Context: an optimization exercise on an open-source flow, tuned for small area. The choices shown serve that exercise and are no tape-out recipe. At most, simulation tests tie the RTL to the original design; equivalence was not proved. Not every run is shown, and edits may drop behaviour that the tests do not exercise. Function not checked in runs 4 to 7: the RTL went through the layout flow alone.

### flow/config.mk
export PLATFORM = sky130hd
export DESIGN_NAME = top_PF
export DESIGN_NICKNAME = top_PF
export VERILOG_FILES = /design/flow/design.v
export SDC_FILE = /design/flow/constraint.sdc
export NUM_CORES = 4
export LEC_CHECK = 0
export ABC_AREA = 1
export CAP_MARGIN = 20
export CORE_MARGIN = 2
export CORE_UTILIZATION = 70
export CTS_BUF_LIST = sky130_fd_sc_hd__clkbuf_8
export CTS_CLUSTER_DIAMETER = 40
export CTS_CLUSTER_SIZE = 16
export SLEW_MARGIN = 20
### flow/constraint.sdc
create_clock -name core_clock -period 20.0 [get_ports {clk}]
set_input_delay 4.0000 -clock core_clock [delete_from_list [all_inputs] [get_ports {clk}]]
set_output_delay 4.0000 -clock core_clock [all_outputs]
set_load 0.01 [all_outputs]
### flow/design.v
module pf_add #(parameter W = 8) (
    input  [W-1:0] a,
    input  [W-1:0] b,
    input          ci,
    output [W-1:0] s,
    output         co
);
wire [W:0] c;
assign c[0] = ci;
genvar k;
generate
  for (k = 0; k < W; k = k + 1) begin : bit_
    wire p = a[k] ^ b[k];
    assign s[k]   = p ^ c[k];
    assign c[k+1] = (a[k] & b[k]) | (p & c[k]);
  end
endgenerate
assign co = c[W];
endmodule
module pf_mul #(parameter WA = 17) (
    input  [WA-1:0]   a,
    input  [7:0]      b,
    output [WA+7:0]   p
);
wire [WA:0] ax = {a[WA-1], a};
wire [WA:0] s [0:7];
assign s[0] = b[0] ? ax : {(WA+1){1'b0}};
genvar r;
generate
  for (r = 1; r < 8; r = r + 1) begin : row_
    wire [WA:0] sh = {s[r-1][WA], s[r-1][WA:1]};
    wire [WA:0] pp = b[r] ? ax : {(WA+1){1'b0}};
    wire co;
    if (r < 7) begin : add_
      pf_add #(WA+1) u (.a(sh), .b(pp), .ci(1'b0), .s(s[r]), .co(co));
    end else begin : sub_
      pf_add #(WA+1) u (.a(sh), .b(~pp), .ci(1'b1), .s(s[r]), .co(co));
    end
    assign p[r-1] = s[r-1][0];
  end
endgenerate
assign p[WA+7:7] = s[7];
endmodule
module top_PF (
    input  signed [7:0] i_signals,
    input               clk,
    input               rst,
    output              o_clock,
    output signed [7:0] o_signal,
    output        [1:0] pwm
);
reg [3:0] pa;    
reg [4:0] pb;    
wire pb_wrap = (pb == 5'd23);
always @(posedge clk or negedge rst)
  if (!rst) begin
    pa <= 4'd0;
    pb <= 5'd0;
  end else begin
    pb <= pb_wrap ? 5'd0 : pb + 5'd1;
    if (pb_wrap) pa <= (pa == 4'd14) ? 4'd0 : pa + 4'd1;
  end
wire pa3  = (pa == 4'd3);
wire pa7  = (pa == 4'd7);
wire pa11 = (pa == 4'd11);
wire pa12 = (pa == 4'd12);
wire pa13 = (pa == 4'd13);
wire ev_x    = pa3  && (pb == 5'd18);    
wire ev_dn   = pa11 && (pb == 5'd6);     
wire ev_s    = pa11 && (pb == 5'd7);     
wire c0      = pa11 && (pb == 5'd8);     
wire ev_p2   = pa12 && (pb == 5'd14);    
wire c30     = pa12 && (pb == 5'd14);    
wire c31     = pa12 && (pb == 5'd15);    
wire c60     = pa13 && (pb == 5'd20);    
wire lapA    = (pa11 && pb >= 5'd9) || (pa12 && pb <= 5'd13);    
wire mcalc   = (pa12 && pb >= 5'd15) || (pa13 && pb <= 5'd19);   
wire slip    = mcalc || c60;                                     
wire ge90  = (pa > 4'd3) || (pa3 && pb >= 5'd18);
wire le179 = (pa < 4'd7) || (pa7 && pb <= 5'd11);
wire ge270 = (pa > 4'd11) || (pa11 && pb >= 5'd6);
assign o_clock = (ge90 && le179) || ge270;
reg clr;
reg  [7:0] r1 [0:97];
reg  [7:0] xin;
reg  [6:0] q1;
reg        pend1, run1;
wire [7:0] h1 = r1[0];
wire       start1 = pend1 && (q1 == 7'd0);
reg  signed [14:0] acc1;
integer i;
always @(posedge clk) begin
  for (i = 0; i < 97; i = i + 1) r1[i] <= r1[i+1];
  r1[97] <= clr ? 8'd0 : (start1 ? xin : h1);
end
always @(posedge clk)
  if (ev_x) xin <= {~i_signals[7], i_signals[6:0]};
always @(posedge clk or negedge rst)
  if (!rst) begin
    q1 <= 7'd0;
    pend1 <= 1'b0;
    run1 <= 1'b0;
    clr <= 1'b1;
  end else begin
    q1 <= (start1 || q1 == 7'd97) ? 7'd0 : q1 + 7'd1;
    if (ev_x) pend1 <= 1'b1;
    else if (start1) pend1 <= 1'b0;
    if (start1) run1 <= 1'b1;
    else if (q1 == 7'd96) run1 <= 1'b0;
    if (q1 == 7'd97) clr <= 1'b0;
  end
wire [14:0] a1_in = start1 ? {{6{xin[7]}}, xin, 1'b0} : acc1;
wire [14:0] a1_sum;
pf_add #(15) u_a1 (.a(a1_in), .b({{7{h1[7]}}, h1}), .ci(1'b0), .s(a1_sum), .co());
always @(posedge clk)
  if (start1 || run1) acc1 <= a1_sum;
wire [20:0] a1x = {{6{acc1[14]}}, acc1};
wire [20:0] t9, t41;
pf_add #(21) u_w1 (.a(a1x), .b({a1x[17:0], 3'b000}), .ci(1'b0), .s(t9),  .co());
pf_add #(21) u_w2 (.a(t9),  .b({a1x[15:0], 5'b00000}), .ci(1'b0), .s(t41), .co());
wire [8:0] W = t41[20:12];
reg  [3:0] r2 [0:57];
reg  [5:0] q2;
reg        pend2, run2;
wire [3:0] h2 = r2[0];
wire       start2 = pend2 && !run2 && (q2 == 6'd0);
wire       end2   = run2 && (q2 == 6'd0);
reg  signed [13:0] acc2;
reg  [7:0] zold, zrun;
wire [7:0] zsrc = start2 ? zold : zrun;
wire [7:0] znext;
pf_add #(8) u_z (.a(zsrc), .b({{4{h2[3]}}, h2}), .ci(1'b0), .s(znext), .co());
wire [13:0] a2_in = start2 ? {{5{W[8]}}, W} : acc2;
wire [13:0] a2_sum;
pf_add #(14) u_a2 (.a(a2_in), .b({{6{zsrc[7]}}, zsrc}), .ci(1'b0), .s(a2_sum), .co());
wire [3:0] enew = W[3:0] - zrun[3:0];
always @(posedge clk) begin
  for (i = 0; i < 57; i = i + 1) r2[i] <= r2[i+1];
  r2[57] <= clr ? 4'd0 : (end2 ? enew : h2);
  if (start2 || run2) zrun <= znext;
end
always @(posedge clk or negedge rst)
  if (!rst) begin
    q2 <= 6'd0;
    pend2 <= 1'b0;
    run2 <= 1'b0;
    acc2 <= 14'sd0;
    zold <= 8'd0;
  end else begin
    q2 <= (end2 || q2 == 6'd57) ? 6'd0 : q2 + 6'd1;
    if (ev_p2) pend2 <= 1'b1;
    else if (start2) pend2 <= 1'b0;
    if (start2) run2 <= 1'b1;
    else if (end2) run2 <= 1'b0;
    if (start2 || run2) acc2 <= a2_sum;
    if (start2) zold <= znext;
  end
wire [22:0] bx = {{9{acc2[13]}}, acc2};
wire [22:0] b17, b273;
pf_add #(23) u_v1 (.a(bx),  .b({bx[18:0], 4'b0000}), .ci(1'b0), .s(b17),  .co());
pf_add #(23) u_v2 (.a(b17), .b({bx[14:0], 8'b00000000}), .ci(1'b0), .s(b273), .co());
wire [27:0] qx = {{12{b273[21]}}, b273[21:6]};
wire [27:0] q17, q529, q4625;
pf_add #(28) u_v3 (.a(qx),   .b({qx[23:0], 4'b0000}), .ci(1'b0), .s(q17),  .co());
pf_add #(28) u_v4 (.a(q17),  .b({qx[18:0], 9'b0}),    .ci(1'b0), .s(q529), .co());
pf_add #(28) u_v5 (.a(q529), .b({qx[15:0], 12'b0}),   .ci(1'b0), .s(q4625), .co());
wire [7:0] V = q4625[27:20];
reg  [3:0]  xr [0:29];
reg  [3:0]  dv;
reg  [7:0]  x0r, xrun;
reg  [15:0] hr [0:29];
reg  signed [23:0] acc;
reg  signed [15:0] yn;
reg  [7:0]  dn;
reg  [7:0]  mreg, mleft;
wire [3:0]  xh = xr[0];
wire [15:0] hh = hr[0];
wire [16:0] wo;
pf_add #(17) u_wo (.a({dn[7], dn, 8'd0}), .b(~{yn[15], yn}), .ci(1'b1), .s(wo), .co());
wire [16:0] mop1 = slip ? wo : {hh[15], hh};
wire [7:0]  mop2 = xrun;
wire [24:0] mp;
pf_mul #(17) u_mul (.a(mop1), .b(mop2), .p(mp));
wire [29:0] mpx = {{5{mp[24]}}, mp};
wire [29:0] m33;
pf_add #(30) u_m33 (.a(mpx), .b({mpx[24:0], 5'b00000}), .ci(1'b0), .s(m33), .co());
wire [7:0] mnew = m33[29:22];
wire [7:0] msel = c31 ? mleft : mreg;
wire [20:0] hx = {{5{hh[15]}}, hh};
wire [20:0] h33;
pf_add #(21) u_h33 (.a(hx), .b({hx[15:0], 5'b00000}), .ci(1'b0), .s(h33), .co());
wire [7:0] fl = {{2{h33[20]}}, h33[20:15]};    
wire nz = |hh[14:0];
wire [7:0] dlt;
pf_add #(8) u_dl (.a(msel), .b(~fl), .ci(~nz), .s(dlt), .co());
wire [15:0] hnew;    
wire [7:0]  dlg = hupd ? dlt : 8'd0;
pf_add #(16) u_hn (.a(hh), .b({{8{dlg[7]}}, dlg}), .ci(1'b0), .s(hnew), .co());
wire hupd = c0 || mcalc;
wire [7:0] xstep;
pf_add #(8) u_xs (.a(xrun), .b(~{{4{xh[3]}}, xh}), .ci(1'b1), .s(xstep), .co());
wire [23:0] acc_sum;
pf_add #(24) u_acc (.a(c0 ? 24'd0 : acc), .b(mp[23:0]), .ci(1'b0), .s(acc_sum), .co());
always @(posedge clk) begin
  for (i = 0; i < 29; i = i + 1) begin
    xr[i] <= xr[i+1];
    hr[i] <= hr[i+1];
  end
  xr[29] <= clr ? 4'd0 : (slip ? dv : xh);
  hr[29] <= clr ? 16'd0 : hnew;
  if (c0) dv <= V[3:0] - x0r[3:0];
  else if (slip) dv <= xh;
  if (c0 || c30) xrun <= x0r;
  else if (lapA || mcalc) xrun <= xstep;
end
always @(posedge clk or negedge rst)
  if (!rst) begin
    acc <= 24'sd0;
    yn <= 16'sd0;
    dn <= 8'd0;
    x0r <= 8'd0;
    mreg <= 8'd0;
    mleft <= 8'd0;
  end else begin
    if (c0 || lapA) acc <= acc_sum;
    if (ev_s) yn <= acc[23:8];
    if (ev_dn) dn <= {~i_signals[7], i_signals[6:0]};
    if (mcalc) mreg <= mnew;
    if (c60) mleft <= mnew;
    if (c30) x0r <= V;
  end
assign o_signal = {~wo[15], wo[14:8]};
reg [4:0] c31c;   
always @(posedge clk or negedge rst)
  if (!rst) c31c <= 5'd0;
  else if (pb == 5'd12) c31c <= (c31c < 5'd30) ? c31c + 5'd1 : 5'd0;
wire [4:0] tri5 = (c31c <= 5'd15) ? c31c : 5'd30 - c31c;
wire [3:0] t = tri5[3:0];
wire [15:0] T16 = {t, t, t, t};
wire tp1 = t[3] & ~(&t[2:0]);
wire [15:0] c  = wo[15:0];
wire [15:0] cn;
pf_add #(16) u_neg (.a(~c), .b(16'd0), .ci(1'b1), .s(cn), .co());
wire g1, g4;    
pf_add #(16) u_g1 (.a(c  ^ 16'h8000), .b(~T16), .ci(~tp1), .s(), .co(g1));
pf_add #(16) u_g4 (.a(cn ^ 16'h8000), .b(~T16), .ci(~tp1), .s(), .co(g4));
wire [1:0] raw = {~g1 & g4, g1 & ~g4};
reg [1:0] s6, s7, s12;
always @(posedge clk) begin
  if (pb == 5'd6)  s6  <= raw;
  if (pb == 5'd7)  s7  <= raw;
  if (pb == 5'd12) s12 <= raw;
end
wire young = clr && (pa == 4'd0) && (pb < 5'd9);
wire [1:0] d9 = (pb >= 5'd7  && pb <= 5'd15) ? s6  :
                (pb == 5'd16)                ? s7  :
                (pb >= 5'd17 && pb <= 5'd21) ? s12 : raw;
wire [1:0] r9 = young ? 2'b00 : d9;
wire dead = (r9 == 2'b01 && raw == 2'b10) || (r9 == 2'b10 && raw == 2'b01);
assign pwm = dead ? 2'b00 : raw;
endmodule
### flow/run.sh
#!/bin/bash
# synth_recipe.tcl (not shown) runs the flow's synth.tcl, then flattens the netlist and writes it again
# the make line also repeats each setting of config.mk as NAME=value (left out here)
make -C /OpenROAD-flow-scripts/flow DESIGN_CONFIG=/design/flow/config.mk WORK_HOME=/design/flow/orfs CLKGATE_MAP_FILE= SYNTH_SCRIPT=/design/flow/synth_recipe.tcl finish
Figure 1. Top view of the die (run 1).
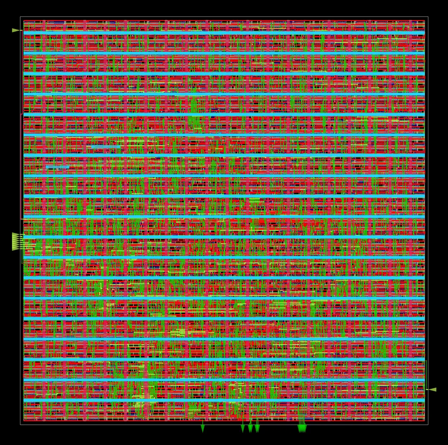
design area: 54,600 µm²
full die area: 74,000 µm²
routed wire length: 78,700 µm
Layout Utilization: 76.6%

Figure 2. Metal 1 (run 1).
Scale bar: 100 µm. Supply wires on this layer in gray.
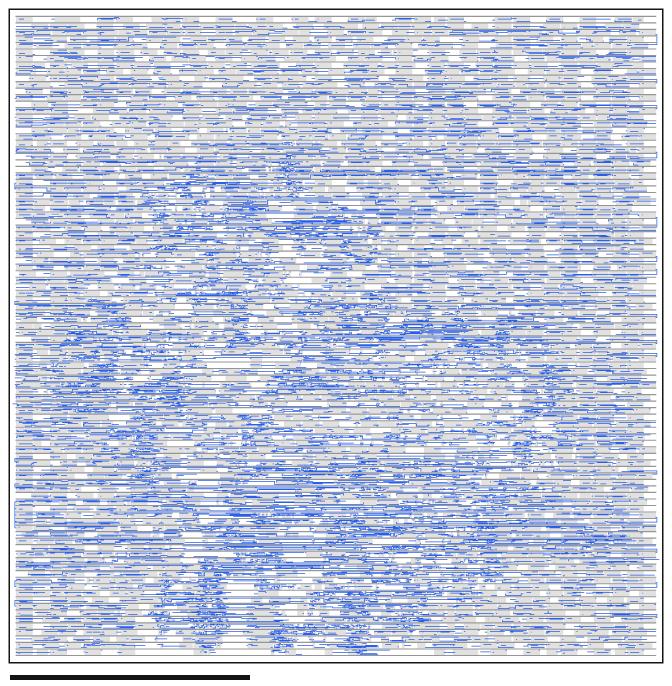
share of all routed wire = 46%
longest straight run = 84.6 µm
nets with wire on the layer = 3,984
met1 Track Usage GR: 31.5%
via count: 22,953

==> results_dict.tcl, run 1 <==
set metrics [dict create \
    drc 0 \
    synthDistinctLibCells 47 \
    layout_common_cells "1,616 x dfxtp_1, 441 x inv_1, 347 x nand2_1, 285 x fa_1, 209 x nor2_1" \
    setup_viol 0 \
    drt_iter0_drc 1273 \
    synth_area_leader_cell "dfxtp_1" \
    synth_area_leaders "dfxtp_1 64%, fa_1 11%, dfrtp_1 6.2%" \
    worstPathArrival_ps 18760 \
    drv_cap 0 \
    clk_pin_slew_ps 100 \
    ant_nets 0 \
    crit_type "reg2reg" \
    placed_area_um2 51500 \
    status "finished clean" \
    stdcell_count 4750 \
    grtUsageMet3_pct 4.59 \
    gp_congestion 0.887 \
    slowest_stage "fa_1" \
    grt_pass1_wl_um 130000 \
    htreeDepth 4 \
    coreArea_um2 71200 \
    hold_viol 0 \
    busiest_layer "met2" \
]
Figure 3. Sequential cells grouped by signal name (run 1).
Other sequential cells in the stronger gray, the rest of the logic in the fainter gray.
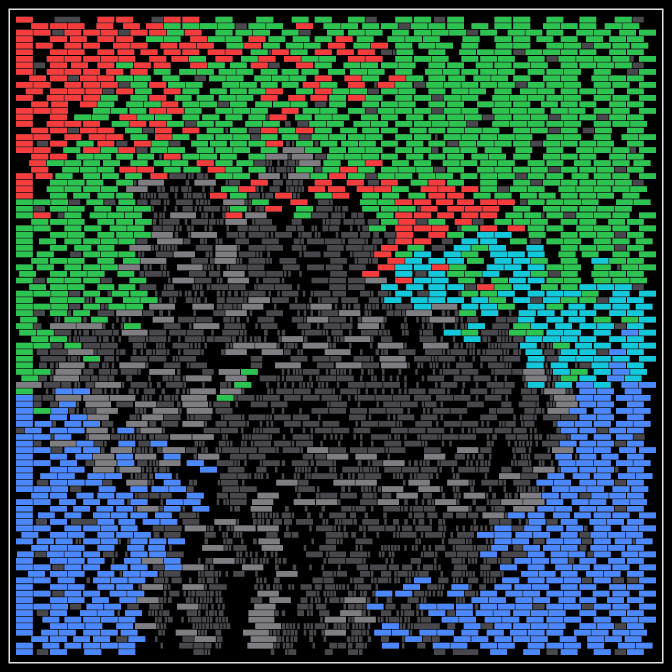
xr -> cyan  # sequential cells 120, where east
r1 -> green  # sequential cells 784
hr -> blue  # sequential cells 480
r2 -> red  # sequential cells 232
sequential share of cell area: 67.8%
FF/Latch Area: 37,000 µm²

Figure 4. Zoomed window (run 1).
Scale bar: 20 µm. Region (179, 179) to (229, 229) µm. Cells in gray, sequential cells in the stronger gray; small squares are vias.
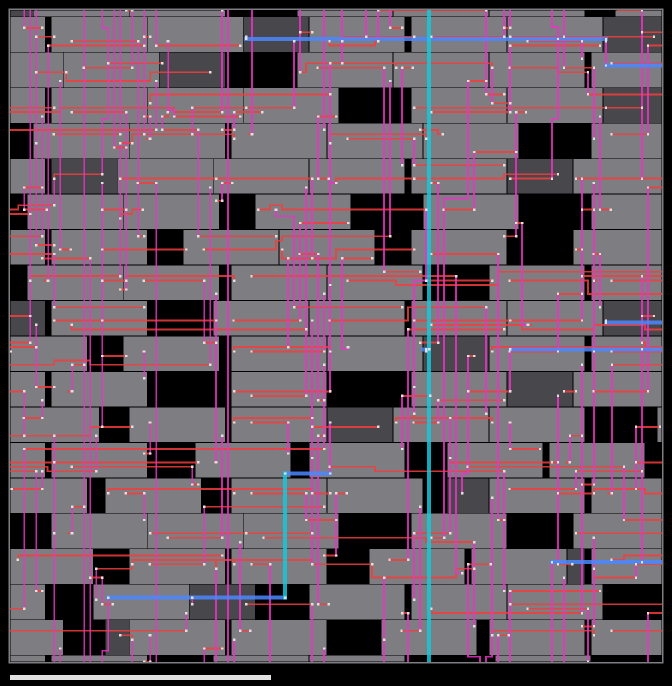
M4 -> cyan
M3 -> blue
M1 -> red
M2 -> magenta
sequential cells in the window = 95
most frequent = dfxtp_1 (95), clkbuf_8 (12)
cells with their middle in the window = 110
netlist names of flops here include = r1 (78), r2 (17)

-- run 1: metrics by stage --
step	hold WS (ps)	setup slack [ps]
floorplan	310	3460
global placement	310	2350
detailed placement	312	1950
CTS	276	1870
global route	272	1070
finish	286	1930
-- run 1: routing by layer --
layer | vias to the layer above | wire [µm]
met5 | - | 31
met4 | 4 | 1550
met3 | 145 | 3300
met2 | 448 | 37300
met1 | 11180 | 36500
li1 | 11176 | -
-- run 1: path summary, 6_finish.rpt --
check	start	endpoint	slack [ps]
worst max-delay path	pb[0]$_DFF_PN0_	mreg[6]$_DFFE_PN0P_	1930
worst min-delay path	hr[2][14]$_DFF_P_	hr[1][14]$_DFF_P_	290
worst max register to register	pb[0]$_DFF_PN0_	mreg[6]$_DFFE_PN0P_	1930
worst min register to register	hr[2][14]$_DFF_P_	hr[1][14]$_DFF_P_	290
max in group asynchronous	rst	acc2[12]$_DFFE_PN0P_	15090
min in group asynchronous	rst	yn[2]$_DFFE_PN0P_	3110
-- run 1: worst max-delay path, delay by kind of cell (launching register included) --
family / cells / cell delay, ps
fa+ha+maj: 36 / 14770
simple gates: 6 / 1410
buf+inv: 6 / 820
flops: 1 / 470
compound gates: 3 / 430
-- run 1: logic make-up (layout without fill, tap and decap cells) --
| kind of cell | Yosys count | in the layout | synth area share (%) |
|---|---|---|---|
| simple gates | 610 | 610 | 4.80 |
| other cells | 0 | 1 | 0 |
| flops | 1791 | 1791 | 73.6 |
| xor+xnor | 27 | 27 | 0.471 |
| fa+ha+maj | 419 | 419 | 14.7 |
| compound gates | 238 | 238 | 2.60 |
| buf+inv | 480 | 704 | 3.65 |
| mux | 10 | 10 | 0.219 |
-- run 1: flip-flops by register name (all words and copies together) (netlist names), 4 cells and up --
register,flops
q2,6
zold,8
acc1,15
xrun,8
c31c,5
q1,7
xin,8
r1,784
pa,4
dn,8
mreg,8
dv,4
yn,16
mleft,8
xr,120
x0r,8
hr,480
zrun,8
acc2,14
pb,5
r2,232
acc,24
-- run 1: cell type report --
cell class | instances | area [µm²]
antenna | 1 | 2.50
sequential | 1791 | 37000
multi-input combinational | 1304 | 11500
clock buffer | 168 | 2310
inverter | 431 | 1620
timing repair buffer | 28 | 258
clock inverter | 77 | 751
tap | 950 | 1190
fill | 3994 | 16700
-- run 1: Yosys cell counts, types with 12 or more instances --
master / n
dfrtp_1: 125
o21a_1: 12
clkbuf_1: 39
edfxtp_1: 49
o21ai_1: 18
xor2_1: 15
nand3_1: 24
nand2_1: 348
xnor2_1: 12
a21oi_1: 75
nor2_1: 209
inv_1: 416
o21ai_0: 102
fa_1: 285
dfxtp_1: 1616
ha_1: 134
Figure 5. Path with the least slack (run 1).
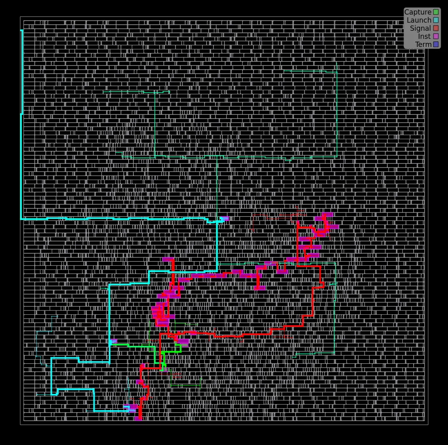

==> run 2, diff against run 1 <==
--- a/flow/config.mk
+++ b/flow/config.mk
@@ -10,6 +10,6 @@
 export CORE_MARGIN = 2
 export CORE_UTILIZATION = 70
 export CTS_BUF_LIST = sky130_fd_sc_hd__clkbuf_8
-export CTS_CLUSTER_DIAMETER = 40
-export CTS_CLUSTER_SIZE = 16
+export CTS_CLUSTER_DIAMETER = 35
+export CTS_CLUSTER_SIZE = 18
 export SLEW_MARGIN = 20
Figure 6. Path with the least slack (run 2).
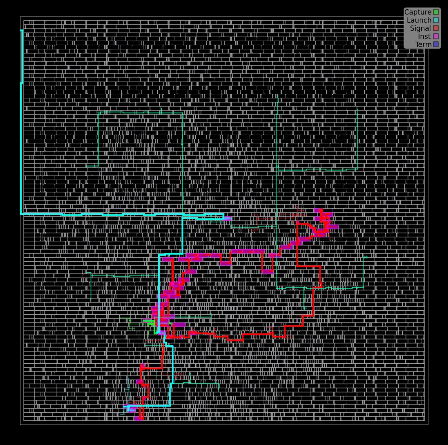
Layout Utilization: 77.6%
post-layout min period: 18,040 ps
Worst Slack Setup Final: 1960 ps
post-route insts no fill: 4,797
Setup TNS Final: 0 ps

Figure 7. Metal 1 (run 2).
Scale bar: 100 µm. Supply wires on this layer in gray.
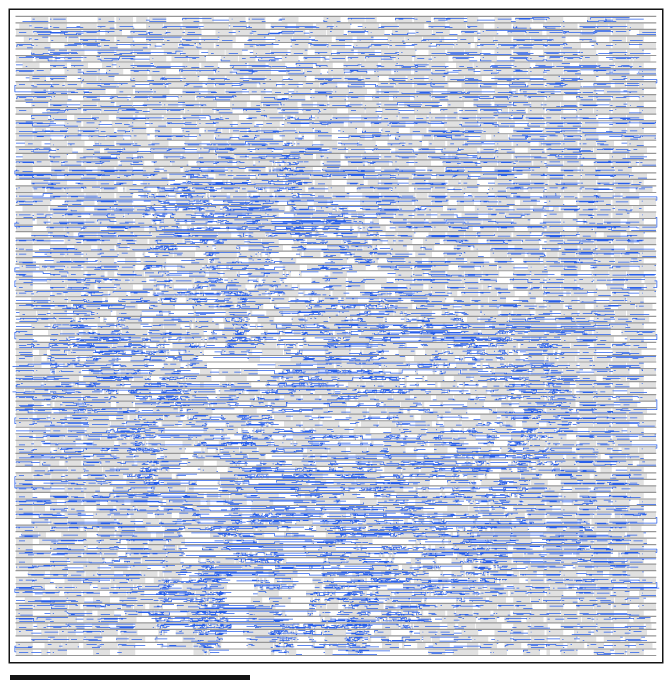
nets with wire on the layer = 3,990
main direction = horizontal
wire length on this layer = 37.0 mm
share of all routed wire = 46%
routed wire length: 80,900 µm
via count: 23,143
met1 Track Usage GR: 31.9%

Figure 8. Sequential cells grouped by signal name (run 2).
Other sequential cells in the stronger gray, the rest of the logic in the fainter gray.
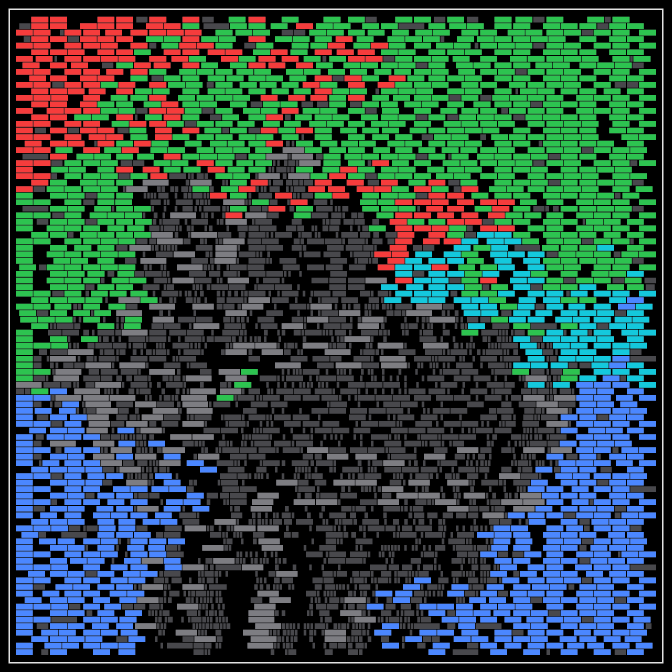
r2 -> red  # sequential cells 232
xr -> cyan  # sequential cells 120, where east
r1 -> green  # sequential cells 784
hr -> blue  # sequential cells 480
sequential share of cell area: 66.9%

==> run 2 against run 1 <==
Effect of this change:
- flip-flop and latch count did not move
- register-to-register slack improved by 30 ps
- clock skew fell by 12 ps
- worst hold slack improved by 4.7 ps
- critical path depth rose by 2
- largest cell class unchanged
==> results_dict.tcl, run 2 <==
set metrics [dict create \
    reg2reg_slack_ps 1960 \
    fin_crit_sh_pct 90.2 \
    slowest_stage "fa_1" \
    synthAdderAreaFrac_pct 14.7 \
    yosys.area_share.simple_pct 4.80 \
    setup_viol 0 \
    synthXorXnorAreaFrac_pct 0.471 \
    largest_reg_flops 784 \
    drv_cap 0 \
    synth_top_family_by_area "adder cells" \
    status "finished clean" \
    top_register "r1" \
    cp_common_cell "fa_1" \
    coreArea_um2 71200 \
    crit_type "reg2reg" \
    hold_viol 0 \
    synth_common_cells "1,616 x dfxtp_1, 416 x inv_1, 348 x nand2_1, 285 x fa_1, 209 x nor2_1" \
    nets 4146 \
    antenna_found_initial 3 \
    layout_common_cells "1,616 x dfxtp_1, 429 x inv_1, 347 x nand2_1, 285 x fa_1, 209 x nor2_1" \
    gp_congestion 0.887 \
    rsz0062_at_grt "false" \
    worstPathArrival_ps 18730 \
    htreeDepth 4 \
    synthDistinctLibCells 47 \
    reg_top3 "r1: 784 flops, hr: 480 flops, r2: 232 flops" \
    synth.most_common_cell "dfxtp_1" \
    critPathBufInv 7 \
    drc 0 \
    synth_compound_area_share_pct 2.60 \
    synth_area_leader_cell "dfxtp_1" \
    die-area_um2 74000 \
    synthMuxAreaShare_pct 0.219 \
    clock-root-buffer "clkbuf_8" \
    grt_pass1_wl_um 133000 \
    drtPass1Iterations 7 \
    clk_pin_slew_ps 100 \
    die_w_um 272 \
    synth_area_leaders "dfxtp_1 64%, fa_1 11%, dfrtp_1 6.2%" \
    cts_setup_buffers 0 \
    crit_family "adder cells" \
    hold_ws_ps 291 \
    final_common_cell "dfxtp_1" \
    drt_iter0_drc 1291 \
]
[run 2: worst paths after layout]
| check | cells past startpoint | end | start |
|---|---|---|---|
| max in group asynchronous | 3 | x0r[5]$_DFFE_PN0P_ | rst |
| min in group asynchronous | 1 | acc[9]$_DFFE_PN0P_ | rst |
| setup reg to reg | 53 | mleft[6]$_DFFE_PN0P_ | pb[0]$_DFF_PN0_ |
| setup / recovery | 53 | mleft[6]$_DFFE_PN0P_ | pb[0]$_DFF_PN0_ |
| hold / removal | 0 | hr[22][0]$_DFF_P_ | hr[23][0]$_DFF_P_ |
| hold reg to reg | 0 | hr[22][0]$_DFF_P_ | hr[23][0]$_DFF_P_ |
[run 2: cell families (layout without fill, tap and decap cells)]
logic type	count (synthesis)	count (layout)
xor+xnor	27	27
flops	1791	1791
buf+inv	480	751
fa+ha+maj	419	419
mux	10	10
other cells	0	1
compound gates	238	238
simple gates	610	610
[run 2: through the flow]
stage / setup WS (ps) / cell area, µm² / std cells / utilization [%]
floorplan: 3460 / 50300 / 3575 / -
global placement: 2350 / 51500 / 4504 / 72.3
detailed placement: 1950 / 51500 / 4504 / 72.3
CTS: 1920 / 55300 / 4796 / 77.6
global route: 1130 / 55300 / 4797 / 77.6
finish: 1960 / 55300 / 4797 / 77.6
[run 2: per-layer routing]
metal,global-route usage [%],part of all wire (%),vias to the layer above
met5,0,0,-
met4,7.43,2.2,0
met3,3.92,3.8,144
met2,38.2,48,444
met1,31.9,46,11332
li1,-,-,11223
[run 2: final cells by class]
cell class | count | area [µm²]
Antenna cell | 1 | 2.50
Clock buffer | 171 | 2350
Clock inverter | 121 | 1410
Fill cell | 3860 | 16000
Inverter | 431 | 1620
Multi-Input combinational cell | 1304 | 11500
Sequential cell | 1791 | 37000
Tap cell | 950 | 1190
Timing Repair Buffer | 28 | 258
Figure 9. Zoomed window (run 2).
Scale bar: 20 µm. Region (179, 179) to (229, 229) µm. Cells in gray, sequential cells in the stronger gray; small squares are vias.
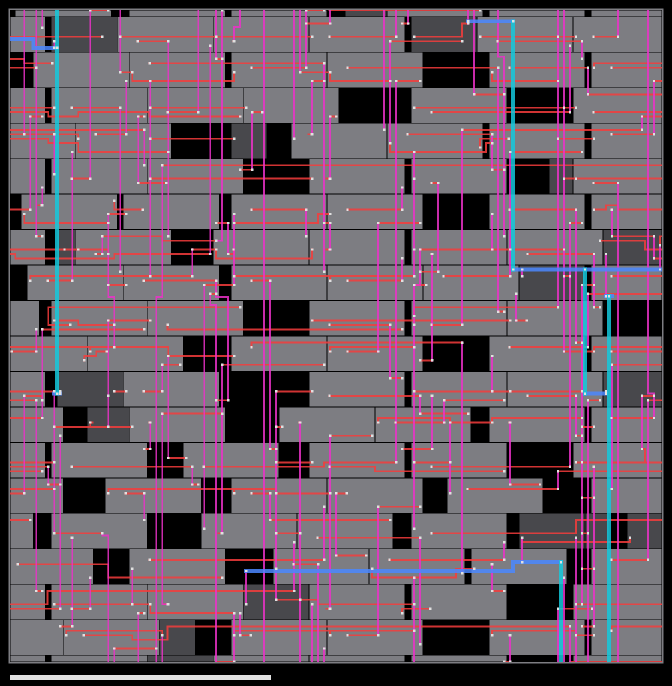

==> run 3, diff against run 2 <==
--- a/flow/config.mk
+++ b/flow/config.mk
@@ -9,7 +9,7 @@
 export CAP_MARGIN = 20
 export CORE_MARGIN = 2
 export CORE_UTILIZATION = 70
-export CTS_BUF_LIST = sky130_fd_sc_hd__clkbuf_8
-export CTS_CLUSTER_DIAMETER = 35
-export CTS_CLUSTER_SIZE = 18
+export CTS_BUF_LIST = sky130_fd_sc_hd__clkbuf_16
+export CTS_CLUSTER_DIAMETER = 60
+export CTS_CLUSTER_SIZE = 28
 export SLEW_MARGIN = 20
Figure 10. Zoomed window (run 3).
Scale bar: 20 µm. Region (179, 179) to (229, 229) µm. Cells in gray, sequential cells in the stronger gray; small squares are vias.
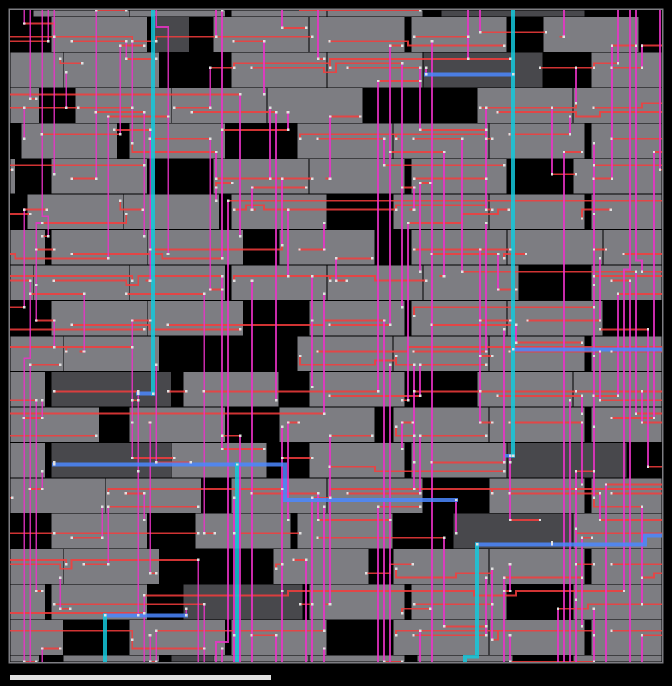

Figure 11. Path with the least slack (run 3).
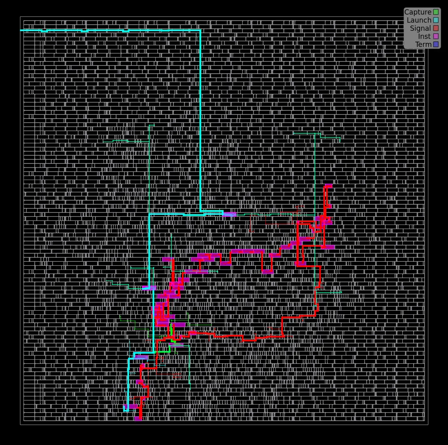
Layout Utilization: 76.2%
Worst Slack Setup Final: 1750 ps
post-route insts no fill: 4,638
post-layout min period: 18,250 ps

Figure 12. Metal 1 (run 3).
Scale bar: 100 µm. Supply wires on this layer in gray.
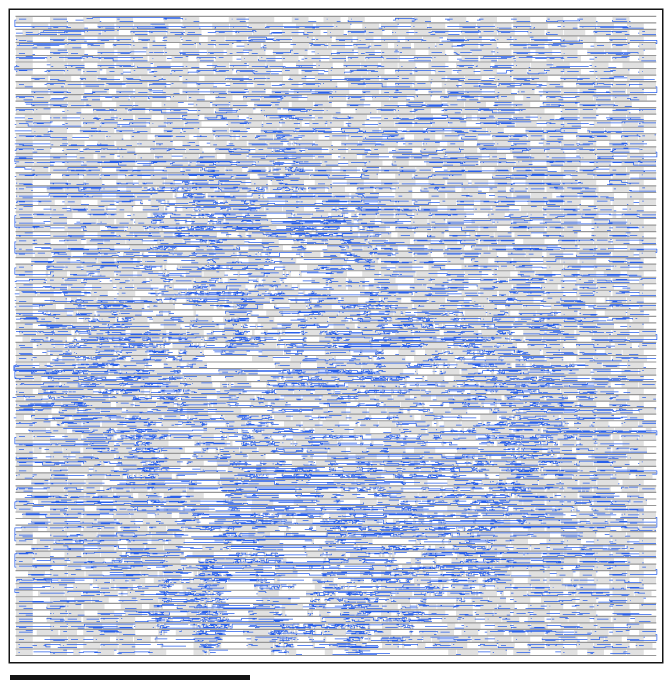
main direction = horizontal
share of all routed wire = 45%
nets with wire on the layer = 3,924
wire length on this layer = 37.6 mm
longest straight run = 68.1 µm
routed wire length: 83,300 µm
met1 Track Usage GR: 32.8%

==> run 3 against run 2 <==
Effect of this change:
- still clean on timing, DRC and antenna
- synthesized area did not move
- register-to-register slack worse by 220 ps
- critical endpoint unchanged
==> results_dict.tcl, run 3 <==
set metrics [dict create \
    min_from "hr[2][14]$_DFF_P_" \
    hold_viol 0 \
    gp_congestion 0.887 \
    clock-root-buffer "clkbuf_16" \
    ff2ff_path_depth 53 \
    multiInputGateArea_um2 11500 \
    largest_reg_flops 784 \
    drc 0 \
    antenna_found_initial 3 \
    diodes 0 \
    reg_top3 "r1: 784 flops, hr: 480 flops, r2: 232 flops" \
    fin_crit_sh_pct 91.3 \
    die_w_um 272 \
    r2r_start "pb[0]$_DFF_PN0_" \
    hold_end "hr[1][14]$_DFF_P_" \
    grt_pass1_wl_um 136000 \
    coreArea_um2 71200 \
    drt_iter0_drc 1590 \
    nets 4071 \
    top_register "r1" \
    clk_pin_slew_ps 90 \
    drtPass1Iterations 5 \
    fillers 3966 \
    htreeDepth 3 \
    final_common_cell "dfxtp_1" \
    status "finished clean" \
]
run 3: cell types whose count changed in the layout (fill, tap and decap cells not counted), sizes merged:
cell	delta
clkinvlp	-13
bufinv	-13
diode	-1
clkbuf	-83
clkinv	-22
inv	-27
run 3: worst max-delay path, delay by kind of cell (launching register included):
family                     cells  cell delay (ps)
AOI/OAI and AO/OA              3              460
adders and majority gates     37            15060
buffers and inverters          7              880
DFF                            1              480
and+or+nand+nor                6             1240
run 3: layout make-up:
class,instances,area share (%)
multi-input combinational,1304,21.1
clock inverter,46,1.12
sequential,1791,68.1
timing repair buffer,28,0.475
clock buffer,88,4.06
inverter,431,2.98
tap,950,2.19
run 3: how the worst max path moves through the flow:
stage	from	end	slack, ps	cells after the start
floorplan	pb[0]$_DFF_PN0_	mleft[6]$_DFFE_PN0P_	3460	51
global placement	pb[0]$_DFF_PN0_	mleft[6]$_DFFE_PN0P_	2350	51
detailed placement	pb[0]$_DFF_PN0_	mleft[6]$_DFFE_PN0P_	1950	51
CTS	pb[0]$_DFF_PN0_	mleft[6]$_DFFE_PN0P_	1720	53
global route	pb[0]$_DFF_PN0_	mleft[6]$_DFFE_PN0P_	900	55
finish	pb[0]$_DFF_PN0_	mleft[6]$_DFFE_PN0P_	1750	53
run 3: per-stage QoR:
stage / worst slack [ps] / std cells / area (µm²) / hold WS [ps]
finish: 1750 / 4638 / 54300 / 303
floorplan: 3460 / 3575 / 50300 / 310
global route: 903 / 4638 / 54300 / 320
global placement: 2350 / 4504 / 51500 / 310
CTS: 1720 / 4638 / 54300 / 305
detailed placement: 1950 / 4504 / 51500 / 312
run 3: routing by layer:
layer  global-route usage [%]  part of all wire (%)
met5                        0                 0.034
met4                     6.38                   2.3
met3                     2.90                   3.3
met2                     40.2                    49
met1                     32.8                    45
run 3: kinds of logic (layout without fill, tap and decap cells):
| family | after synthesis | count (layout) | synth area share, % |
|---|---|---|---|
| compound gates | 238 | 238 | 2.60 |
| xor+xnor | 27 | 27 | 0.471 |
| fa+ha+maj | 419 | 419 | 14.7 |
| buf+inv | 480 | 593 | 3.65 |
| flops | 1791 | 1791 | 73.6 |
| mux | 10 | 10 | 0.219 |
| simple gates | 610 | 610 | 4.80 |
Figure 13. Top view of the die (run 3).
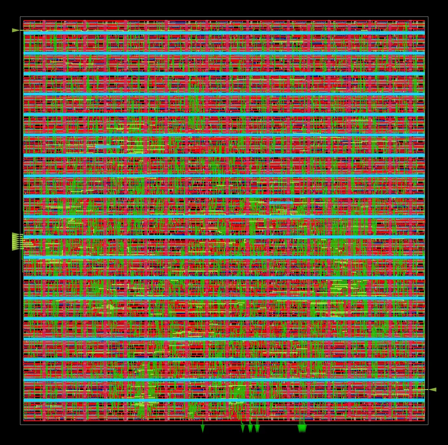

==> run 4, diff against run 3 <==
--- a/flow/design.v
+++ b/flow/design.v
@@ -193,9 +193,8 @@
 wire nz = |hh[14:0];
 wire [7:0] dlt;
 pf_add #(8) u_dl (.a(msel), .b(~fl), .ci(~nz), .s(dlt), .co());
-wire [15:0] hnew;    
-wire [7:0]  dlg = hupd ? dlt : 8'd0;
-pf_add #(16) u_hn (.a(hh), .b({{8{dlg[7]}}, dlg}), .ci(1'b0), .s(hnew), .co());
+wire [15:0] hnew;
+pf_add #(16) u_hn (.a(hh), .b({{8{dlt[7]}}, dlt}), .ci(1'b0), .s(hnew), .co());
 wire hupd = c0 || mcalc;
 wire [7:0] xstep;
 pf_add #(8) u_xs (.a(xrun), .b(~{{4{xh[3]}}, xh}), .ci(1'b1), .s(xstep), .co());
@@ -207,7 +206,7 @@
     hr[i] <= hr[i+1];
   end
   xr[29] <= clr ? 4'd0 : (slip ? dv : xh);
-  hr[29] <= clr ? 16'd0 : hnew;
+  hr[29] <= clr ? 16'd0 : (hupd ? hnew : hh);
   if (c0) dv <= V[3:0] - x0r[3:0];
   else if (slip) dv <= xh;
   if (c0 || c30) xrun <= x0r;
@@ -237,25 +236,20 @@
 wire [4:0] tri5 = (c31c <= 5'd15) ? c31c : 5'd30 - c31c;
 wire [3:0] t = tri5[3:0];
 wire [15:0] T16 = {t, t, t, t};
-wire tp1 = t[3] & ~(&t[2:0]);
 wire [15:0] c  = wo[15:0];
 wire [15:0] cn;
 pf_add #(16) u_neg (.a(~c), .b(16'd0), .ci(1'b1), .s(cn), .co());
 wire g1, g4;    
-pf_add #(16) u_g1 (.a(c  ^ 16'h8000), .b(~T16), .ci(~tp1), .s(), .co(g1));
-pf_add #(16) u_g4 (.a(cn ^ 16'h8000), .b(~T16), .ci(~tp1), .s(), .co(g4));
+pf_add #(16) u_g1 (.a(c  ^ 16'h8000), .b(~T16), .ci(1'b1), .s(), .co(g1));
+pf_add #(16) u_g4 (.a(cn ^ 16'h8000), .b(~T16), .ci(1'b1), .s(), .co(g4));
 wire [1:0] raw = {~g1 & g4, g1 & ~g4};
-reg [1:0] s6, s7, s12;
-always @(posedge clk) begin
-  if (pb == 5'd6)  s6  <= raw;
-  if (pb == 5'd7)  s7  <= raw;
-  if (pb == 5'd12) s12 <= raw;
+reg [1:0] dt [1:9];
+always @(posedge clk) begin
+  dt[1] <= raw;
+  for (i = 2; i <= 9; i = i + 1) dt[i] <= dt[i-1];
 end
 wire young = clr && (pa == 4'd0) && (pb < 5'd9);
-wire [1:0] d9 = (pb >= 5'd7  && pb <= 5'd15) ? s6  :
-                (pb == 5'd16)                ? s7  :
-                (pb >= 5'd17 && pb <= 5'd21) ? s12 : raw;
-wire [1:0] r9 = young ? 2'b00 : d9;
+wire [1:0] r9 = young ? 2'b00 : dt[9];
 wire dead = (r9 == 2'b01 && raw == 2'b10) || (r9 == 2'b10 && raw == 2'b01);
 assign pwm = dead ? 2'b00 : raw;
 endmodule
==> flow/config.mk (replaced) <==
export PLATFORM = sky130hd
export DESIGN_NAME = top_PF
export DESIGN_NICKNAME = top_PF
export VERILOG_FILES = /design/flow/design.v
export SDC_FILE = /design/flow/constraint.sdc
export NUM_CORES = 4
export LEC_CHECK = 0
export CAP_MARGIN = 20
export CORE_MARGIN = 2
export CORE_UTILIZATION = 70
export CTS_BUF_LIST = sky130_fd_sc_hd__clkbuf_4
export SLEW_MARGIN = 20
Figure 14. Top view of the die (run 4).
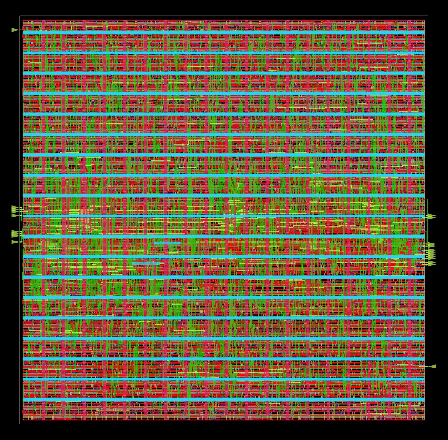
design area: 56,500 µm²
post-route insts no fill: 4,963
num ports: 21
full die area: 74,200 µm²
routed wire length: 89,300 µm

Figure 15. Metal 1 (run 4).
Scale bar: 100 µm. Supply wires on this layer in gray.
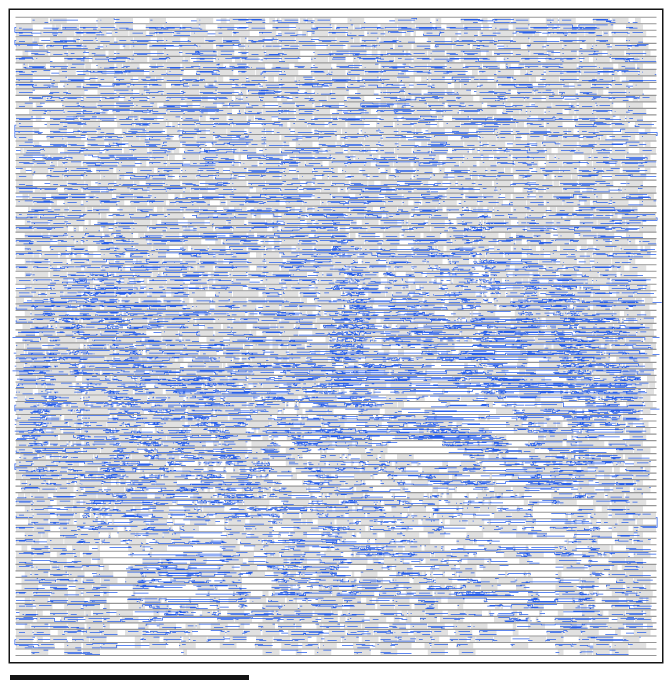
main direction = horizontal
share of all routed wire = 41%
wire length on this layer = 36.7 mm
via count: 24,605
met1 Track Usage GR: 31.1%

Figure 16. Zoomed window (run 4).
Scale bar: 20 µm. Region (179, 179) to (229, 229) µm. Cells in gray, sequential cells in the stronger gray; small squares are vias.
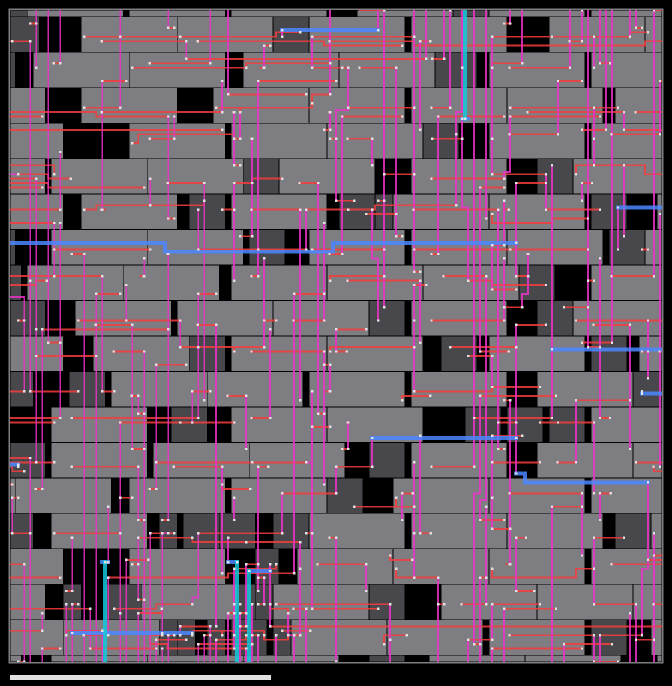
M1 -> red
M3 -> blue
M2 -> magenta
M4 -> cyan
netlist names of flops here include = hr (76), r2 (15)
cells with their middle in the window = 141
most frequent = dfxtp_1 (92), clkbuf_4 (34), nor2_1 (10)
sequential cells in the window = 92

==> run 4 against run 3 <==
Effect of this change:
- register-to-register slack worse by 130 ps
- sequential share of layout area down 2.4 points
- synthesized cell count shrank 5.8%
- die area increased by 0.27%
- flip-flop and latch count up 12
- first-iteration DRC count down 6.8%
- still clean on timing, DRC and antenna
- global-route usage up 1.9 points
- core utilization increased by 3.0 points
- clock-buffer cell count rose by 502
- critical path depth unchanged
==> results_dict.tcl, run 4 <==
set metrics [dict create \
    gr-usage-met2_pct 43.1 \
    critPathCaptureType "flop" \
    rsz0062_at_grt "false" \
    fin_crit_sh_pct 91.9 \
    placed_area_um2 51600 \
    clk_latency_ps 1180 \
    ff2ff_path_depth 53 \
    gp_congestion 0.859 \
    dpl.cell_count 4286 \
    min_from "hr[25][3]$_DFF_P_" \
    reg_top3 "r1: 784 flops, hr: 480 flops, r2: 232 flops" \
    slowest_stage "fa_1" \
    status "finished clean" \
    clk_pin_slew_ps 80 \
    largest_reg_flops 784 \
    required_ps 20930 \
    nets 4168 \
    cts_made_buffers 402 \
    ant_nets 0 \
    synth_edf_count 43 \
    die_w_um 272 \
    coreArea_um2 71400 \
    syn_avg_cell_area_um2 15.0 \
    synth_area_leaders "dfxtp_1 65%, fa_1 11%, dfrtp_1 6.2%" \
    final_common_cell "dfxtp_1" \
    crit_type "reg2reg" \
    postSynthCellCount 3367 \
    drtPass1Iterations 8 \
    htreeDepth 5 \
    clock-root-buffer "clkbuf_4" \
    placementRows 98 \
    fin_crit_ps 18380 \
    drv_cap 0 \
    grtUsageMet3_pct 6.68 \
    critical_path.startpoint "pb[1]$_DFF_PN0_" \
    antenna_found_initial 9 \
    die_h_um 272 \
    worstSetupEndpoint "mleft[6]$_DFFE_PN0P_" \
    syn2layout_area_growth_pct 12.2 \
    drc 0 \
    grt_pass1_wl_um 147000 \
    r2r_start "pb[1]$_DFF_PN0_" \
    dp_hpwl_um 53700 \
    hold_viol 0 \
    syn-num-nets 3795 \
    fin_util_pct 79.2 \
    synth_common_cells "1,634 x dfxtp_1, 285 x fa_1, 278 x inv_1, 197 x nor2_1, 133 x ha_1" \
    top_register "r1" \
    synthDistinctLibCells 65 \
    busiest_layer "met2" \
    drt_iter0_drc 1482 \
]
-- run 4: cell count changes in the layout (fill, tap and decap cells not counted), moves of 19 or more --
cell       before  now
clkbuf_4        0  590
clkbuf_16      88    0
o21ai_0       102   64
nand2b_1        0   32
inv_1         426  278
mux2_2          8   42
nand2_1       347  130
nor2b_1         0   19
clkinv_1       10   58
-- run 4: worst max-delay path: cells and delay by family (launching register included) --
family          cells  cell delay (ps)
mux                 1              330
buf+inv             5              340
compound gates      7             1680
flops               1              500
fa+ha+maj          37            14870
simple gates        3              520
-- run 4: final cells by class --
| class | count | area (µm²) |
|---|---|---|
| Inverter | 278 | 1040 |
| Tap cell | 950 | 1190 |
| Clock buffer | 590 | 4430 |
| Sequential cell | 1803 | 37200 |
| Clock inverter | 83 | 473 |
| Antenna cell | 4 | 10.0 |
| Timing Repair Buffer | 32 | 292 |
| Fill cell | 3828 | 14800 |
| Multi-Input combinational cell | 1223 | 11900 |
-- run 4: cell families after synthesis --
family / count (synthesis) / synth area share [%]
AND/OR/NAND/NOR: 460 / 4.07
buffers and inverters: 341 / 2.61
flip-flops: 1803 / 73.7
AO/OA/AOI/OAI: 250 / 3.04
multiplexers: 62 / 1.34
XOR/XNOR: 33 / 0.574
adder cells (fa/ha/maj): 418 / 14.6
-- run 4: metal layers --
metal / vias to the layer above / wire (µm)
met5: - / 32
met1: 12186 / 36700
li1: 11542 / -
met4: 4 / 2790
met2: 650 / 45400
met3: 223 / 4460
-- run 4: worst min-delay path by stage --
stage | to | slack [ps] | cells after the start
3_5_place_dp | hr[2][2]$_DFF_P_ | 310 | 0
6_report | hr[24][3]$_DFF_P_ | 230 | 0
3_3_place_gp | hr[3][14]$_DFF_P_ | 310 | 0
4_1_cts | hr[24][3]$_DFF_P_ | 220 | 0
2_1_floorplan | dt[2][0]$_DFF_P_ | 310 | 0
5_1_grt | hr[24][3]$_DFF_P_ | 230 | 0
-- run 4: stage by stage --
step                setup slack (ps)  hold WS [ps]
floorplan                       2780           310
global placement                2050           310
detailed placement              1590           312
CTS                             1510           224
global route                     898           232
finish                          1620           229
Figure 17. Path with the least slack (run 4).
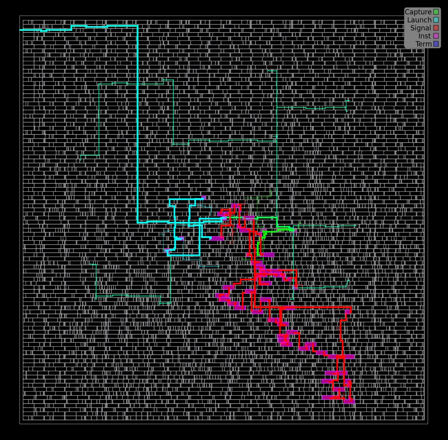

==> run 5, diff against run 4 <==
--- a/flow/config.mk
+++ b/flow/config.mk
@@ -7,6 +7,5 @@
 export LEC_CHECK = 0
 export CAP_MARGIN = 20
 export CORE_MARGIN = 2
-export CORE_UTILIZATION = 70
-export CTS_BUF_LIST = sky130_fd_sc_hd__clkbuf_4
+export CORE_UTILIZATION = 40
 export SLEW_MARGIN = 20
Figure 18. Path with the least slack (run 5).
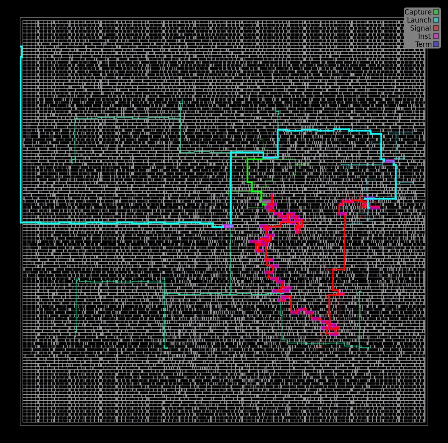
post-layout min period: 18,390 ps
post-route insts no fill: 5,300

Figure 19. Placed cells, one color a class (run 5).
Fill, decap, tap and diode cells in gray.
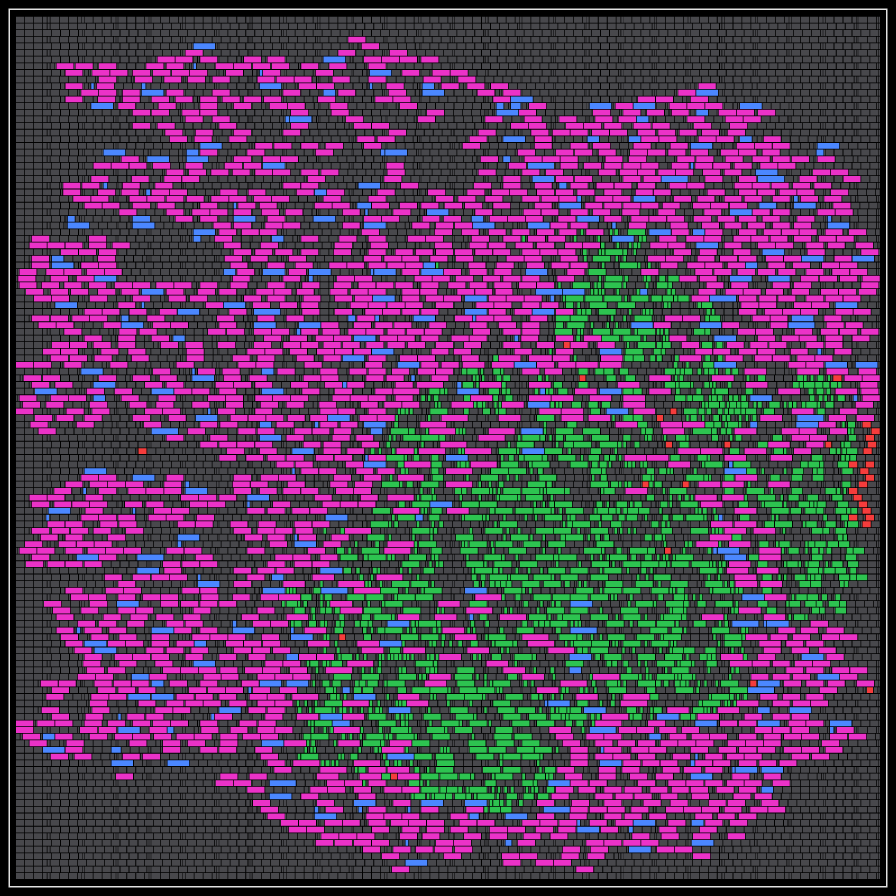
remaining logic cells -> green  # cells 1,501, share of their area 23%
remaining buffers and delay cells -> red  # cells 33, share of their area 0.52%
registers -> magenta  # cells 1,803, share of their area 66%
clock drivers and dummy loads -> blue  # cells 311, share of their area 10%
core area: 125,000 µm²
design area: 58,400 µm²
Rows: 130
Layout Utilization: 46.6%

==> run 5 against run 4 <==
Effect of this change:
- non-clock buffer count increased by 1
- highest routed layer is now met4
- global-route usage decreased by 14 points
- clock-buffer cell count decreased by 354
- via count shrank 9.8%
- largest cell class unchanged
==> results_dict.tcl, run 5 <==
set metrics [dict create \
    clock-root-buffer "clkbuf_16" \
    io-pin-count 21 \
    largest_reg_flops 784 \
    drv_cap 0 \
    status "finished clean" \
    ant_nets 0 \
    syn2layout_area_growth_pct 15.8 \
    synth_area_leaders "dfxtp_1 65%, fa_1 11%, dfrtp_1 6.2%" \
    final_common_cell "dfxtp_1" \
    r2r_start "pb[1]$_DFF_PN0_" \
    critPathCaptureType "flop" \
    syn-num-nets 3795 \
    multiInputGateArea_um2 11900 \
    antenna_found_initial 1 \
    syn_avg_cell_area_um2 15.0 \
    crit_type "reg2reg" \
    cts_made_buffers 170 \
    synth_edf_count 43 \
    synth_compound_area_share_pct 3.04 \
    gp_congestion 0.828 \
    synthDistinctLibCells 65 \
    required_ps 20680 \
    rsz0062_at_grt "false" \
    regArea_um2 37200 \
]
Figure 20. Metal 1 (run 5).
Scale bar: 100 µm. Supply wires on this layer in gray.
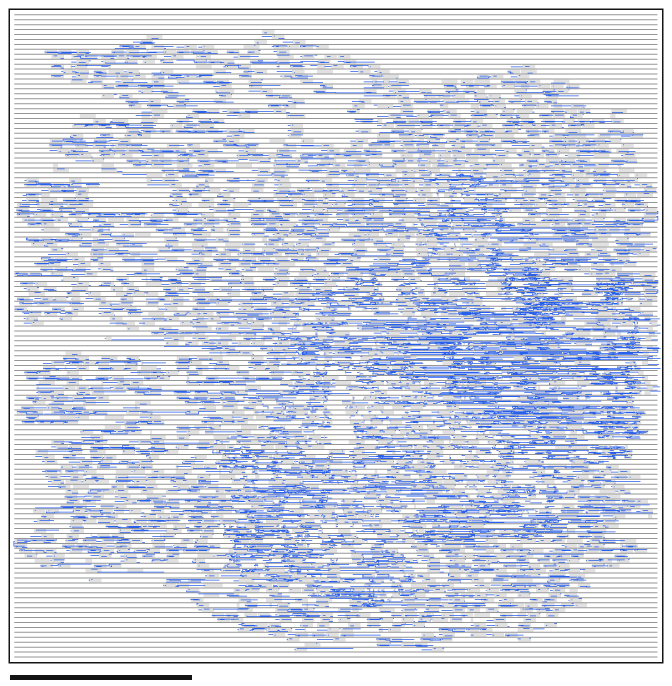
via count: 22,184
routed wire length: 71,000 µm
met1 Track Usage GR: 16.5%

==> run 5: cell count changes in the layout (fill, tap and decap cells not counted), moves of 3 or more <==
cell,previous run,this run
clkbuf_8,0,31
clkinv_2,11,33
inv_8,0,3
clkinv_1,58,1
inv_16,0,4
bufinv_16,4,10
clkbuf_4,590,0
clkinv_4,3,7
clkbuf_1,0,31
inv_6,0,5
clkinv_16,0,8
clkbuf_16,0,174
==> run 5: final cells by class <==
cell class                 count  share of cell area (%)
inverter                     278                    1.79
tap                         1650                    3.54
timing repair buffer          33                   0.506
clock inverter                75                    1.65
antenna                        2                 0.00857
clock buffer                 236                    8.39
multi-input combinational   1223                    20.5
sequential                  1803                    63.7
==> run 5: stage by stage <==
stage          utilization [%]  setup slack, ps  hold slack [ps]  area (µm²)
5_1_grt                   46.6              936              294       58400
6_report                  46.6             1610              302       58400
3_3_place_gp              41.9             1850              310       52500
4_1_cts                   46.6             1580              300       58400
2_1_floorplan                -             2780              310       50400
3_5_place_dp              41.9             1630              312       52500
==> run 5: logic make-up (layout without fill, tap and decap cells) <==
| family | after synthesis | after routing |
|---|---|---|
| compound gates | 250 | 250 |
| buf+inv | 341 | 622 |
| mux | 62 | 62 |
| fa+ha+maj | 418 | 418 |
| simple gates | 460 | 460 |
| flops | 1803 | 1803 |
| xor+xnor | 33 | 33 |
| other cells | 0 | 2 |
==> run 5: worst min path at each step <==
stage | to | startpoint | slack [ps]
6_report | dt[7][0]$_DFF_P_ | dt[6][0]$_DFF_P_ | 300
5_1_grt | dt[7][0]$_DFF_P_ | dt[6][0]$_DFF_P_ | 290
3_5_place_dp | hr[18][15]$_DFF_P_ | hr[19][15]$_DFF_P_ | 310
2_1_floorplan | dt[2][0]$_DFF_P_ | dt[1][0]$_DFF_P_ | 310
4_1_cts | dt[7][0]$_DFF_P_ | dt[6][0]$_DFF_P_ | 300
3_3_place_gp | hr[10][14]$_DFF_P_ | hr[11][14]$_DFF_P_ | 310
==> run 5: metal layers <==
metal,track usage [%],vias up,part of all wire (%)
met5,0,-,0
met4,5.44,0,3.4
met3,2.99,170,4.5
met2,16.6,348,41
met1,16.5,10768,51
li1,-,10898,-
Figure 21. Zoomed window (run 5).
Scale bar: 20 µm. Region (244, 244) to (294, 294) µm. Cells in gray, sequential cells in the stronger gray; small squares are vias.
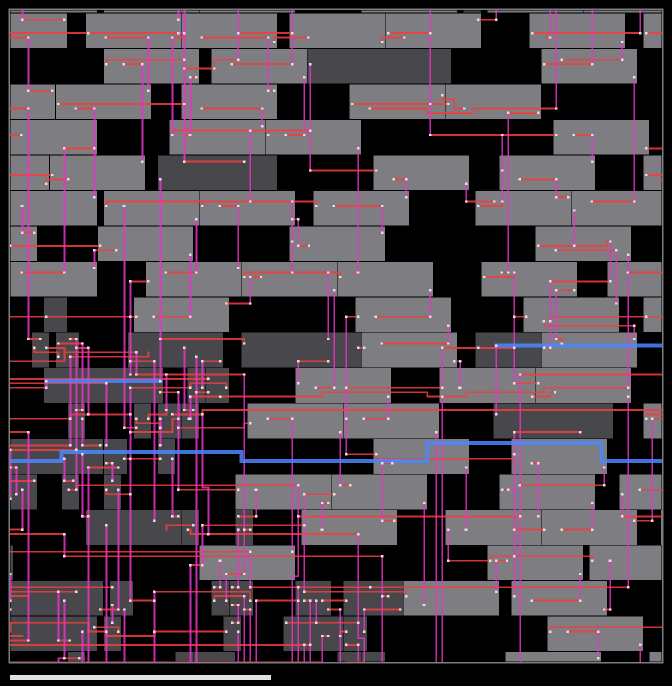

==> run 6, diff against run 5 <==
--- a/flow/config.mk
+++ b/flow/config.mk
@@ -7,5 +7,8 @@
 export LEC_CHECK = 0
 export CAP_MARGIN = 20
 export CORE_MARGIN = 2
-export CORE_UTILIZATION = 40
+export CORE_UTILIZATION = 70
+export CTS_BUF_LIST = sky130_fd_sc_hd__clkbuf_16
+export CTS_CLUSTER_DIAMETER = 40
+export CTS_CLUSTER_SIZE = 30
 export SLEW_MARGIN = 20
Figure 22. Zoomed window (run 6).
Scale bar: 20 µm. Region (179, 179) to (229, 229) µm. Cells in gray, sequential cells in the stronger gray; small squares are vias.
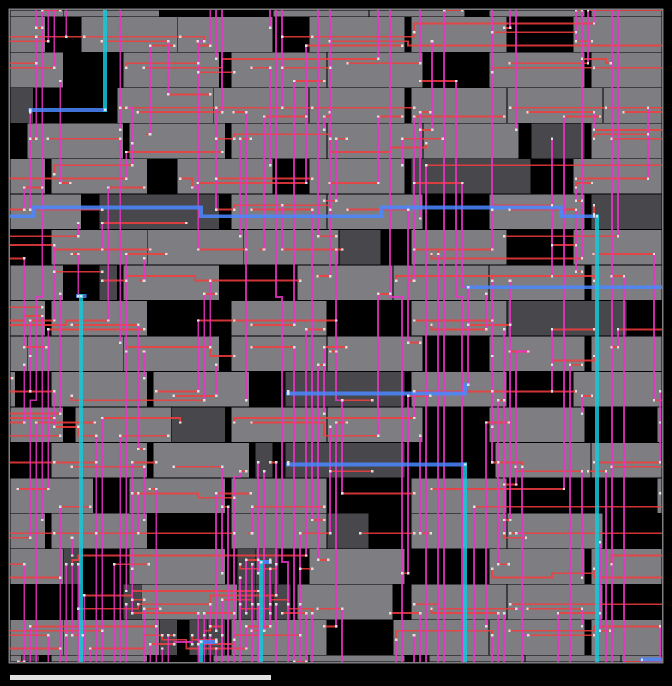
M4 -> cyan
M2 -> magenta
M3 -> blue
M1 -> red
most frequent = dfxtp_1 (87), nor2_1 (10), clkbuf_16 (6)
sequential cells in the window = 87
netlist names of flops here include = hr (70), r2 (16)
cells with their middle in the window = 109

Figure 23. Sequential cells grouped by signal name (run 6).
Other sequential cells in the stronger gray, the rest of the logic in the fainter gray.
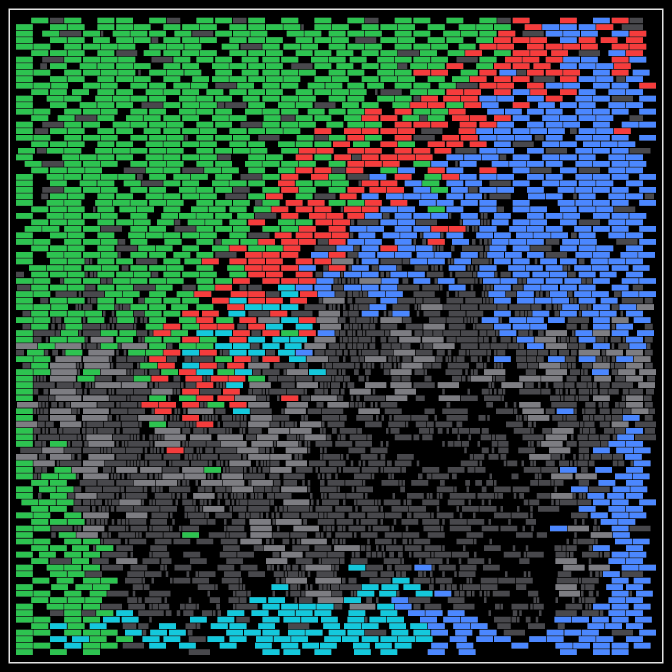
xr -> cyan  # sequential cells 120
hr -> blue  # sequential cells 480
r2 -> red  # sequential cells 232
r1 -> green  # sequential cells 784
not colored = 187
FF/Latch Area: 37,200 µm²
Layout Utilization: 79.0%
sequential share of cell area: 65.9%

==> run 6 against run 5 <==
Effect of this change:
- largest cell class unchanged
- maximum frequency decreased by 0.72%
- design area shrank 3.5%
- register-to-register slack worse by 130 ps
==> results_dict.tcl, run 6 <==
set metrics [dict create \
    drt_iter0_drc 1847 \
    final_common_cell "dfxtp_1" \
    ctsHoldBuffers 0 \
    grt_pass1_vias 26520 \
    antenna_found_initial 3 \
    coreArea_um2 71400 \
    final_area_um2 56300 \
    clk_latency_ps 750 \
    clock-root-buffer "clkbuf_16" \
    largest_reg_flops 784 \
    diodes 0 \
    postSynthCellCount 3367 \
    synth_edf_count 43 \
    synth_area_leaders "dfxtp_1 65%, fa_1 11%, dfrtp_1 6.2%" \
    dr_wl_met3_um 4720 \
    critPathCaptureType "flop" \
    synthDistinctLibCells 65 \
    hold_viol 0 \
    status "finished clean" \
    wl_met1_um 38000 \
    placed_area_um2 51600 \
    wirelength_um 96100 \
    cp_common_cell "fa_1" \
    post_cts_resized 0 \
    drv_cap 0 \
    syn-num-nets 3795 \
    cts_tree "built" \
    pre_cts_ws_ps 1590 \
    gp_congestion 0.859 \
    cts_made_buffers 132 \
    gr-total-overflow 0 \
    rsz0062_at_grt "false" \
    slowest_delay_ps 580 \
    synthArstFlopShare_pct 6.99 \
    top_layer "met4" \
    drc 0 \
    finClkSkew_ps 73.2 \
    crit_type "reg2reg" \
    hold_ws_ps 311 \
    syn2layout_area_growth_pct 11.8 \
    die_h_um 272 \
    top_register "r1" \
    synth.most_common_cell "dfxtp_1" \
    syn_avg_cell_area_um2 15.0 \
    post_drt_wl_per_cell_um 21.2 \
    dr_total_vias 23815 \
    required_ps 20580 \
    io-pin-count 21 \
    ant_nets 0 \
    initial_utilization_pct 70.6 \
    timing.fmax_ghz 0.0540 \
    placementRows 98 \
    route.met2.wl_um 49200 \
]
Figure 24. Path with the least slack (run 6).
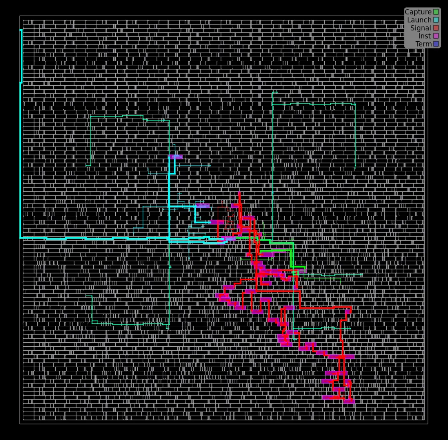
post-layout min period: 18,520 ps
Worst Slack Setup Final: 1480 ps
post-route insts no fill: 4,529

-- run 6: cell counts after synthesis --
No cell type changed its count.
-- run 6: critical path, delay by kind of cell (launching register included) --
kind | cells | cell delay, ps
fa+ha+maj | 37 | 14880
compound gates | 7 | 1700
simple gates | 3 | 560
flops | 1 | 510
buf+inv | 5 | 340
mux | 1 | 330
-- run 6: path summary, 6_finish.rpt --
kind	startpoint	end	slack, ps	depth (start not counted)
hold / removal	hr[9][14]$_DFF_P_	hr[8][14]$_DFF_P_	310	0
hold reg to reg	hr[9][14]$_DFF_P_	hr[8][14]$_DFF_P_	310	0
min in group asynchronous	rst	acc[3]$_DFFE_PN0P_	3300	1
setup reg to reg	pb[0]$_DFF_PN0_	mleft[6]$_DFFE_PN0P_	1480	53
setup / recovery	pb[0]$_DFF_PN0_	mleft[6]$_DFFE_PN0P_	1480	53
max in group asynchronous	rst	q1[5]$_DFF_PN0_	15450	2
-- run 6: final cells by class --
cell class	instances	area, µm²	share of cell area, %
Clock inverter	109	1380	2.44
Clock buffer	134	3350	5.95
Tap cell	950	1190	2.11
Timing Repair Buffer	32	292	0.517
Sequential cell	1803	37200	65.9
Inverter	278	1040	1.85
Multi-Input combinational cell	1223	11900	21.2
-- run 6: routing by layer --
layer | track usage, % | vias up
met4 | 12.4 | 0
met1 | 33.9 | 11946
met5 | 0 | -
li1 | - | 10804
met3 | 4.62 | 261
met2 | 47.3 | 804
-- run 6: logic make-up after synthesis --
group,synth area share [%]
DFF,73.7
and+or+nand+nor,4.07
adders and majority gates,14.6
buffers and inverters,2.61
AOI/OAI and AO/OA,3.04
muxes,1.34
xor gates and xnor gates,0.574
Figure 25. Placed cells, one color a class (run 6).
Fill, decap, tap and diode cells in gray.
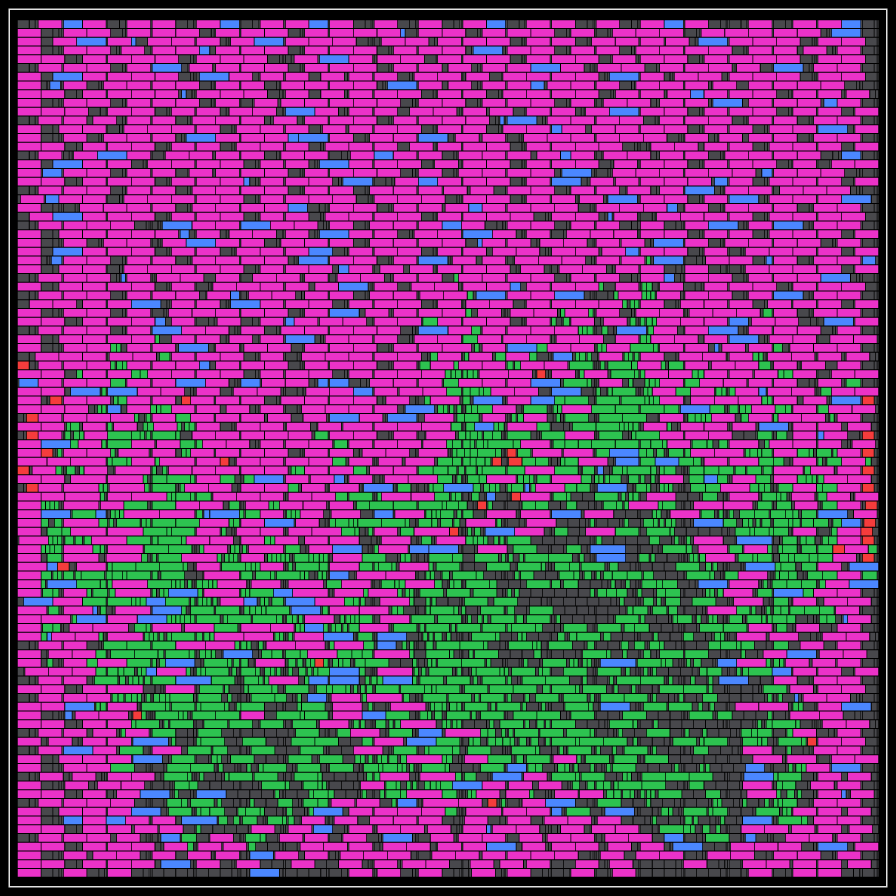

==> run 7, diff against run 6 <==
--- a/flow/config.mk
+++ b/flow/config.mk
@@ -8,7 +8,7 @@
 export CAP_MARGIN = 20
 export CORE_MARGIN = 2
 export CORE_UTILIZATION = 70
-export CTS_BUF_LIST = sky130_fd_sc_hd__clkbuf_16
+export CTS_BUF_LIST = sky130_fd_sc_hd__clkbuf_8
 export CTS_CLUSTER_DIAMETER = 40
-export CTS_CLUSTER_SIZE = 30
+export CTS_CLUSTER_SIZE = 16
 export SLEW_MARGIN = 20
Figure 26. Placed cells, one color a class (run 7).
Fill, decap, tap and diode cells in gray.
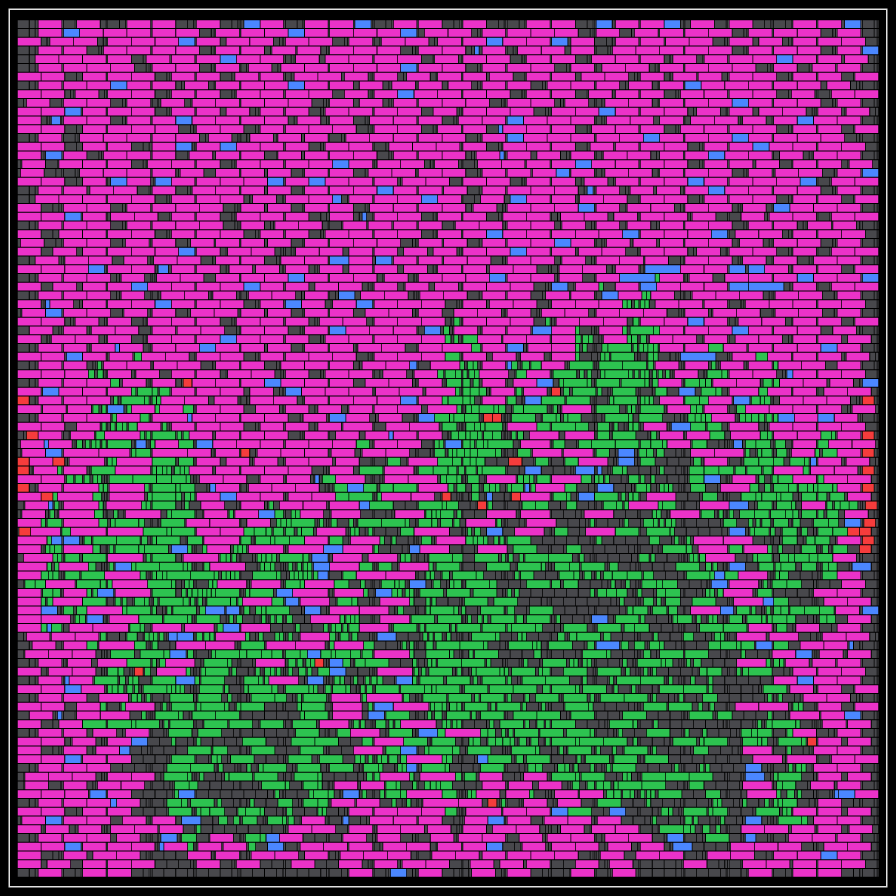
clock drivers and dummy loads -> blue  # cells 231, share of their area 5.5%
remaining logic cells -> green  # cells 1,501, share of their area 24%
registers -> magenta  # cells 1,803, share of their area 70%
remaining buffers and delay cells -> red  # cells 32, share of their area 0.55%
design area: 54,500 µm²
sequential share of cell area: 68.1%
Layout Utilization: 76.4%
core area: 71,400 µm²
Rows: 98

Figure 27. Sequential cells grouped by signal name (run 7).
Other sequential cells in the stronger gray, the rest of the logic in the fainter gray.
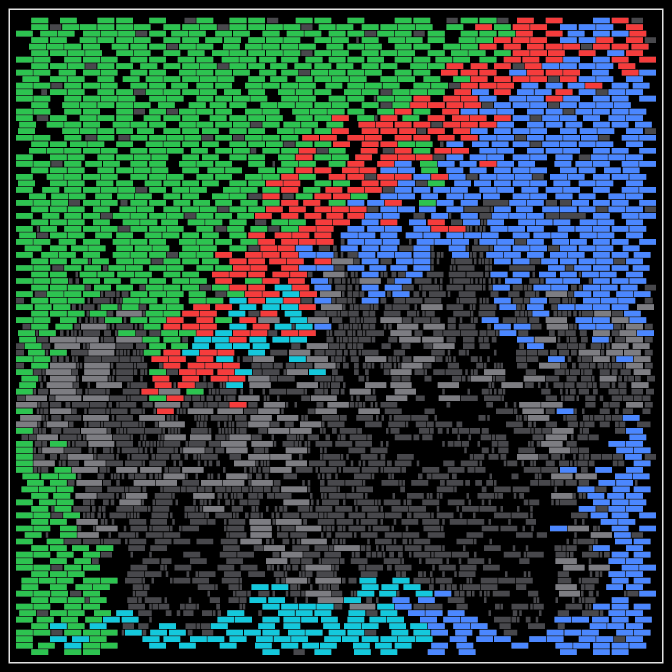

==> run 7 against run 6 <==
Effect of this change:
- first-iteration DRC count shrank 21%
- register-to-register slack better by 90 ps
- still clean
- maximum frequency rose by 0.49%
- largest cell class unchanged
==> results_dict.tcl, run 7 <==
set metrics [dict create \
    clock-root-buffer "clkbuf_8" \
    gp_congestion 0.859 \
    pre_cts_ws_ps 1590 \
    cp_common_cell "fa_1" \
    synth_area_leaders "dfxtp_1 65%, fa_1 11%, dfrtp_1 6.2%" \
    hold_viol 0 \
    gr-total-overflow 0 \
    required_ps 20660 \
    slowest_stage "fa_1" \
    synth.most_common_cell "dfxtp_1" \
    rsz0062_at_grt "false" \
    htreeDepth 4 \
    slowest_delay_ps 590 \
    synth_edf_count 43 \
    busiest_layer "met2" \
    postSynthCellCount 3367 \
    gr-usage-met2_pct 38.5 \
    final_common_cell "dfxtp_1" \
    dr_total_vias 22636 \
    drv_cap 0 \
    post_cts_resized 0 \
    grt_pass1_vias 25002 \
    drt_iter0_drc 1456 \
    wirelength_um 80800 \
    globalRouteMet1Util_pct 31.3 \
    cts_made_buffers 152 \
    status "finished clean" \
    clk_latency_ps 830 \
    initial_utilization_pct 70.6 \
    grtUsageMet3_pct 4.30 \
    syn_avg_cell_area_um2 15.0 \
    timing.fmax_ghz 0.0543 \
    critPathCaptureType "flop" \
    io-pin-count 21 \
    grt_max_degree 80 \
    die_h_um 272 \
    ant_nets 0 \
    antenna_found_initial 4 \
    syn-num-nets 3795 \
    synthArstFlopShare_pct 6.99 \
    top_register "r1" \
    yosysSeqAreaShare_pct 73.7 \
    finClkSkew_ps 72.0 \
    cts_tree "built" \
    crit_type "reg2reg" \
    post_drt_wl_per_cell_um 17.9 \
    drc 0 \
]
Figure 28. Path with the least slack (run 7).
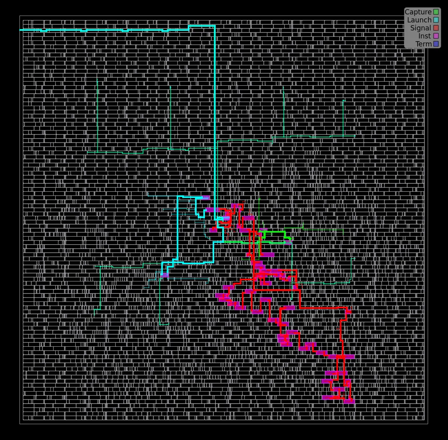
Worst Slack Setup Final: 1570 ps
post-layout min period: 18,430 ps

run 7: cell types whose count changed in the layout (fill, tap and decap cells not counted), moves of 4 or more:
cell / change
bufinv_16: +4
inv_16: -6
clkinv_16: -6
clkbuf_16: -134
clkinv_8: -20
inv_8: -4
inv_6: -5
clkbuf_8: +159
inv_1: +13
clkinv_1: -8
run 7: path summary, 6_finish.rpt:
path	start	endpoint	slack (ps)	cells after the start
hold reg to reg	hr[28][5]$_DFF_P_	hr[27][5]$_DFF_P_	300	0
setup reg to reg	pb[1]$_DFF_PN0_	mleft[6]$_DFFE_PN0P_	1570	53
hold / removal	hr[28][5]$_DFF_P_	hr[27][5]$_DFF_P_	300	0
min in group asynchronous	rst	acc[3]$_DFFE_PN0P_	3170	1
max in group asynchronous	rst	q1[5]$_DFF_PN0_	15570	2
setup / recovery	pb[1]$_DFF_PN0_	mleft[6]$_DFFE_PN0P_	1570	53
run 7: cell families (layout without fill, tap and decap cells):
family	Yosys count	count (layout)	synth area share (%)
compound gates	250	250	3.04
xor+xnor	33	33	0.574
fa+ha+maj	418	418	14.6
buf+inv	341	541	2.61
flops	1803	1803	73.7
mux	62	62	1.34
other cells	0	1	0
simple gates	460	460	4.07
run 7: cell type report:
cell class	count	area [µm²]	share of cell area, %
sequential	1803	37200	68.1
multi-input combinational	1223	11900	21.9
clock buffer	159	2190	4.01
tap	950	1190	2.18
inverter	278	1040	1.91
clock inverter	72	731	1.34
timing repair buffer	32	292	0.535
antenna	1	2.50	0.00459
run 7: metal layers:
metal	vias up	share of wire [%]
met5	-	0
met4	0	2.5
met3	166	4.4
met2	503	49
met1	11192	44
li1	10775	-
run 7: metrics by stage:
step | hold slack [ps] | util [%] | std cells | area, µm²
2_1_floorplan | 310 | - | 3367 | 50400
3_3_place_gp | 310 | 72.3 | 4286 | 51600
3_5_place_dp | 312 | 72.3 | 4286 | 51600
4_1_cts | 298 | 76.4 | 4517 | 54500
5_1_grt | 294 | 76.4 | 4518 | 54500
6_report | 298 | 76.4 | 4518 | 54500
run 7: critical path, delay by kind of cell, from the launching register on:
| kind | cells | cell delay, ps |
|---|---|---|
| muxes | 1 | 330 |
| adders and majority gates | 37 | 14870 |
| AOI/OAI and AO/OA | 7 | 1720 |
| buffers and inverters | 5 | 340 |
| and+or+nand+nor | 3 | 510 |
| DFF | 1 | 510 |
Figure 29. Metal 1 (run 7).
Scale bar: 100 µm. Supply wires on this layer in gray.
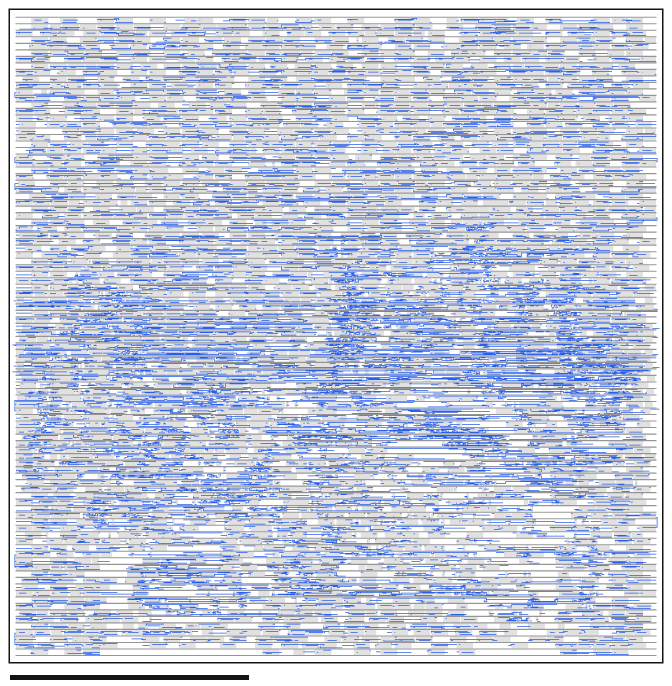

==> run 8, diff against run 7 <==
--- a/flow/design.v
+++ b/flow/design.v
@@ -17,29 +17,34 @@
 endgenerate
 assign co = c[W];
 endmodule
-module pf_mul #(parameter WA = 17) (
+module pf_mulb #(parameter WA = 17) (
     input  [WA-1:0]   a,
     input  [7:0]      b,
     output [WA+7:0]   p
 );
-wire [WA:0] ax = {a[WA-1], a};
-wire [WA:0] s [0:7];
-assign s[0] = b[0] ? ax : {(WA+1){1'b0}};
-genvar r;
+localparam W = WA + 2;            
+wire [W-1:0] ax  = {{2{a[WA-1]}}, a};
+wire [W-1:0] ax2 = {a[WA-1], a, 1'b0};
+wire [8:0] bb = {b, 1'b0};
+wire [W-1:0] s [0:3];
+genvar i;
 generate
-  for (r = 1; r < 8; r = r + 1) begin : row_
-    wire [WA:0] sh = {s[r-1][WA], s[r-1][WA:1]};
-    wire [WA:0] pp = b[r] ? ax : {(WA+1){1'b0}};
-    wire co;
-    if (r < 7) begin : add_
-      pf_add #(WA+1) u (.a(sh), .b(pp), .ci(1'b0), .s(s[r]), .co(co));
-    end else begin : sub_
-      pf_add #(WA+1) u (.a(sh), .b(~pp), .ci(1'b1), .s(s[r]), .co(co));
+  for (i = 0; i < 4; i = i + 1) begin : dig_
+    wire b0 = bb[2*i], b1 = bb[2*i+1], b2 = bb[2*i+2];
+    wire one = b0 ^ b1;
+    wire two = (b2 & ~b1 & ~b0) | (~b2 & b1 & b0);
+    wire neg = b2;
+    wire [W-1:0] q = (({W{one}} & ax) | ({W{two}} & ax2)) ^ {W{neg}};
+    if (i == 0) begin : first_
+      pf_add #(W) u (.a(q), .b({W{1'b0}}), .ci(neg), .s(s[0]), .co());
+    end else begin : row_
+      wire [W-1:0] sh = {{2{s[i-1][W-1]}}, s[i-1][W-1:2]};
+      pf_add #(W) u (.a(sh), .b(q), .ci(neg), .s(s[i]), .co());
+      assign p[2*i-1:2*i-2] = s[i-1][1:0];
     end
-    assign p[r-1] = s[r-1][0];
   end
 endgenerate
-assign p[WA+7:7] = s[7];
+assign p[WA+7:6] = s[3][WA+1:0];
 endmodule
 module top_PF (
     input  signed [7:0] i_signals,
@@ -180,11 +185,11 @@
 wire [16:0] mop1 = slip ? wo : {hh[15], hh};
 wire [7:0]  mop2 = xrun;
 wire [24:0] mp;
-pf_mul #(17) u_mul (.a(mop1), .b(mop2), .p(mp));
-wire [29:0] mpx = {{5{mp[24]}}, mp};
-wire [29:0] m33;
-pf_add #(30) u_m33 (.a(mpx), .b({mpx[24:0], 5'b00000}), .ci(1'b0), .s(m33), .co());
-wire [7:0] mnew = m33[29:22];
+pf_mulb #(17) u_mul (.a(mop1), .b(mop2), .p(mp));
+wire c22;
+pf_add #(17) u_c22 (.a(mp[16:0]), .b(mp[21:5]), .ci(1'b0), .s(), .co(c22));
+wire [7:0] mnew;
+pf_add #(8) u_mn (.a(mp[24:17]), .b({{5{mp[24]}}, mp[24:22]}), .ci(c22), .s(mnew), .co());
 wire [7:0] msel = c31 ? mleft : mreg;
 wire [20:0] hx = {{5{hh[15]}}, hh};
 wire [20:0] h33;
@@ -193,8 +198,9 @@
 wire nz = |hh[14:0];
 wire [7:0] dlt;
 pf_add #(8) u_dl (.a(msel), .b(~fl), .ci(~nz), .s(dlt), .co());
-wire [15:0] hnew;
-pf_add #(16) u_hn (.a(hh), .b({{8{dlt[7]}}, dlt}), .ci(1'b0), .s(hnew), .co());
+wire [15:0] hnew;    
+wire [7:0]  dlg = hupd ? dlt : 8'd0;
+pf_add #(16) u_hn (.a(hh), .b({{8{dlg[7]}}, dlg}), .ci(1'b0), .s(hnew), .co());
 wire hupd = c0 || mcalc;
 wire [7:0] xstep;
 pf_add #(8) u_xs (.a(xrun), .b(~{{4{xh[3]}}, xh}), .ci(1'b1), .s(xstep), .co());
@@ -206,7 +212,7 @@
     hr[i] <= hr[i+1];
   end
   xr[29] <= clr ? 4'd0 : (slip ? dv : xh);
-  hr[29] <= clr ? 16'd0 : (hupd ? hnew : hh);
+  hr[29] <= clr ? 16'd0 : hnew;
   if (c0) dv <= V[3:0] - x0r[3:0];
   else if (slip) dv <= xh;
   if (c0 || c30) xrun <= x0r;
@@ -236,20 +242,32 @@
 wire [4:0] tri5 = (c31c <= 5'd15) ? c31c : 5'd30 - c31c;
 wire [3:0] t = tri5[3:0];
 wire [15:0] T16 = {t, t, t, t};
-wire [15:0] c  = wo[15:0];
-wire [15:0] cn;
-pf_add #(16) u_neg (.a(~c), .b(16'd0), .ci(1'b1), .s(cn), .co());
-wire g1, g4;    
-pf_add #(16) u_g1 (.a(c  ^ 16'h8000), .b(~T16), .ci(1'b1), .s(), .co(g1));
-pf_add #(16) u_g4 (.a(cn ^ 16'h8000), .b(~T16), .ci(1'b1), .s(), .co(g4));
+wire tp1 = t[3] & ~(&t[2:0]);
+wire [15:0] u  = wo[15:0] ^ 16'h8000;
+wire [15:0] un = ~u;
+wire [3:0]  tl1 = t + {3'b000, tp1};
+wire [3:0]  tl4 = t + {3'b000, tp1} - 4'd1;
+wire ge1a = (u[3:0] >= tl1);
+wire ge1b = (u[7:4] > t)   || (u[7:4] == t   && ge1a);
+wire ge1c = (u[11:8] > t)  || (u[11:8] == t  && ge1b);
+wire g1   = (u[15:12] > t) || (u[15:12] == t && ge1c);
+wire ge4a = (un[3:0] >= tl4);
+wire ge4b = (un[7:4] > t)   || (un[7:4] == t   && ge4a);
+wire ge4c = (un[11:8] > t)  || (un[11:8] == t  && ge4b);
+wire ge4d = (un[15:12] > t) || (un[15:12] == t && ge4c);
+wire g4   = (t == 4'd0) || ((|u) && ge4d);
 wire [1:0] raw = {~g1 & g4, g1 & ~g4};
-reg [1:0] dt [1:9];
-always @(posedge clk) begin
-  dt[1] <= raw;
-  for (i = 2; i <= 9; i = i + 1) dt[i] <= dt[i-1];
+reg [1:0] s6, s7, s12;
+always @(posedge clk) begin
+  if (pb == 5'd6)  s6  <= raw;
+  if (pb == 5'd7)  s7  <= raw;
+  if (pb == 5'd12) s12 <= raw;
 end
 wire young = clr && (pa == 4'd0) && (pb < 5'd9);
-wire [1:0] r9 = young ? 2'b00 : dt[9];
+wire [1:0] d9 = (pb >= 5'd7  && pb <= 5'd15) ? s6  :
+                (pb == 5'd16)                ? s7  :
+                (pb >= 5'd17 && pb <= 5'd21) ? s12 : raw;
+wire [1:0] r9 = young ? 2'b00 : d9;
 wire dead = (r9 == 2'b01 && raw == 2'b10) || (r9 == 2'b10 && raw == 2'b01);
 assign pwm = dead ? 2'b00 : raw;
 endmodule
==> flow/config.mk (replaced) <==
export PLATFORM = sky130hd
export DESIGN_NAME = top_PF
export DESIGN_NICKNAME = top_PF
export VERILOG_FILES = /design/flow/design.v
export SDC_FILE = /design/flow/constraint.sdc
export NUM_CORES = 4
export LEC_CHECK = 0
export ABC_AREA = 1
export CAP_MARGIN = 20
export CORE_MARGIN = 2
export CORE_UTILIZATION = 70
export CTS_BUF_LIST = sky130_fd_sc_hd__clkbuf_16
export CTS_CLUSTER_DIAMETER = 60
export CTS_CLUSTER_SIZE = 28
export SLEW_MARGIN = 20
Figure 30. Metal 1 (run 8).
Scale bar: 100 µm. Supply wires on this layer in gray.
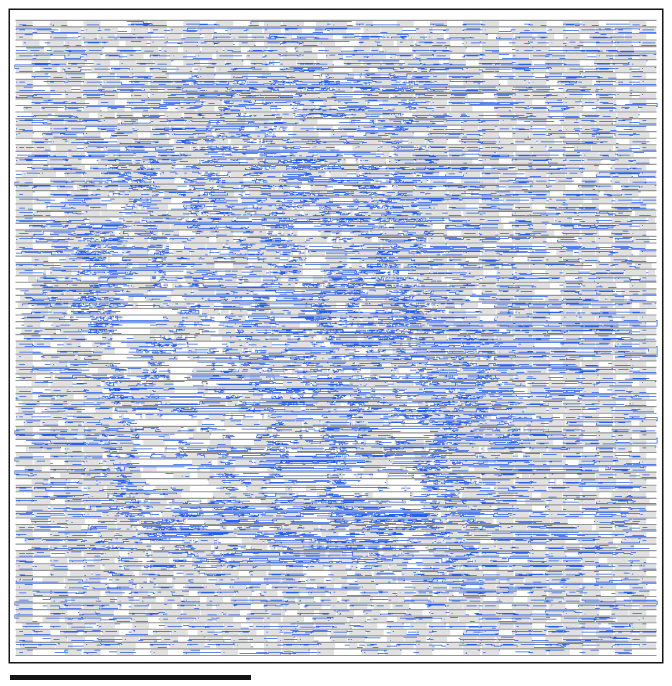
via count: 23,578
met1 Track Usage GR: 35.1%
routed wire length: 91,800 µm

Figure 31. Path with the least slack (run 8).
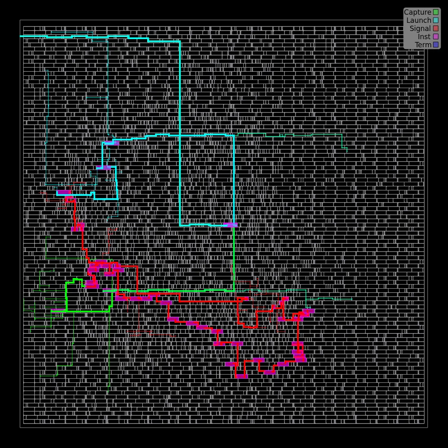
Layout Utilization: 76.7%
Worst Slack Setup Final: 3710 ps
post-layout min period: 16,290 ps

Figure 32. Sequential cells grouped by signal name (run 8).
Other sequential cells in the stronger gray, the rest of the logic in the fainter gray.
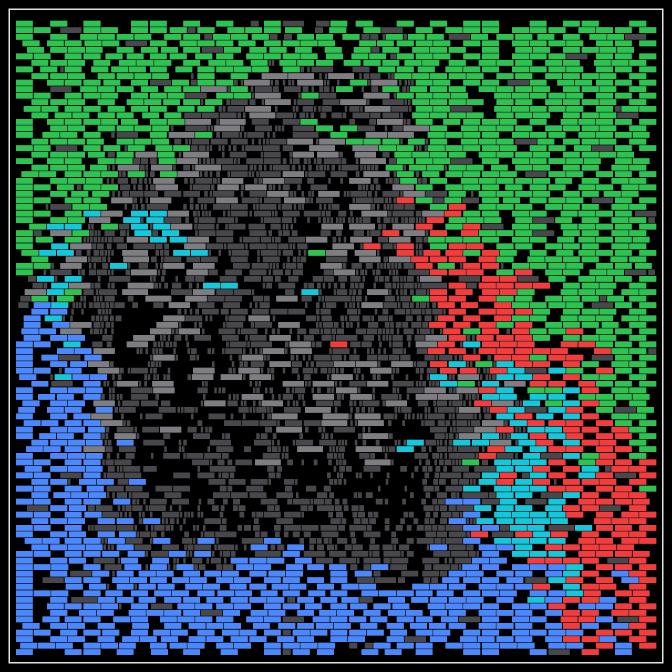
sequential share of cell area: 68.6%
FF/Latch Area: 37,000 µm²

==> run 8 against run 7 <==
Effect of this change:
- routed wire length rose by 14%
- via count grew 4.2%
- first-iteration DRC count up 11%
- non-clock buffer count up 1
- worst setup slack better by 2100 ps
- still clean on timing, DRC and antenna
- design area decreased by 1.2%
- die area is 1.1% lower
- critical path type unchanged
- largest cell class unchanged
- cell count grew 1.1%
- maximum frequency increased by 13%
- register-to-register slack improved by 2100 ps
- clock skew decreased by 32 ps
==> results_dict.tcl, run 8 <==
set metrics [dict create \
    status "finished clean" \
    reg2reg_slack_ps 3710 \
    syn_avg_cell_area_um2 14.2 \
    top_register "r1" \
    drt_iter0_drc 1615 \
    postSynthCellCount 3519 \
    cp_common_cell "fa_1" \
    min_from "r2[54][0]$_DFF_P_" \
    synth_edf_count 49 \
    slowest_stage "nor2_4" \
    antenna_found_initial 1 \
    grt_max_degree 76 \
    diodes 0 \
    cts_tree "built" \
    drv_cap 0 \
    placementRows 97 \
    rsz0062_at_grt "false" \
    gr-total-overflow 0 \
    clk_latency_ps 690 \
    grt_pass1_vias 25576 \
    drc 0 \
    coreArea_um2 70300 \
    post_cts_resized 0 \
    critPathCaptureType "flop" \
    finClkSkew_ps 40.1 \
    gp_congestion 0.845 \
    ff2ff_path_depth 46 \
    io-pin-count 21 \
    synthArstFlopShare_pct 7.04 \
    placed_area_um2 51100 \
    dp_hpwl_um 55900 \
    worstSetupEndpoint "mreg[6]$_DFFE_PN0P_" \
    crit_type "reg2reg" \
    critical_path.startpoint "pb[0]$_DFF_PN0_" \
    htreeDepth 3 \
    slowest_delay_ps 560 \
    syn-num-nets 3893 \
    initial_utilization_pct 70.9 \
    required_ps 20600 \
    post_drt_wl_per_cell_um 20.1 \
    hold_viol 0 \
    final_area_um2 53900 \
    timing.rr.end "mreg[6]$_DFFE_PN0P_" \
    ant_nets 0 \
    final_common_cell "dfxtp_1" \
]
## run 8: layout make-up
cell class                 count  area, µm²
clock inverter                47        651
multi-input combinational   1286      11200
tap                          940       1180
inverter                     384       1450
sequential                  1791      37000
fill                        3901      16400
timing repair buffer          33        299
clock buffer                  86       2150
## run 8: metrics by stage
step	utilization, %	std cells	hold slack [ps]	setup slack [ps]
after floorplan	-	3519	310	5000
after global placement	72.7	4434	310	3990
after detailed placement	72.7	4434	312	3750
after CTS	76.7	4567	313	3710
after global routing	76.7	4567	311	2960
final	76.7	4567	313	3710
## run 8: cells by family after synthesis
logic type | Yosys count | share of synthesized area, %
multiplexers | 10 | 0.221
flip-flops | 1791 | 74.2
AND/OR/NAND/NOR | 477 | 3.98
buffers and inverters | 442 | 3.43
AO/OA/AOI/OAI | 341 | 4.05
adder cells (fa/ha/maj) | 364 | 12.5
XOR/XNOR | 94 | 1.65
## run 8: worst min-delay path by stage
stage	endpoint	slack, ps	cells after the start
after floorplan	hr[0][0]$_DFF_P_	310	0
after global placement	hr[13][0]$_DFF_P_	310	0
after detailed placement	hr[15][13]$_DFF_P_	310	0
after CTS	hr[27][8]$_DFF_P_	310	0
after global routing	hr[27][8]$_DFF_P_	310	0
final	r2[53][0]$_DFF_P_	310	0
## run 8: worst max-delay path, delay by kind of cell, from the launching register on
family	cells	cell delay [ps]
xor gates and xnor gates	1	190
buffers and inverters	4	460
adders and majority gates	33	12920
AOI/OAI and AO/OA	4	1080
DFF	1	480
and+or+nand+nor	4	1020
## run 8: layer usage
| metal | global-route usage [%] | wire (µm) |
|---|---|---|
| met3 | 3.59 | 3340 |
| met5 | 0 | 0 |
| met2 | 44.2 | 46200 |
| met1 | 35.1 | 39400 |
| met4 | 8.03 | 2810 |
Figure 33. Placed cells, one color a class (run 8).
Fill, decap, tap and diode cells in gray.
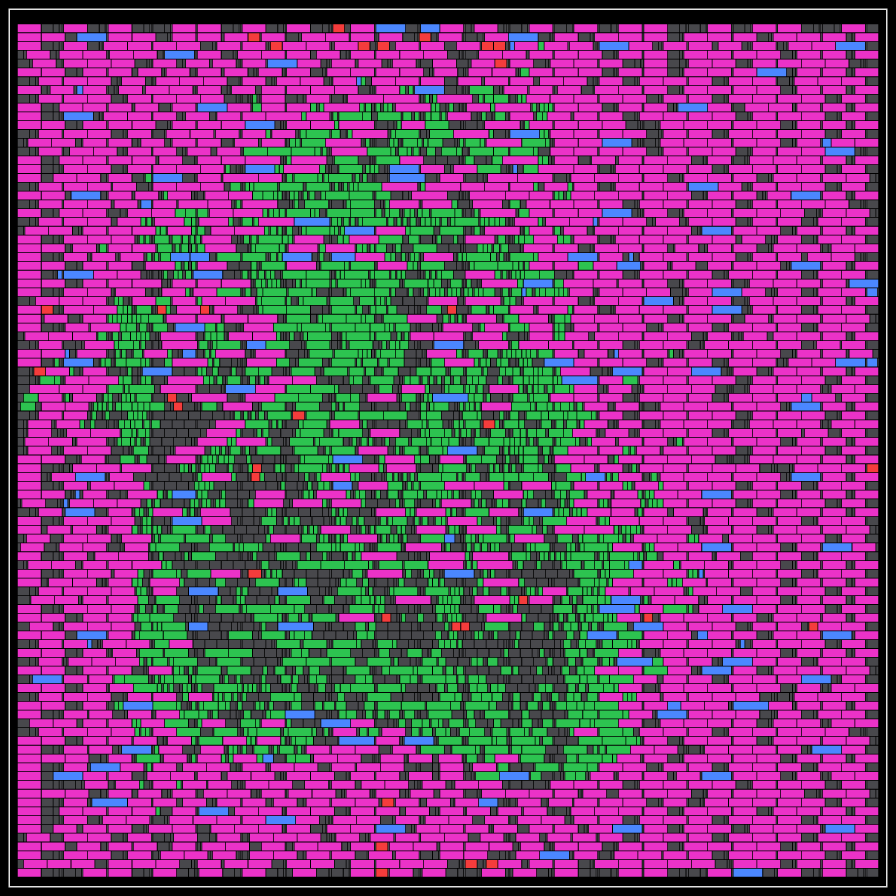

==> run 9, diff against run 8 <==
==> flow/flow/run.sh (new file) <==
#!/bin/bash
# The standard layout (standard.sh, every ORFS step unchanged), with
# one CTS option added: no dummy loads on the clock tree's leaf nets.  The
# other CTS options are the ones cts.tcl builds from config.mk.
set -euo pipefail
CTS="-sink_clustering_enable -repair_clock_nets -dont_use_dummy_load"
CTS="$CTS -buf_list sky130_fd_sc_hd__clkbuf_16"
CTS="$CTS -sink_clustering_size 28 -sink_clustering_max_diameter 60"
bash standard.sh "CTS_ARGS=$CTS" finish > standard_flow.log 2>&1
==> flow/standard.sh (new file) <==
#!/bin/bash
# synth_recipe.tcl (not shown) runs the flow's synth.tcl, then flattens the netlist and writes it again
# the make line also repeats each setting of config.mk as NAME=value (left out here)
make -C /OpenROAD-flow-scripts/flow DESIGN_CONFIG=/design/flow/config.mk WORK_HOME=/design/flow/orfs CLKGATE_MAP_FILE= SYNTH_SCRIPT=/design/flow/synth_recipe.tcl "${@:-finish}"
removed: flow/run.sh
Figure 34. Placed cells, one color a class (run 9).
Fill, decap, tap and diode cells in gray.
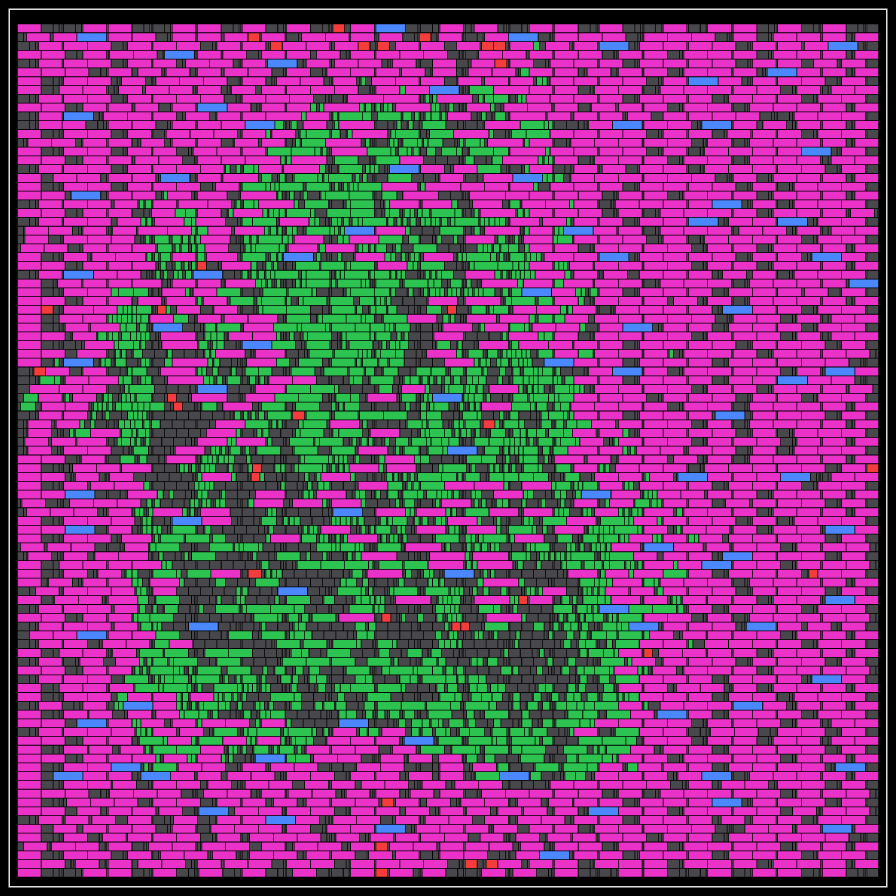
remaining buffers and delay cells -> red  # cells 33, share of their area 0.57%
remaining logic cells -> green  # cells 1,670, share of their area 24%
clock-net drivers -> blue  # cells 85, share of their area 4.1%
registers -> magenta  # cells 1,791, share of their area 71%
core area: 70,300 µm²
Rows: 97
sequential share of cell area: 69.5%
design area: 53,200 µm²

Figure 35. Path with the least slack (run 9).
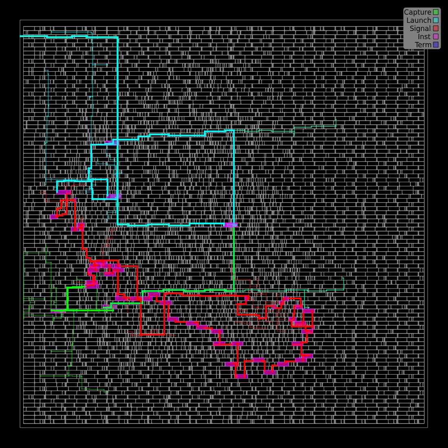
post-layout min period: 16,290 ps
Worst Slack Setup Final: 3710 ps

Figure 36. Top view of the die (run 9).
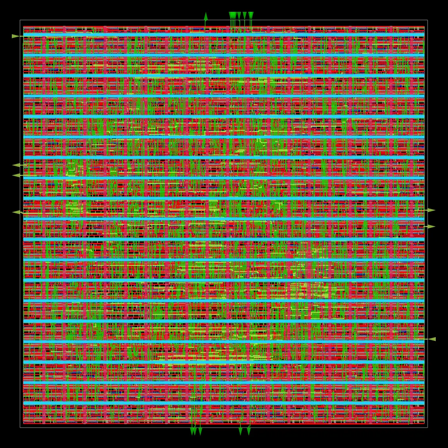
die height: 271 µm
post-route insts no fill: 4,519
full die area: 73,400 µm²
DIE WIDTH: 271 µm
Layout Utilization: 75.7%

==> run 9 against run 8 <==
Effect of this change:
- still clean
- synthesized area stayed put
- clock-buffer cell count decreased by 1
- first-iteration DRC count is 3.8% higher
- via count decreased by 1.8%
- design area shrank 1.3%
- flip-flop and latch count is the same
- synthesized cell count stayed put
- critical path depth did not move
- cell count fell by 1.1%
- register-to-register slack hardly changed
- critical path type unchanged
==> results_dict.tcl, run 9 <==
set metrics [dict create \
    status "finished clean" \
    dp_hpwl_um 55900 \
    ant_nets 0 \
    drv_cap 0 \
    critPathCaptureType "flop" \
    post_cts_resized 0 \
    final_common_cell "dfxtp_1" \
    timing.rr.end "mreg[6]$_DFFE_PN0P_" \
    dr_total_vias 23143 \
    initial_utilization_pct 70.9 \
    slowest_delay_ps 560 \
    cts_tree "built" \
    postSynthCellCount 3519 \
    drc 0 \
    gp_congestion 0.845 \
    grt_pass1_vias 25230 \
    post_drt_wl_per_cell_um 19.7 \
    grt_max_degree 76 \
    critPathBufInv 4 \
    cp_common_cell "fa_1" \
    crit_family "adder cells" \
    min_from "r2[49][0]$_DFF_P_" \
    reg2reg_slack_ps 3710 \
    hold_end "r2[48][0]$_DFF_P_" \
    hold_viol 0 \
]
## run 9: changes by cell type in the layout (fill, tap and decap cells not counted)
cell / previous run / this run
bufinv_16: 1 / 0
clkbuf_16: 86 / 85
clkinv_1: 4 / 3
clkinv_16: 9 / 0
clkinv_2: 1 / 0
clkinv_4: 2 / 0
clkinv_8: 5 / 0
clkinvlp_4: 1 / 0
inv_1: 381 / 368
inv_12: 3 / 0
inv_16: 3 / 0
inv_6: 5 / 0
inv_8: 3 / 0
## run 9: worst reg2reg max path, delay by kind of cell, from the launching register on
kind | cells | cell delay (ps)
buf+inv | 4 | 490
flops | 1 | 480
compound gates | 4 | 1110
xor+xnor | 1 | 180
simple gates | 4 | 1020
fa+ha+maj | 33 | 12910
## run 9: cell type report
class | count | area, µm²
Clock buffer | 85 | 2130
Fill cell | 3989 | 17100
Inverter | 384 | 1450
Multi-Input combinational cell | 1286 | 11200
Sequential cell | 1791 | 37000
Tap cell | 940 | 1180
Timing Repair Buffer | 33 | 299
## run 9: worst max-delay path by stage
stage | from | endpoint | cells past startpoint
floorplan | pb[0]$_DFF_PN0_ | mleft[6]$_DFFE_PN0P_ | 49
global placement | pb[0]$_DFF_PN0_ | mleft[6]$_DFFE_PN0P_ | 46
detailed placement | pb[0]$_DFF_PN0_ | mreg[6]$_DFFE_PN0P_ | 46
CTS | pb[1]$_DFF_PN0_ | mreg[6]$_DFFE_PN0P_ | 46
global route | pb[0]$_DFF_PN0_ | mreg[6]$_DFFE_PN0P_ | 46
finish | pb[0]$_DFF_PN0_ | mreg[6]$_DFFE_PN0P_ | 46
## run 9: through the flow
| stage | util, % | instance area, µm² | hold WS (ps) | setup WS, ps |
|---|---|---|---|---|
| global placement | 72.7 | 51100 | 310 | 3990 |
| floorplan | - | 49900 | 310 | 5000 |
| detailed placement | 72.7 | 51100 | 312 | 3750 |
| global route | 75.7 | 53200 | 269 | 2970 |
| CTS | 75.7 | 53200 | 266 | 3690 |
| finish | 75.7 | 53200 | 276 | 3710 |
## run 9: cells by family (layout without fill, tap and decap cells)
logic type | count (synthesis) | count (layout) | share of synthesized area (%)
buf+inv | 442 | 502 | 3.43
simple gates | 477 | 477 | 3.98
fa+ha+maj | 364 | 364 | 12.5
flops | 1791 | 1791 | 74.2
xor+xnor | 94 | 94 | 1.65
compound gates | 341 | 341 | 4.05
mux | 10 | 10 | 0.221
## run 9: metal layers
layer  part of all wire (%)  routed length (µm)  vias to the layer above  track usage (%)
li1                       -                   -                    11008                -
met1                     43               38100                    11387             34.0
met2                     49               43300                      567             41.7
met3                    5.0                4400                      181             4.26
met4                    3.5                3120                        0             8.72
met5                      0                   0                        -                0
Figure 37. Metal 1 (run 9).
Scale bar: 100 µm. Supply wires on this layer in gray.
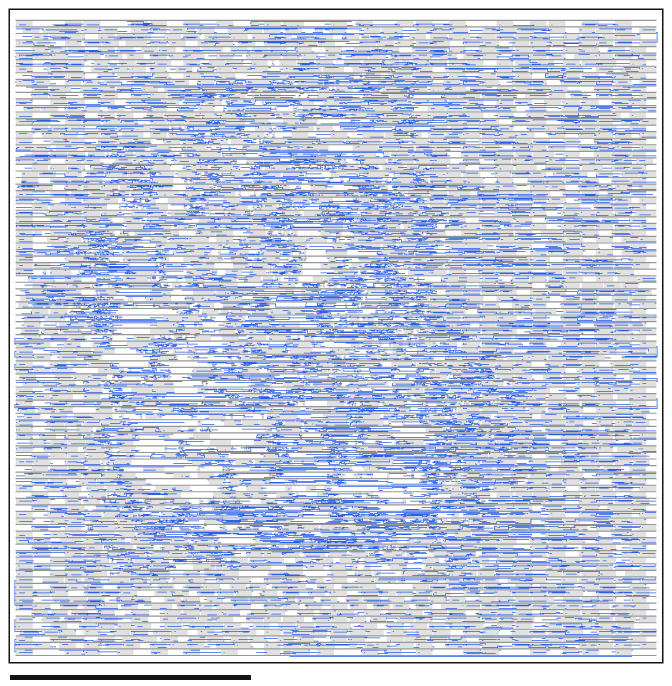

==> run 10, diff against run 9 <==
--- a/flow/design.v
+++ b/flow/design.v
@@ -86,39 +86,35 @@
 wire ge270 = (pa > 4'd11) || (pa11 && pb >= 5'd6);
 assign o_clock = (ge90 && le179) || ge270;
 reg clr;
-reg  [7:0] r1 [0:97];
-reg  [7:0] xin;
-reg  [6:0] q1;
-reg        pend1, run1;
-wire [7:0] h1 = r1[0];
-wire       start1 = pend1 && (q1 == 7'd0);
+always @(posedge clk or negedge rst)
+  if (!rst) clr <= 1'b1;
+  else if (pa == 4'd2 && pb == 5'd9) clr <= 1'b0;     
+reg  [7:0] re [0:48];
+reg  [7:0] ro [0:48];
+reg        par;           
 reg  signed [14:0] acc1;
+wire [7:0] xnew = {~i_signals[7], i_signals[6:0]};
+wire w1 = (pa3 && pb >= 5'd19) || (pa == 4'd4) || (pa == 4'd5 && pb <= 5'd18);    
+wire w2 = (pa == 4'd5 && pb >= 5'd19) || (pa == 4'd6) || (pa7 && pb <= 5'd19);    
+wire rsel = w1 ? ~par : par;
+wire [7:0] h1 = rsel ? ro[0] : re[0];
 integer i;
 always @(posedge clk) begin
-  for (i = 0; i < 97; i = i + 1) r1[i] <= r1[i+1];
-  r1[97] <= clr ? 8'd0 : (start1 ? xin : h1);
-end
-always @(posedge clk)
-  if (ev_x) xin <= {~i_signals[7], i_signals[6:0]};
-always @(posedge clk or negedge rst)
-  if (!rst) begin
-    q1 <= 7'd0;
-    pend1 <= 1'b0;
-    run1 <= 1'b0;
-    clr <= 1'b1;
-  end else begin
-    q1 <= (start1 || q1 == 7'd97) ? 7'd0 : q1 + 7'd1;
-    if (ev_x) pend1 <= 1'b1;
-    else if (start1) pend1 <= 1'b0;
-    if (start1) run1 <= 1'b1;
-    else if (q1 == 7'd96) run1 <= 1'b0;
-    if (q1 == 7'd97) clr <= 1'b0;
-  end
-wire [14:0] a1_in = start1 ? {{6{xin[7]}}, xin, 1'b0} : acc1;
+  for (i = 0; i < 48; i = i + 1) begin
+    re[i] <= re[i+1];
+    ro[i] <= ro[i+1];
+  end
+  re[48] <= clr ? 8'd0 : ((ev_x && !par) ? xnew : re[0]);
+  ro[48] <= clr ? 8'd0 : ((ev_x &&  par) ? xnew : ro[0]);
+end
+always @(posedge clk or negedge rst)
+  if (!rst) par <= 1'b0;
+  else if (ev_x) par <= ~par;
+wire [14:0] a1_in = ev_x ? {{6{xnew[7]}}, xnew, 1'b0} : acc1;
 wire [14:0] a1_sum;
 pf_add #(15) u_a1 (.a(a1_in), .b({{7{h1[7]}}, h1}), .ci(1'b0), .s(a1_sum), .co());
 always @(posedge clk)
-  if (start1 || run1) acc1 <= a1_sum;
+  if (ev_x || w1 || w2) acc1 <= a1_sum;
 wire [20:0] a1x = {{6{acc1[14]}}, acc1};
 wire [20:0] t9, t41;
 pf_add #(21) u_w1 (.a(a1x), .b({a1x[17:0], 3'b000}), .ci(1'b0), .s(t9),  .co());
Figure 38. Metal 1 (run 10).
Scale bar: 100 µm. Supply wires on this layer in gray.
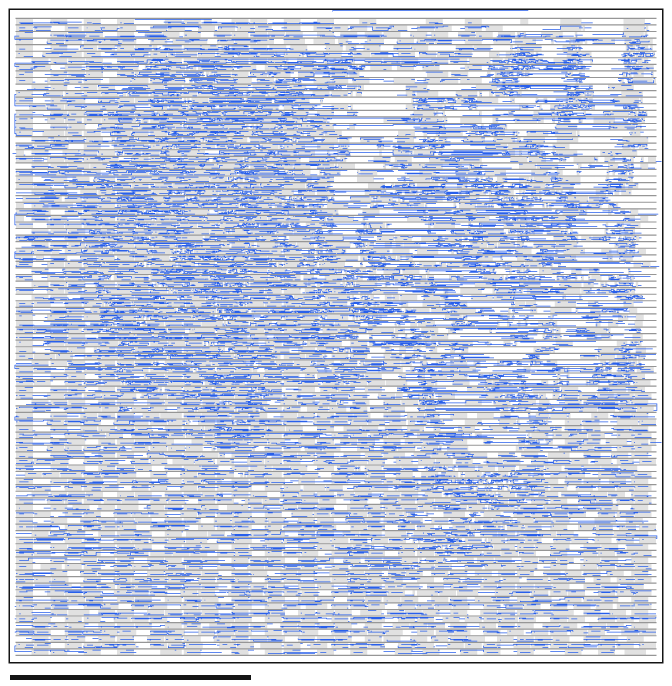
nets with wire on the layer = 3,813
share of all routed wire = 37%
longest straight run = 109 µm
wire length on this layer = 40.1 mm
main direction = horizontal
via count: 24,810
routed wire length: 108,000 µm

Figure 39. Placed cells, one color a class (run 10).
Fill, decap, tap and diode cells in gray.
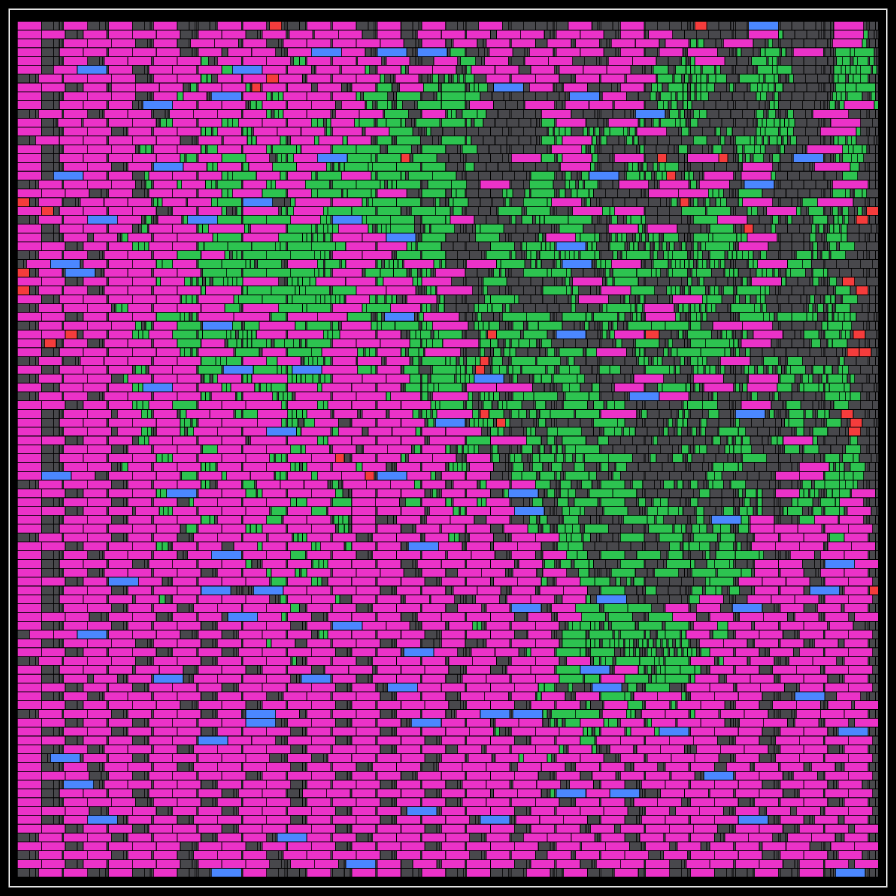
registers -> magenta  # cells 1,775, share of their area 71%
remaining logic cells -> green  # cells 1,687, share of their area 25%
remaining buffers and delay cells -> red  # cells 35, share of their area 0.61%
clock-net drivers -> blue  # cells 84, share of their area 4.1%
core area: 70,000 µm²
sequential share of cell area: 69.1%
Layout Utilization: 75.5%
design area: 52,900 µm²

==> run 10 against run 9 <==
Effect of this change:
- routed wire length rose by 22%
- still clean on timing, DRC and antenna
- non-clock buffer count rose by 2
- largest cell class unchanged
- critical path depth rose by 2
- synthesized area fell by 0.63%
- first-iteration DRC count rose by 46%
- cell count barely moved
- core utilization fell by 0.23 points
- die area fell by 0.62%
==> results_dict.tcl, run 10 <==
set metrics [dict create \
    synthArstFlopShare_pct 6.65 \
    grt_max_degree 76 \
    worstSetupEndpoint "mleft[6]$_DFFE_PN0P_" \
    finClkSkew_ps 147 \
    initial_utilization_pct 70.7 \
    placed_area_um2 50700 \
    critical_path.startpoint "pb[0]$_DFF_PN0_" \
    r2r_start "pb[0]$_DFF_PN0_" \
    ant_nets 0 \
    die_h_um 270 \
    placementRows 97 \
    drt_iter0_drc 2450 \
    die-area_um2 72900 \
    dp_hpwl_um 63300 \
    status "finished clean" \
    post_cts_resized 0 \
    ys.warnings.count 7 \
    synthXorXnorAreaFrac_pct 1.69 \
    critPathCaptureType "flop" \
    synth_area_leader_cell "dfxtp_1" \
    grt_pass1_vias 26960 \
    gp_congestion 0.919 \
    cts_tree "built" \
    fin_crit_sh_pct 81.0 \
    reg2reg_slack_ps 3810 \
    synth_top_family_by_area "adder cells" \
    hold_viol 0 \
    timing.rr.end "mleft[6]$_DFFE_PN0P_" \
    post_drt_wl_per_cell_um 24.0 \
    pre_cts_ws_ps 3770 \
    synthMuxAreaShare_pct 0.313 \
    synth_compound_area_share_pct 4.25 \
    rsz0062_at_grt "false" \
    syn-num-nets 3896 \
    final_common_cell "dfxtp_1" \
    drc 0 \
    die_w_um 270 \
    cp_common_cell "fa_1" \
    postSynthCellCount 3525 \
    gr-total-overflow 0 \
    yosysSeqAreaShare_pct 73.8 \
    diodes 0 \
    drv_cap 0 \
    required_ps 20460 \
    ff2ff_path_depth 48 \
    synthAdderAreaFrac_pct 12.5 \
    clk_pin_slew_ps 110 \
    yosys.area_share.simple_pct 3.98 \
    slowest_delay_ps 540 \
]
Figure 40. Path with the least slack (run 10).
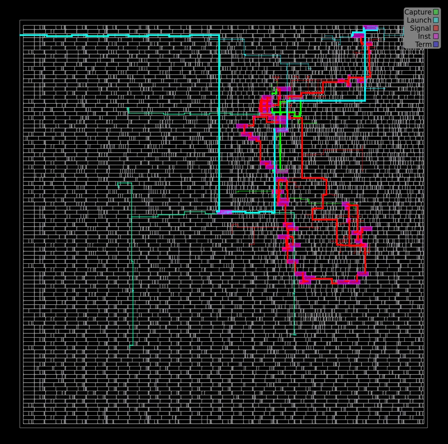
Worst Slack Setup Final: 3810 ps
post-layout min period: 16,190 ps
post-route insts no fill: 4,521

run 10: stage by stage:
stage / hold slack, ps / util (%)
6_report: 216 / 75.5
5_1_grt: 214 / 75.5
4_1_cts: 219 / 75.5
3_5_place_dp: 312 / 72.5
3_3_place_gp: 310 / 72.5
2_1_floorplan: 310 / -
run 10: logic make-up (layout without fill, tap and decap cells):
logic type	Yosys count	count (layout)
flip-flops	1775	1775
AND/OR/NAND/NOR	468	468
buffers and inverters	449	505
AO/OA/AOI/OAI	363	363
adder cells (fa/ha/maj)	361	361
XOR/XNOR	95	95
multiplexers	14	14
run 10: layer usage:
| metal | vias to the layer above | wire [µm] | track usage [%] |
|---|---|---|---|
| met2 | 1152 | 53800 | 51.8 |
| met1 | 12184 | 40100 | 36.7 |
| li1 | 11028 | - | - |
| met3 | 438 | 7280 | 6.29 |
| met5 | - | 45 | 0 |
| met4 | 8 | 7120 | 16.8 |
run 10: worst min path at each step:
stage,from,to,slack (ps),cells past startpoint
detailed placement,hr[19][10]$_DFF_P_,hr[18][10]$_DFF_P_,310,0
finish,xr[29][1]$_SDFF_PP0_,xr[28][1]$_DFF_P_,220,0
floorplan,hr[1][0]$_DFF_P_,hr[0][0]$_DFF_P_,310,0
global route,xr[29][1]$_SDFF_PP0_,xr[28][1]$_DFF_P_,210,0
global placement,re[35][1]$_DFF_P_,re[34][1]$_DFF_P_,310,0
CTS,hr[27][1]$_DFF_P_,hr[26][1]$_DFF_P_,220,0
run 10: worst max-delay path: cells and delay by family, from the launching register on:
family                     cells  cell delay, ps
DFF                            1             470
buffers and inverters          4             370
AOI/OAI and AO/OA              4             990
adders and majority gates     34           13130
xor gates and xnor gates       1             180
and+or+nand+nor                5             890
run 10: area by class of cell:
cell class,count,area [µm²]
sequential,1775,36500
fill,3753,17200
multi-input combinational,1301,11300
clock buffer,84,2100
inverter,386,1450
tap,940,1180
timing repair buffer,35,314

==> layout pictures side by side <==
Top view of the die.
Plate I
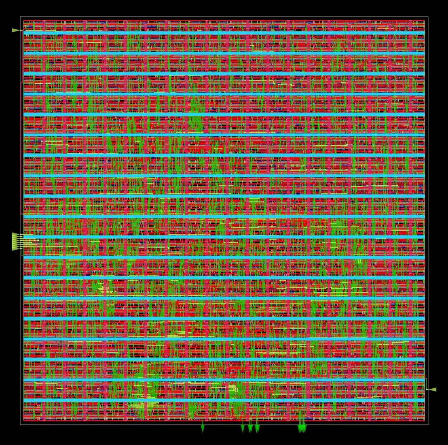
Plate II
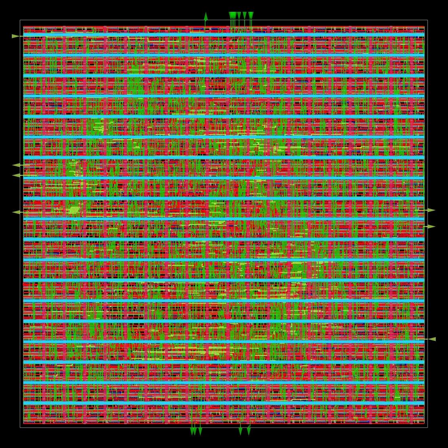
Plate III
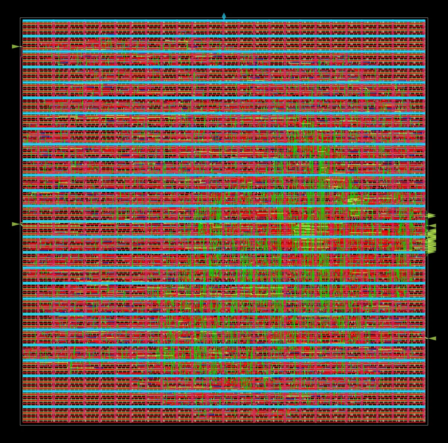
Plate IV
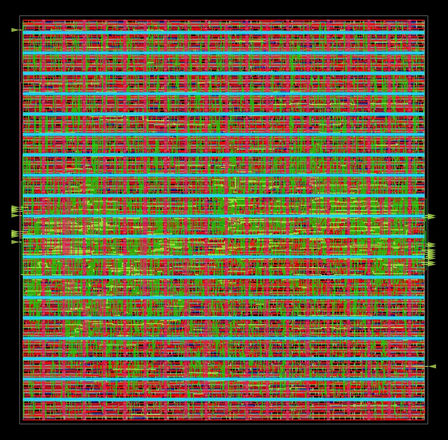
Plate V
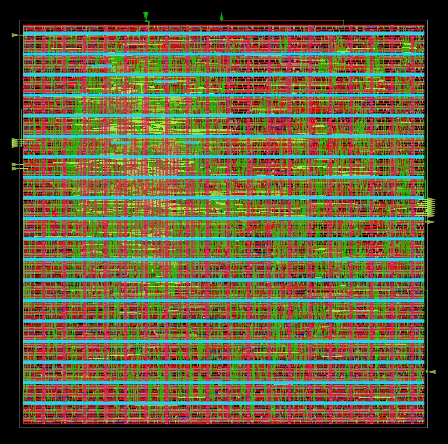
- largest die: Plate III
- lowest utilization: Plate III
| from | picture |
|---|---|
| run 8 | Plate II |
| run 2 | Plate I |
| run 6 | Plate IV |
| run 5 | Plate III |
| run 10 | Plate V |


==> layout pictures side by side <==
Placed cells, one color a class.
Fill, decap, tap and diode cells in gray.
(a)
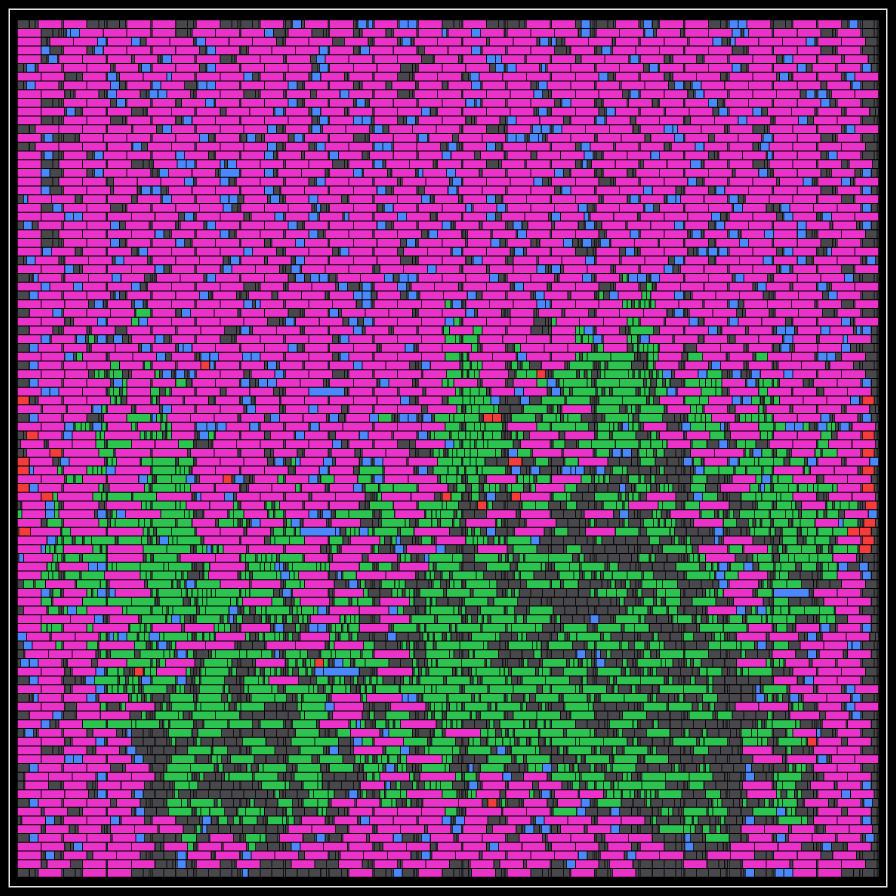
(b)
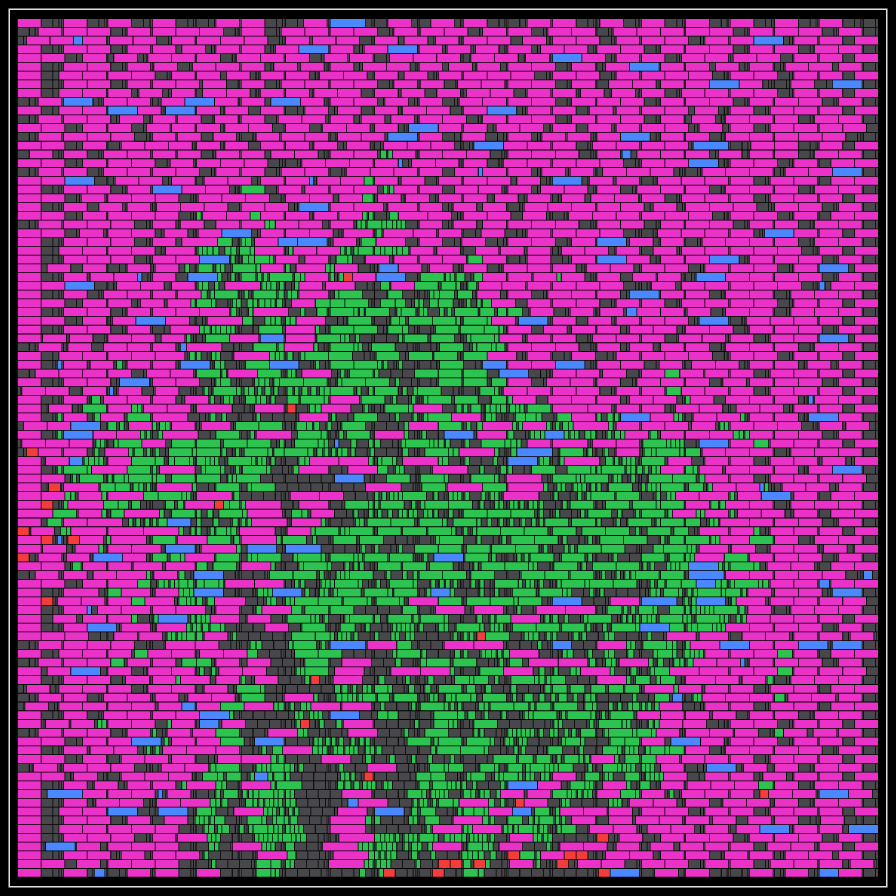
- run 4 = (a)
- run 3 = (b)

Key to (b):
clock drivers and dummy loads -> blue  # cells 134, share of their area 5.3%
remaining logic cells -> green  # cells 1,735, share of their area 25%
remaining buffers and delay cells -> red  # cells 28, share of their area 0.49%
registers -> magenta  # cells 1,791, share of their area 70%

## static timing again, ports no longer ideal
In the flow no input, the clock included, has a driving cell. The finished layouts below were timed again as built, in two steps. Step 1 (the two cells are an assumption about what drives the block):
set clk [get_ports {clk}]
set_driving_cell -lib_cell sky130_fd_sc_hd__clkbuf_16 $clk
set_driving_cell -lib_cell sky130_fd_sc_hd__buf_2 [delete_from_list [all_inputs] $clk]
Step 2 adds t to the input delays and takes it off the output delays; t is the mean of the earliest and latest rising clock arrival at the registers after step 1. Input paths then give back, and output paths get back, about the clock's delay inside the block. Slacks: no drivers / after step 1 / after step 2; pairs: no drivers / after step 1.
run	t, ns	setup slack, ns	worst setup path at the end	latest minus earliest clock arrival (ns)	worst register clock-pin slew, ns
run 1	0.863	1.928 / 1.928 / 1.928	register to register	0.080 / 0.081	0.10 / 0.10
run 2	0.849	1.962 / 1.962 / 1.962	register to register	0.063 / 0.063	0.11 / 0.11
run 3	0.710	1.746 / 1.746 / 1.746	register to register	0.055 / 0.055	0.11 / 0.11
run 4	1.185	1.621 / 1.621 / 1.621	register to register	0.212 / 0.211	0.10 / 0.10
run 5	0.827	1.610 / 1.610 / 1.610	register to register	0.052 / 0.053	0.07 / 0.07
run 6	0.788	1.476 / 1.476 / 1.476	register to register	0.085 / 0.085	0.11 / 0.11
run 7	0.859	1.567 / 1.567 / 1.567	register to register	0.072 / 0.073	0.10 / 0.10
run 8	0.733	3.715 / 3.715 / 3.715	register to register	0.043 / 0.044	0.11 / 0.11
run 9	0.694	3.706 / 3.706 / 3.706	register to register	0.101 / 0.102	0.11 / 0.11
run 10	0.699	3.805 / 3.805 / 3.805	register to register	0.167 / 0.167	0.12 / 0.12
After both steps every run listed still meets setup and hold.
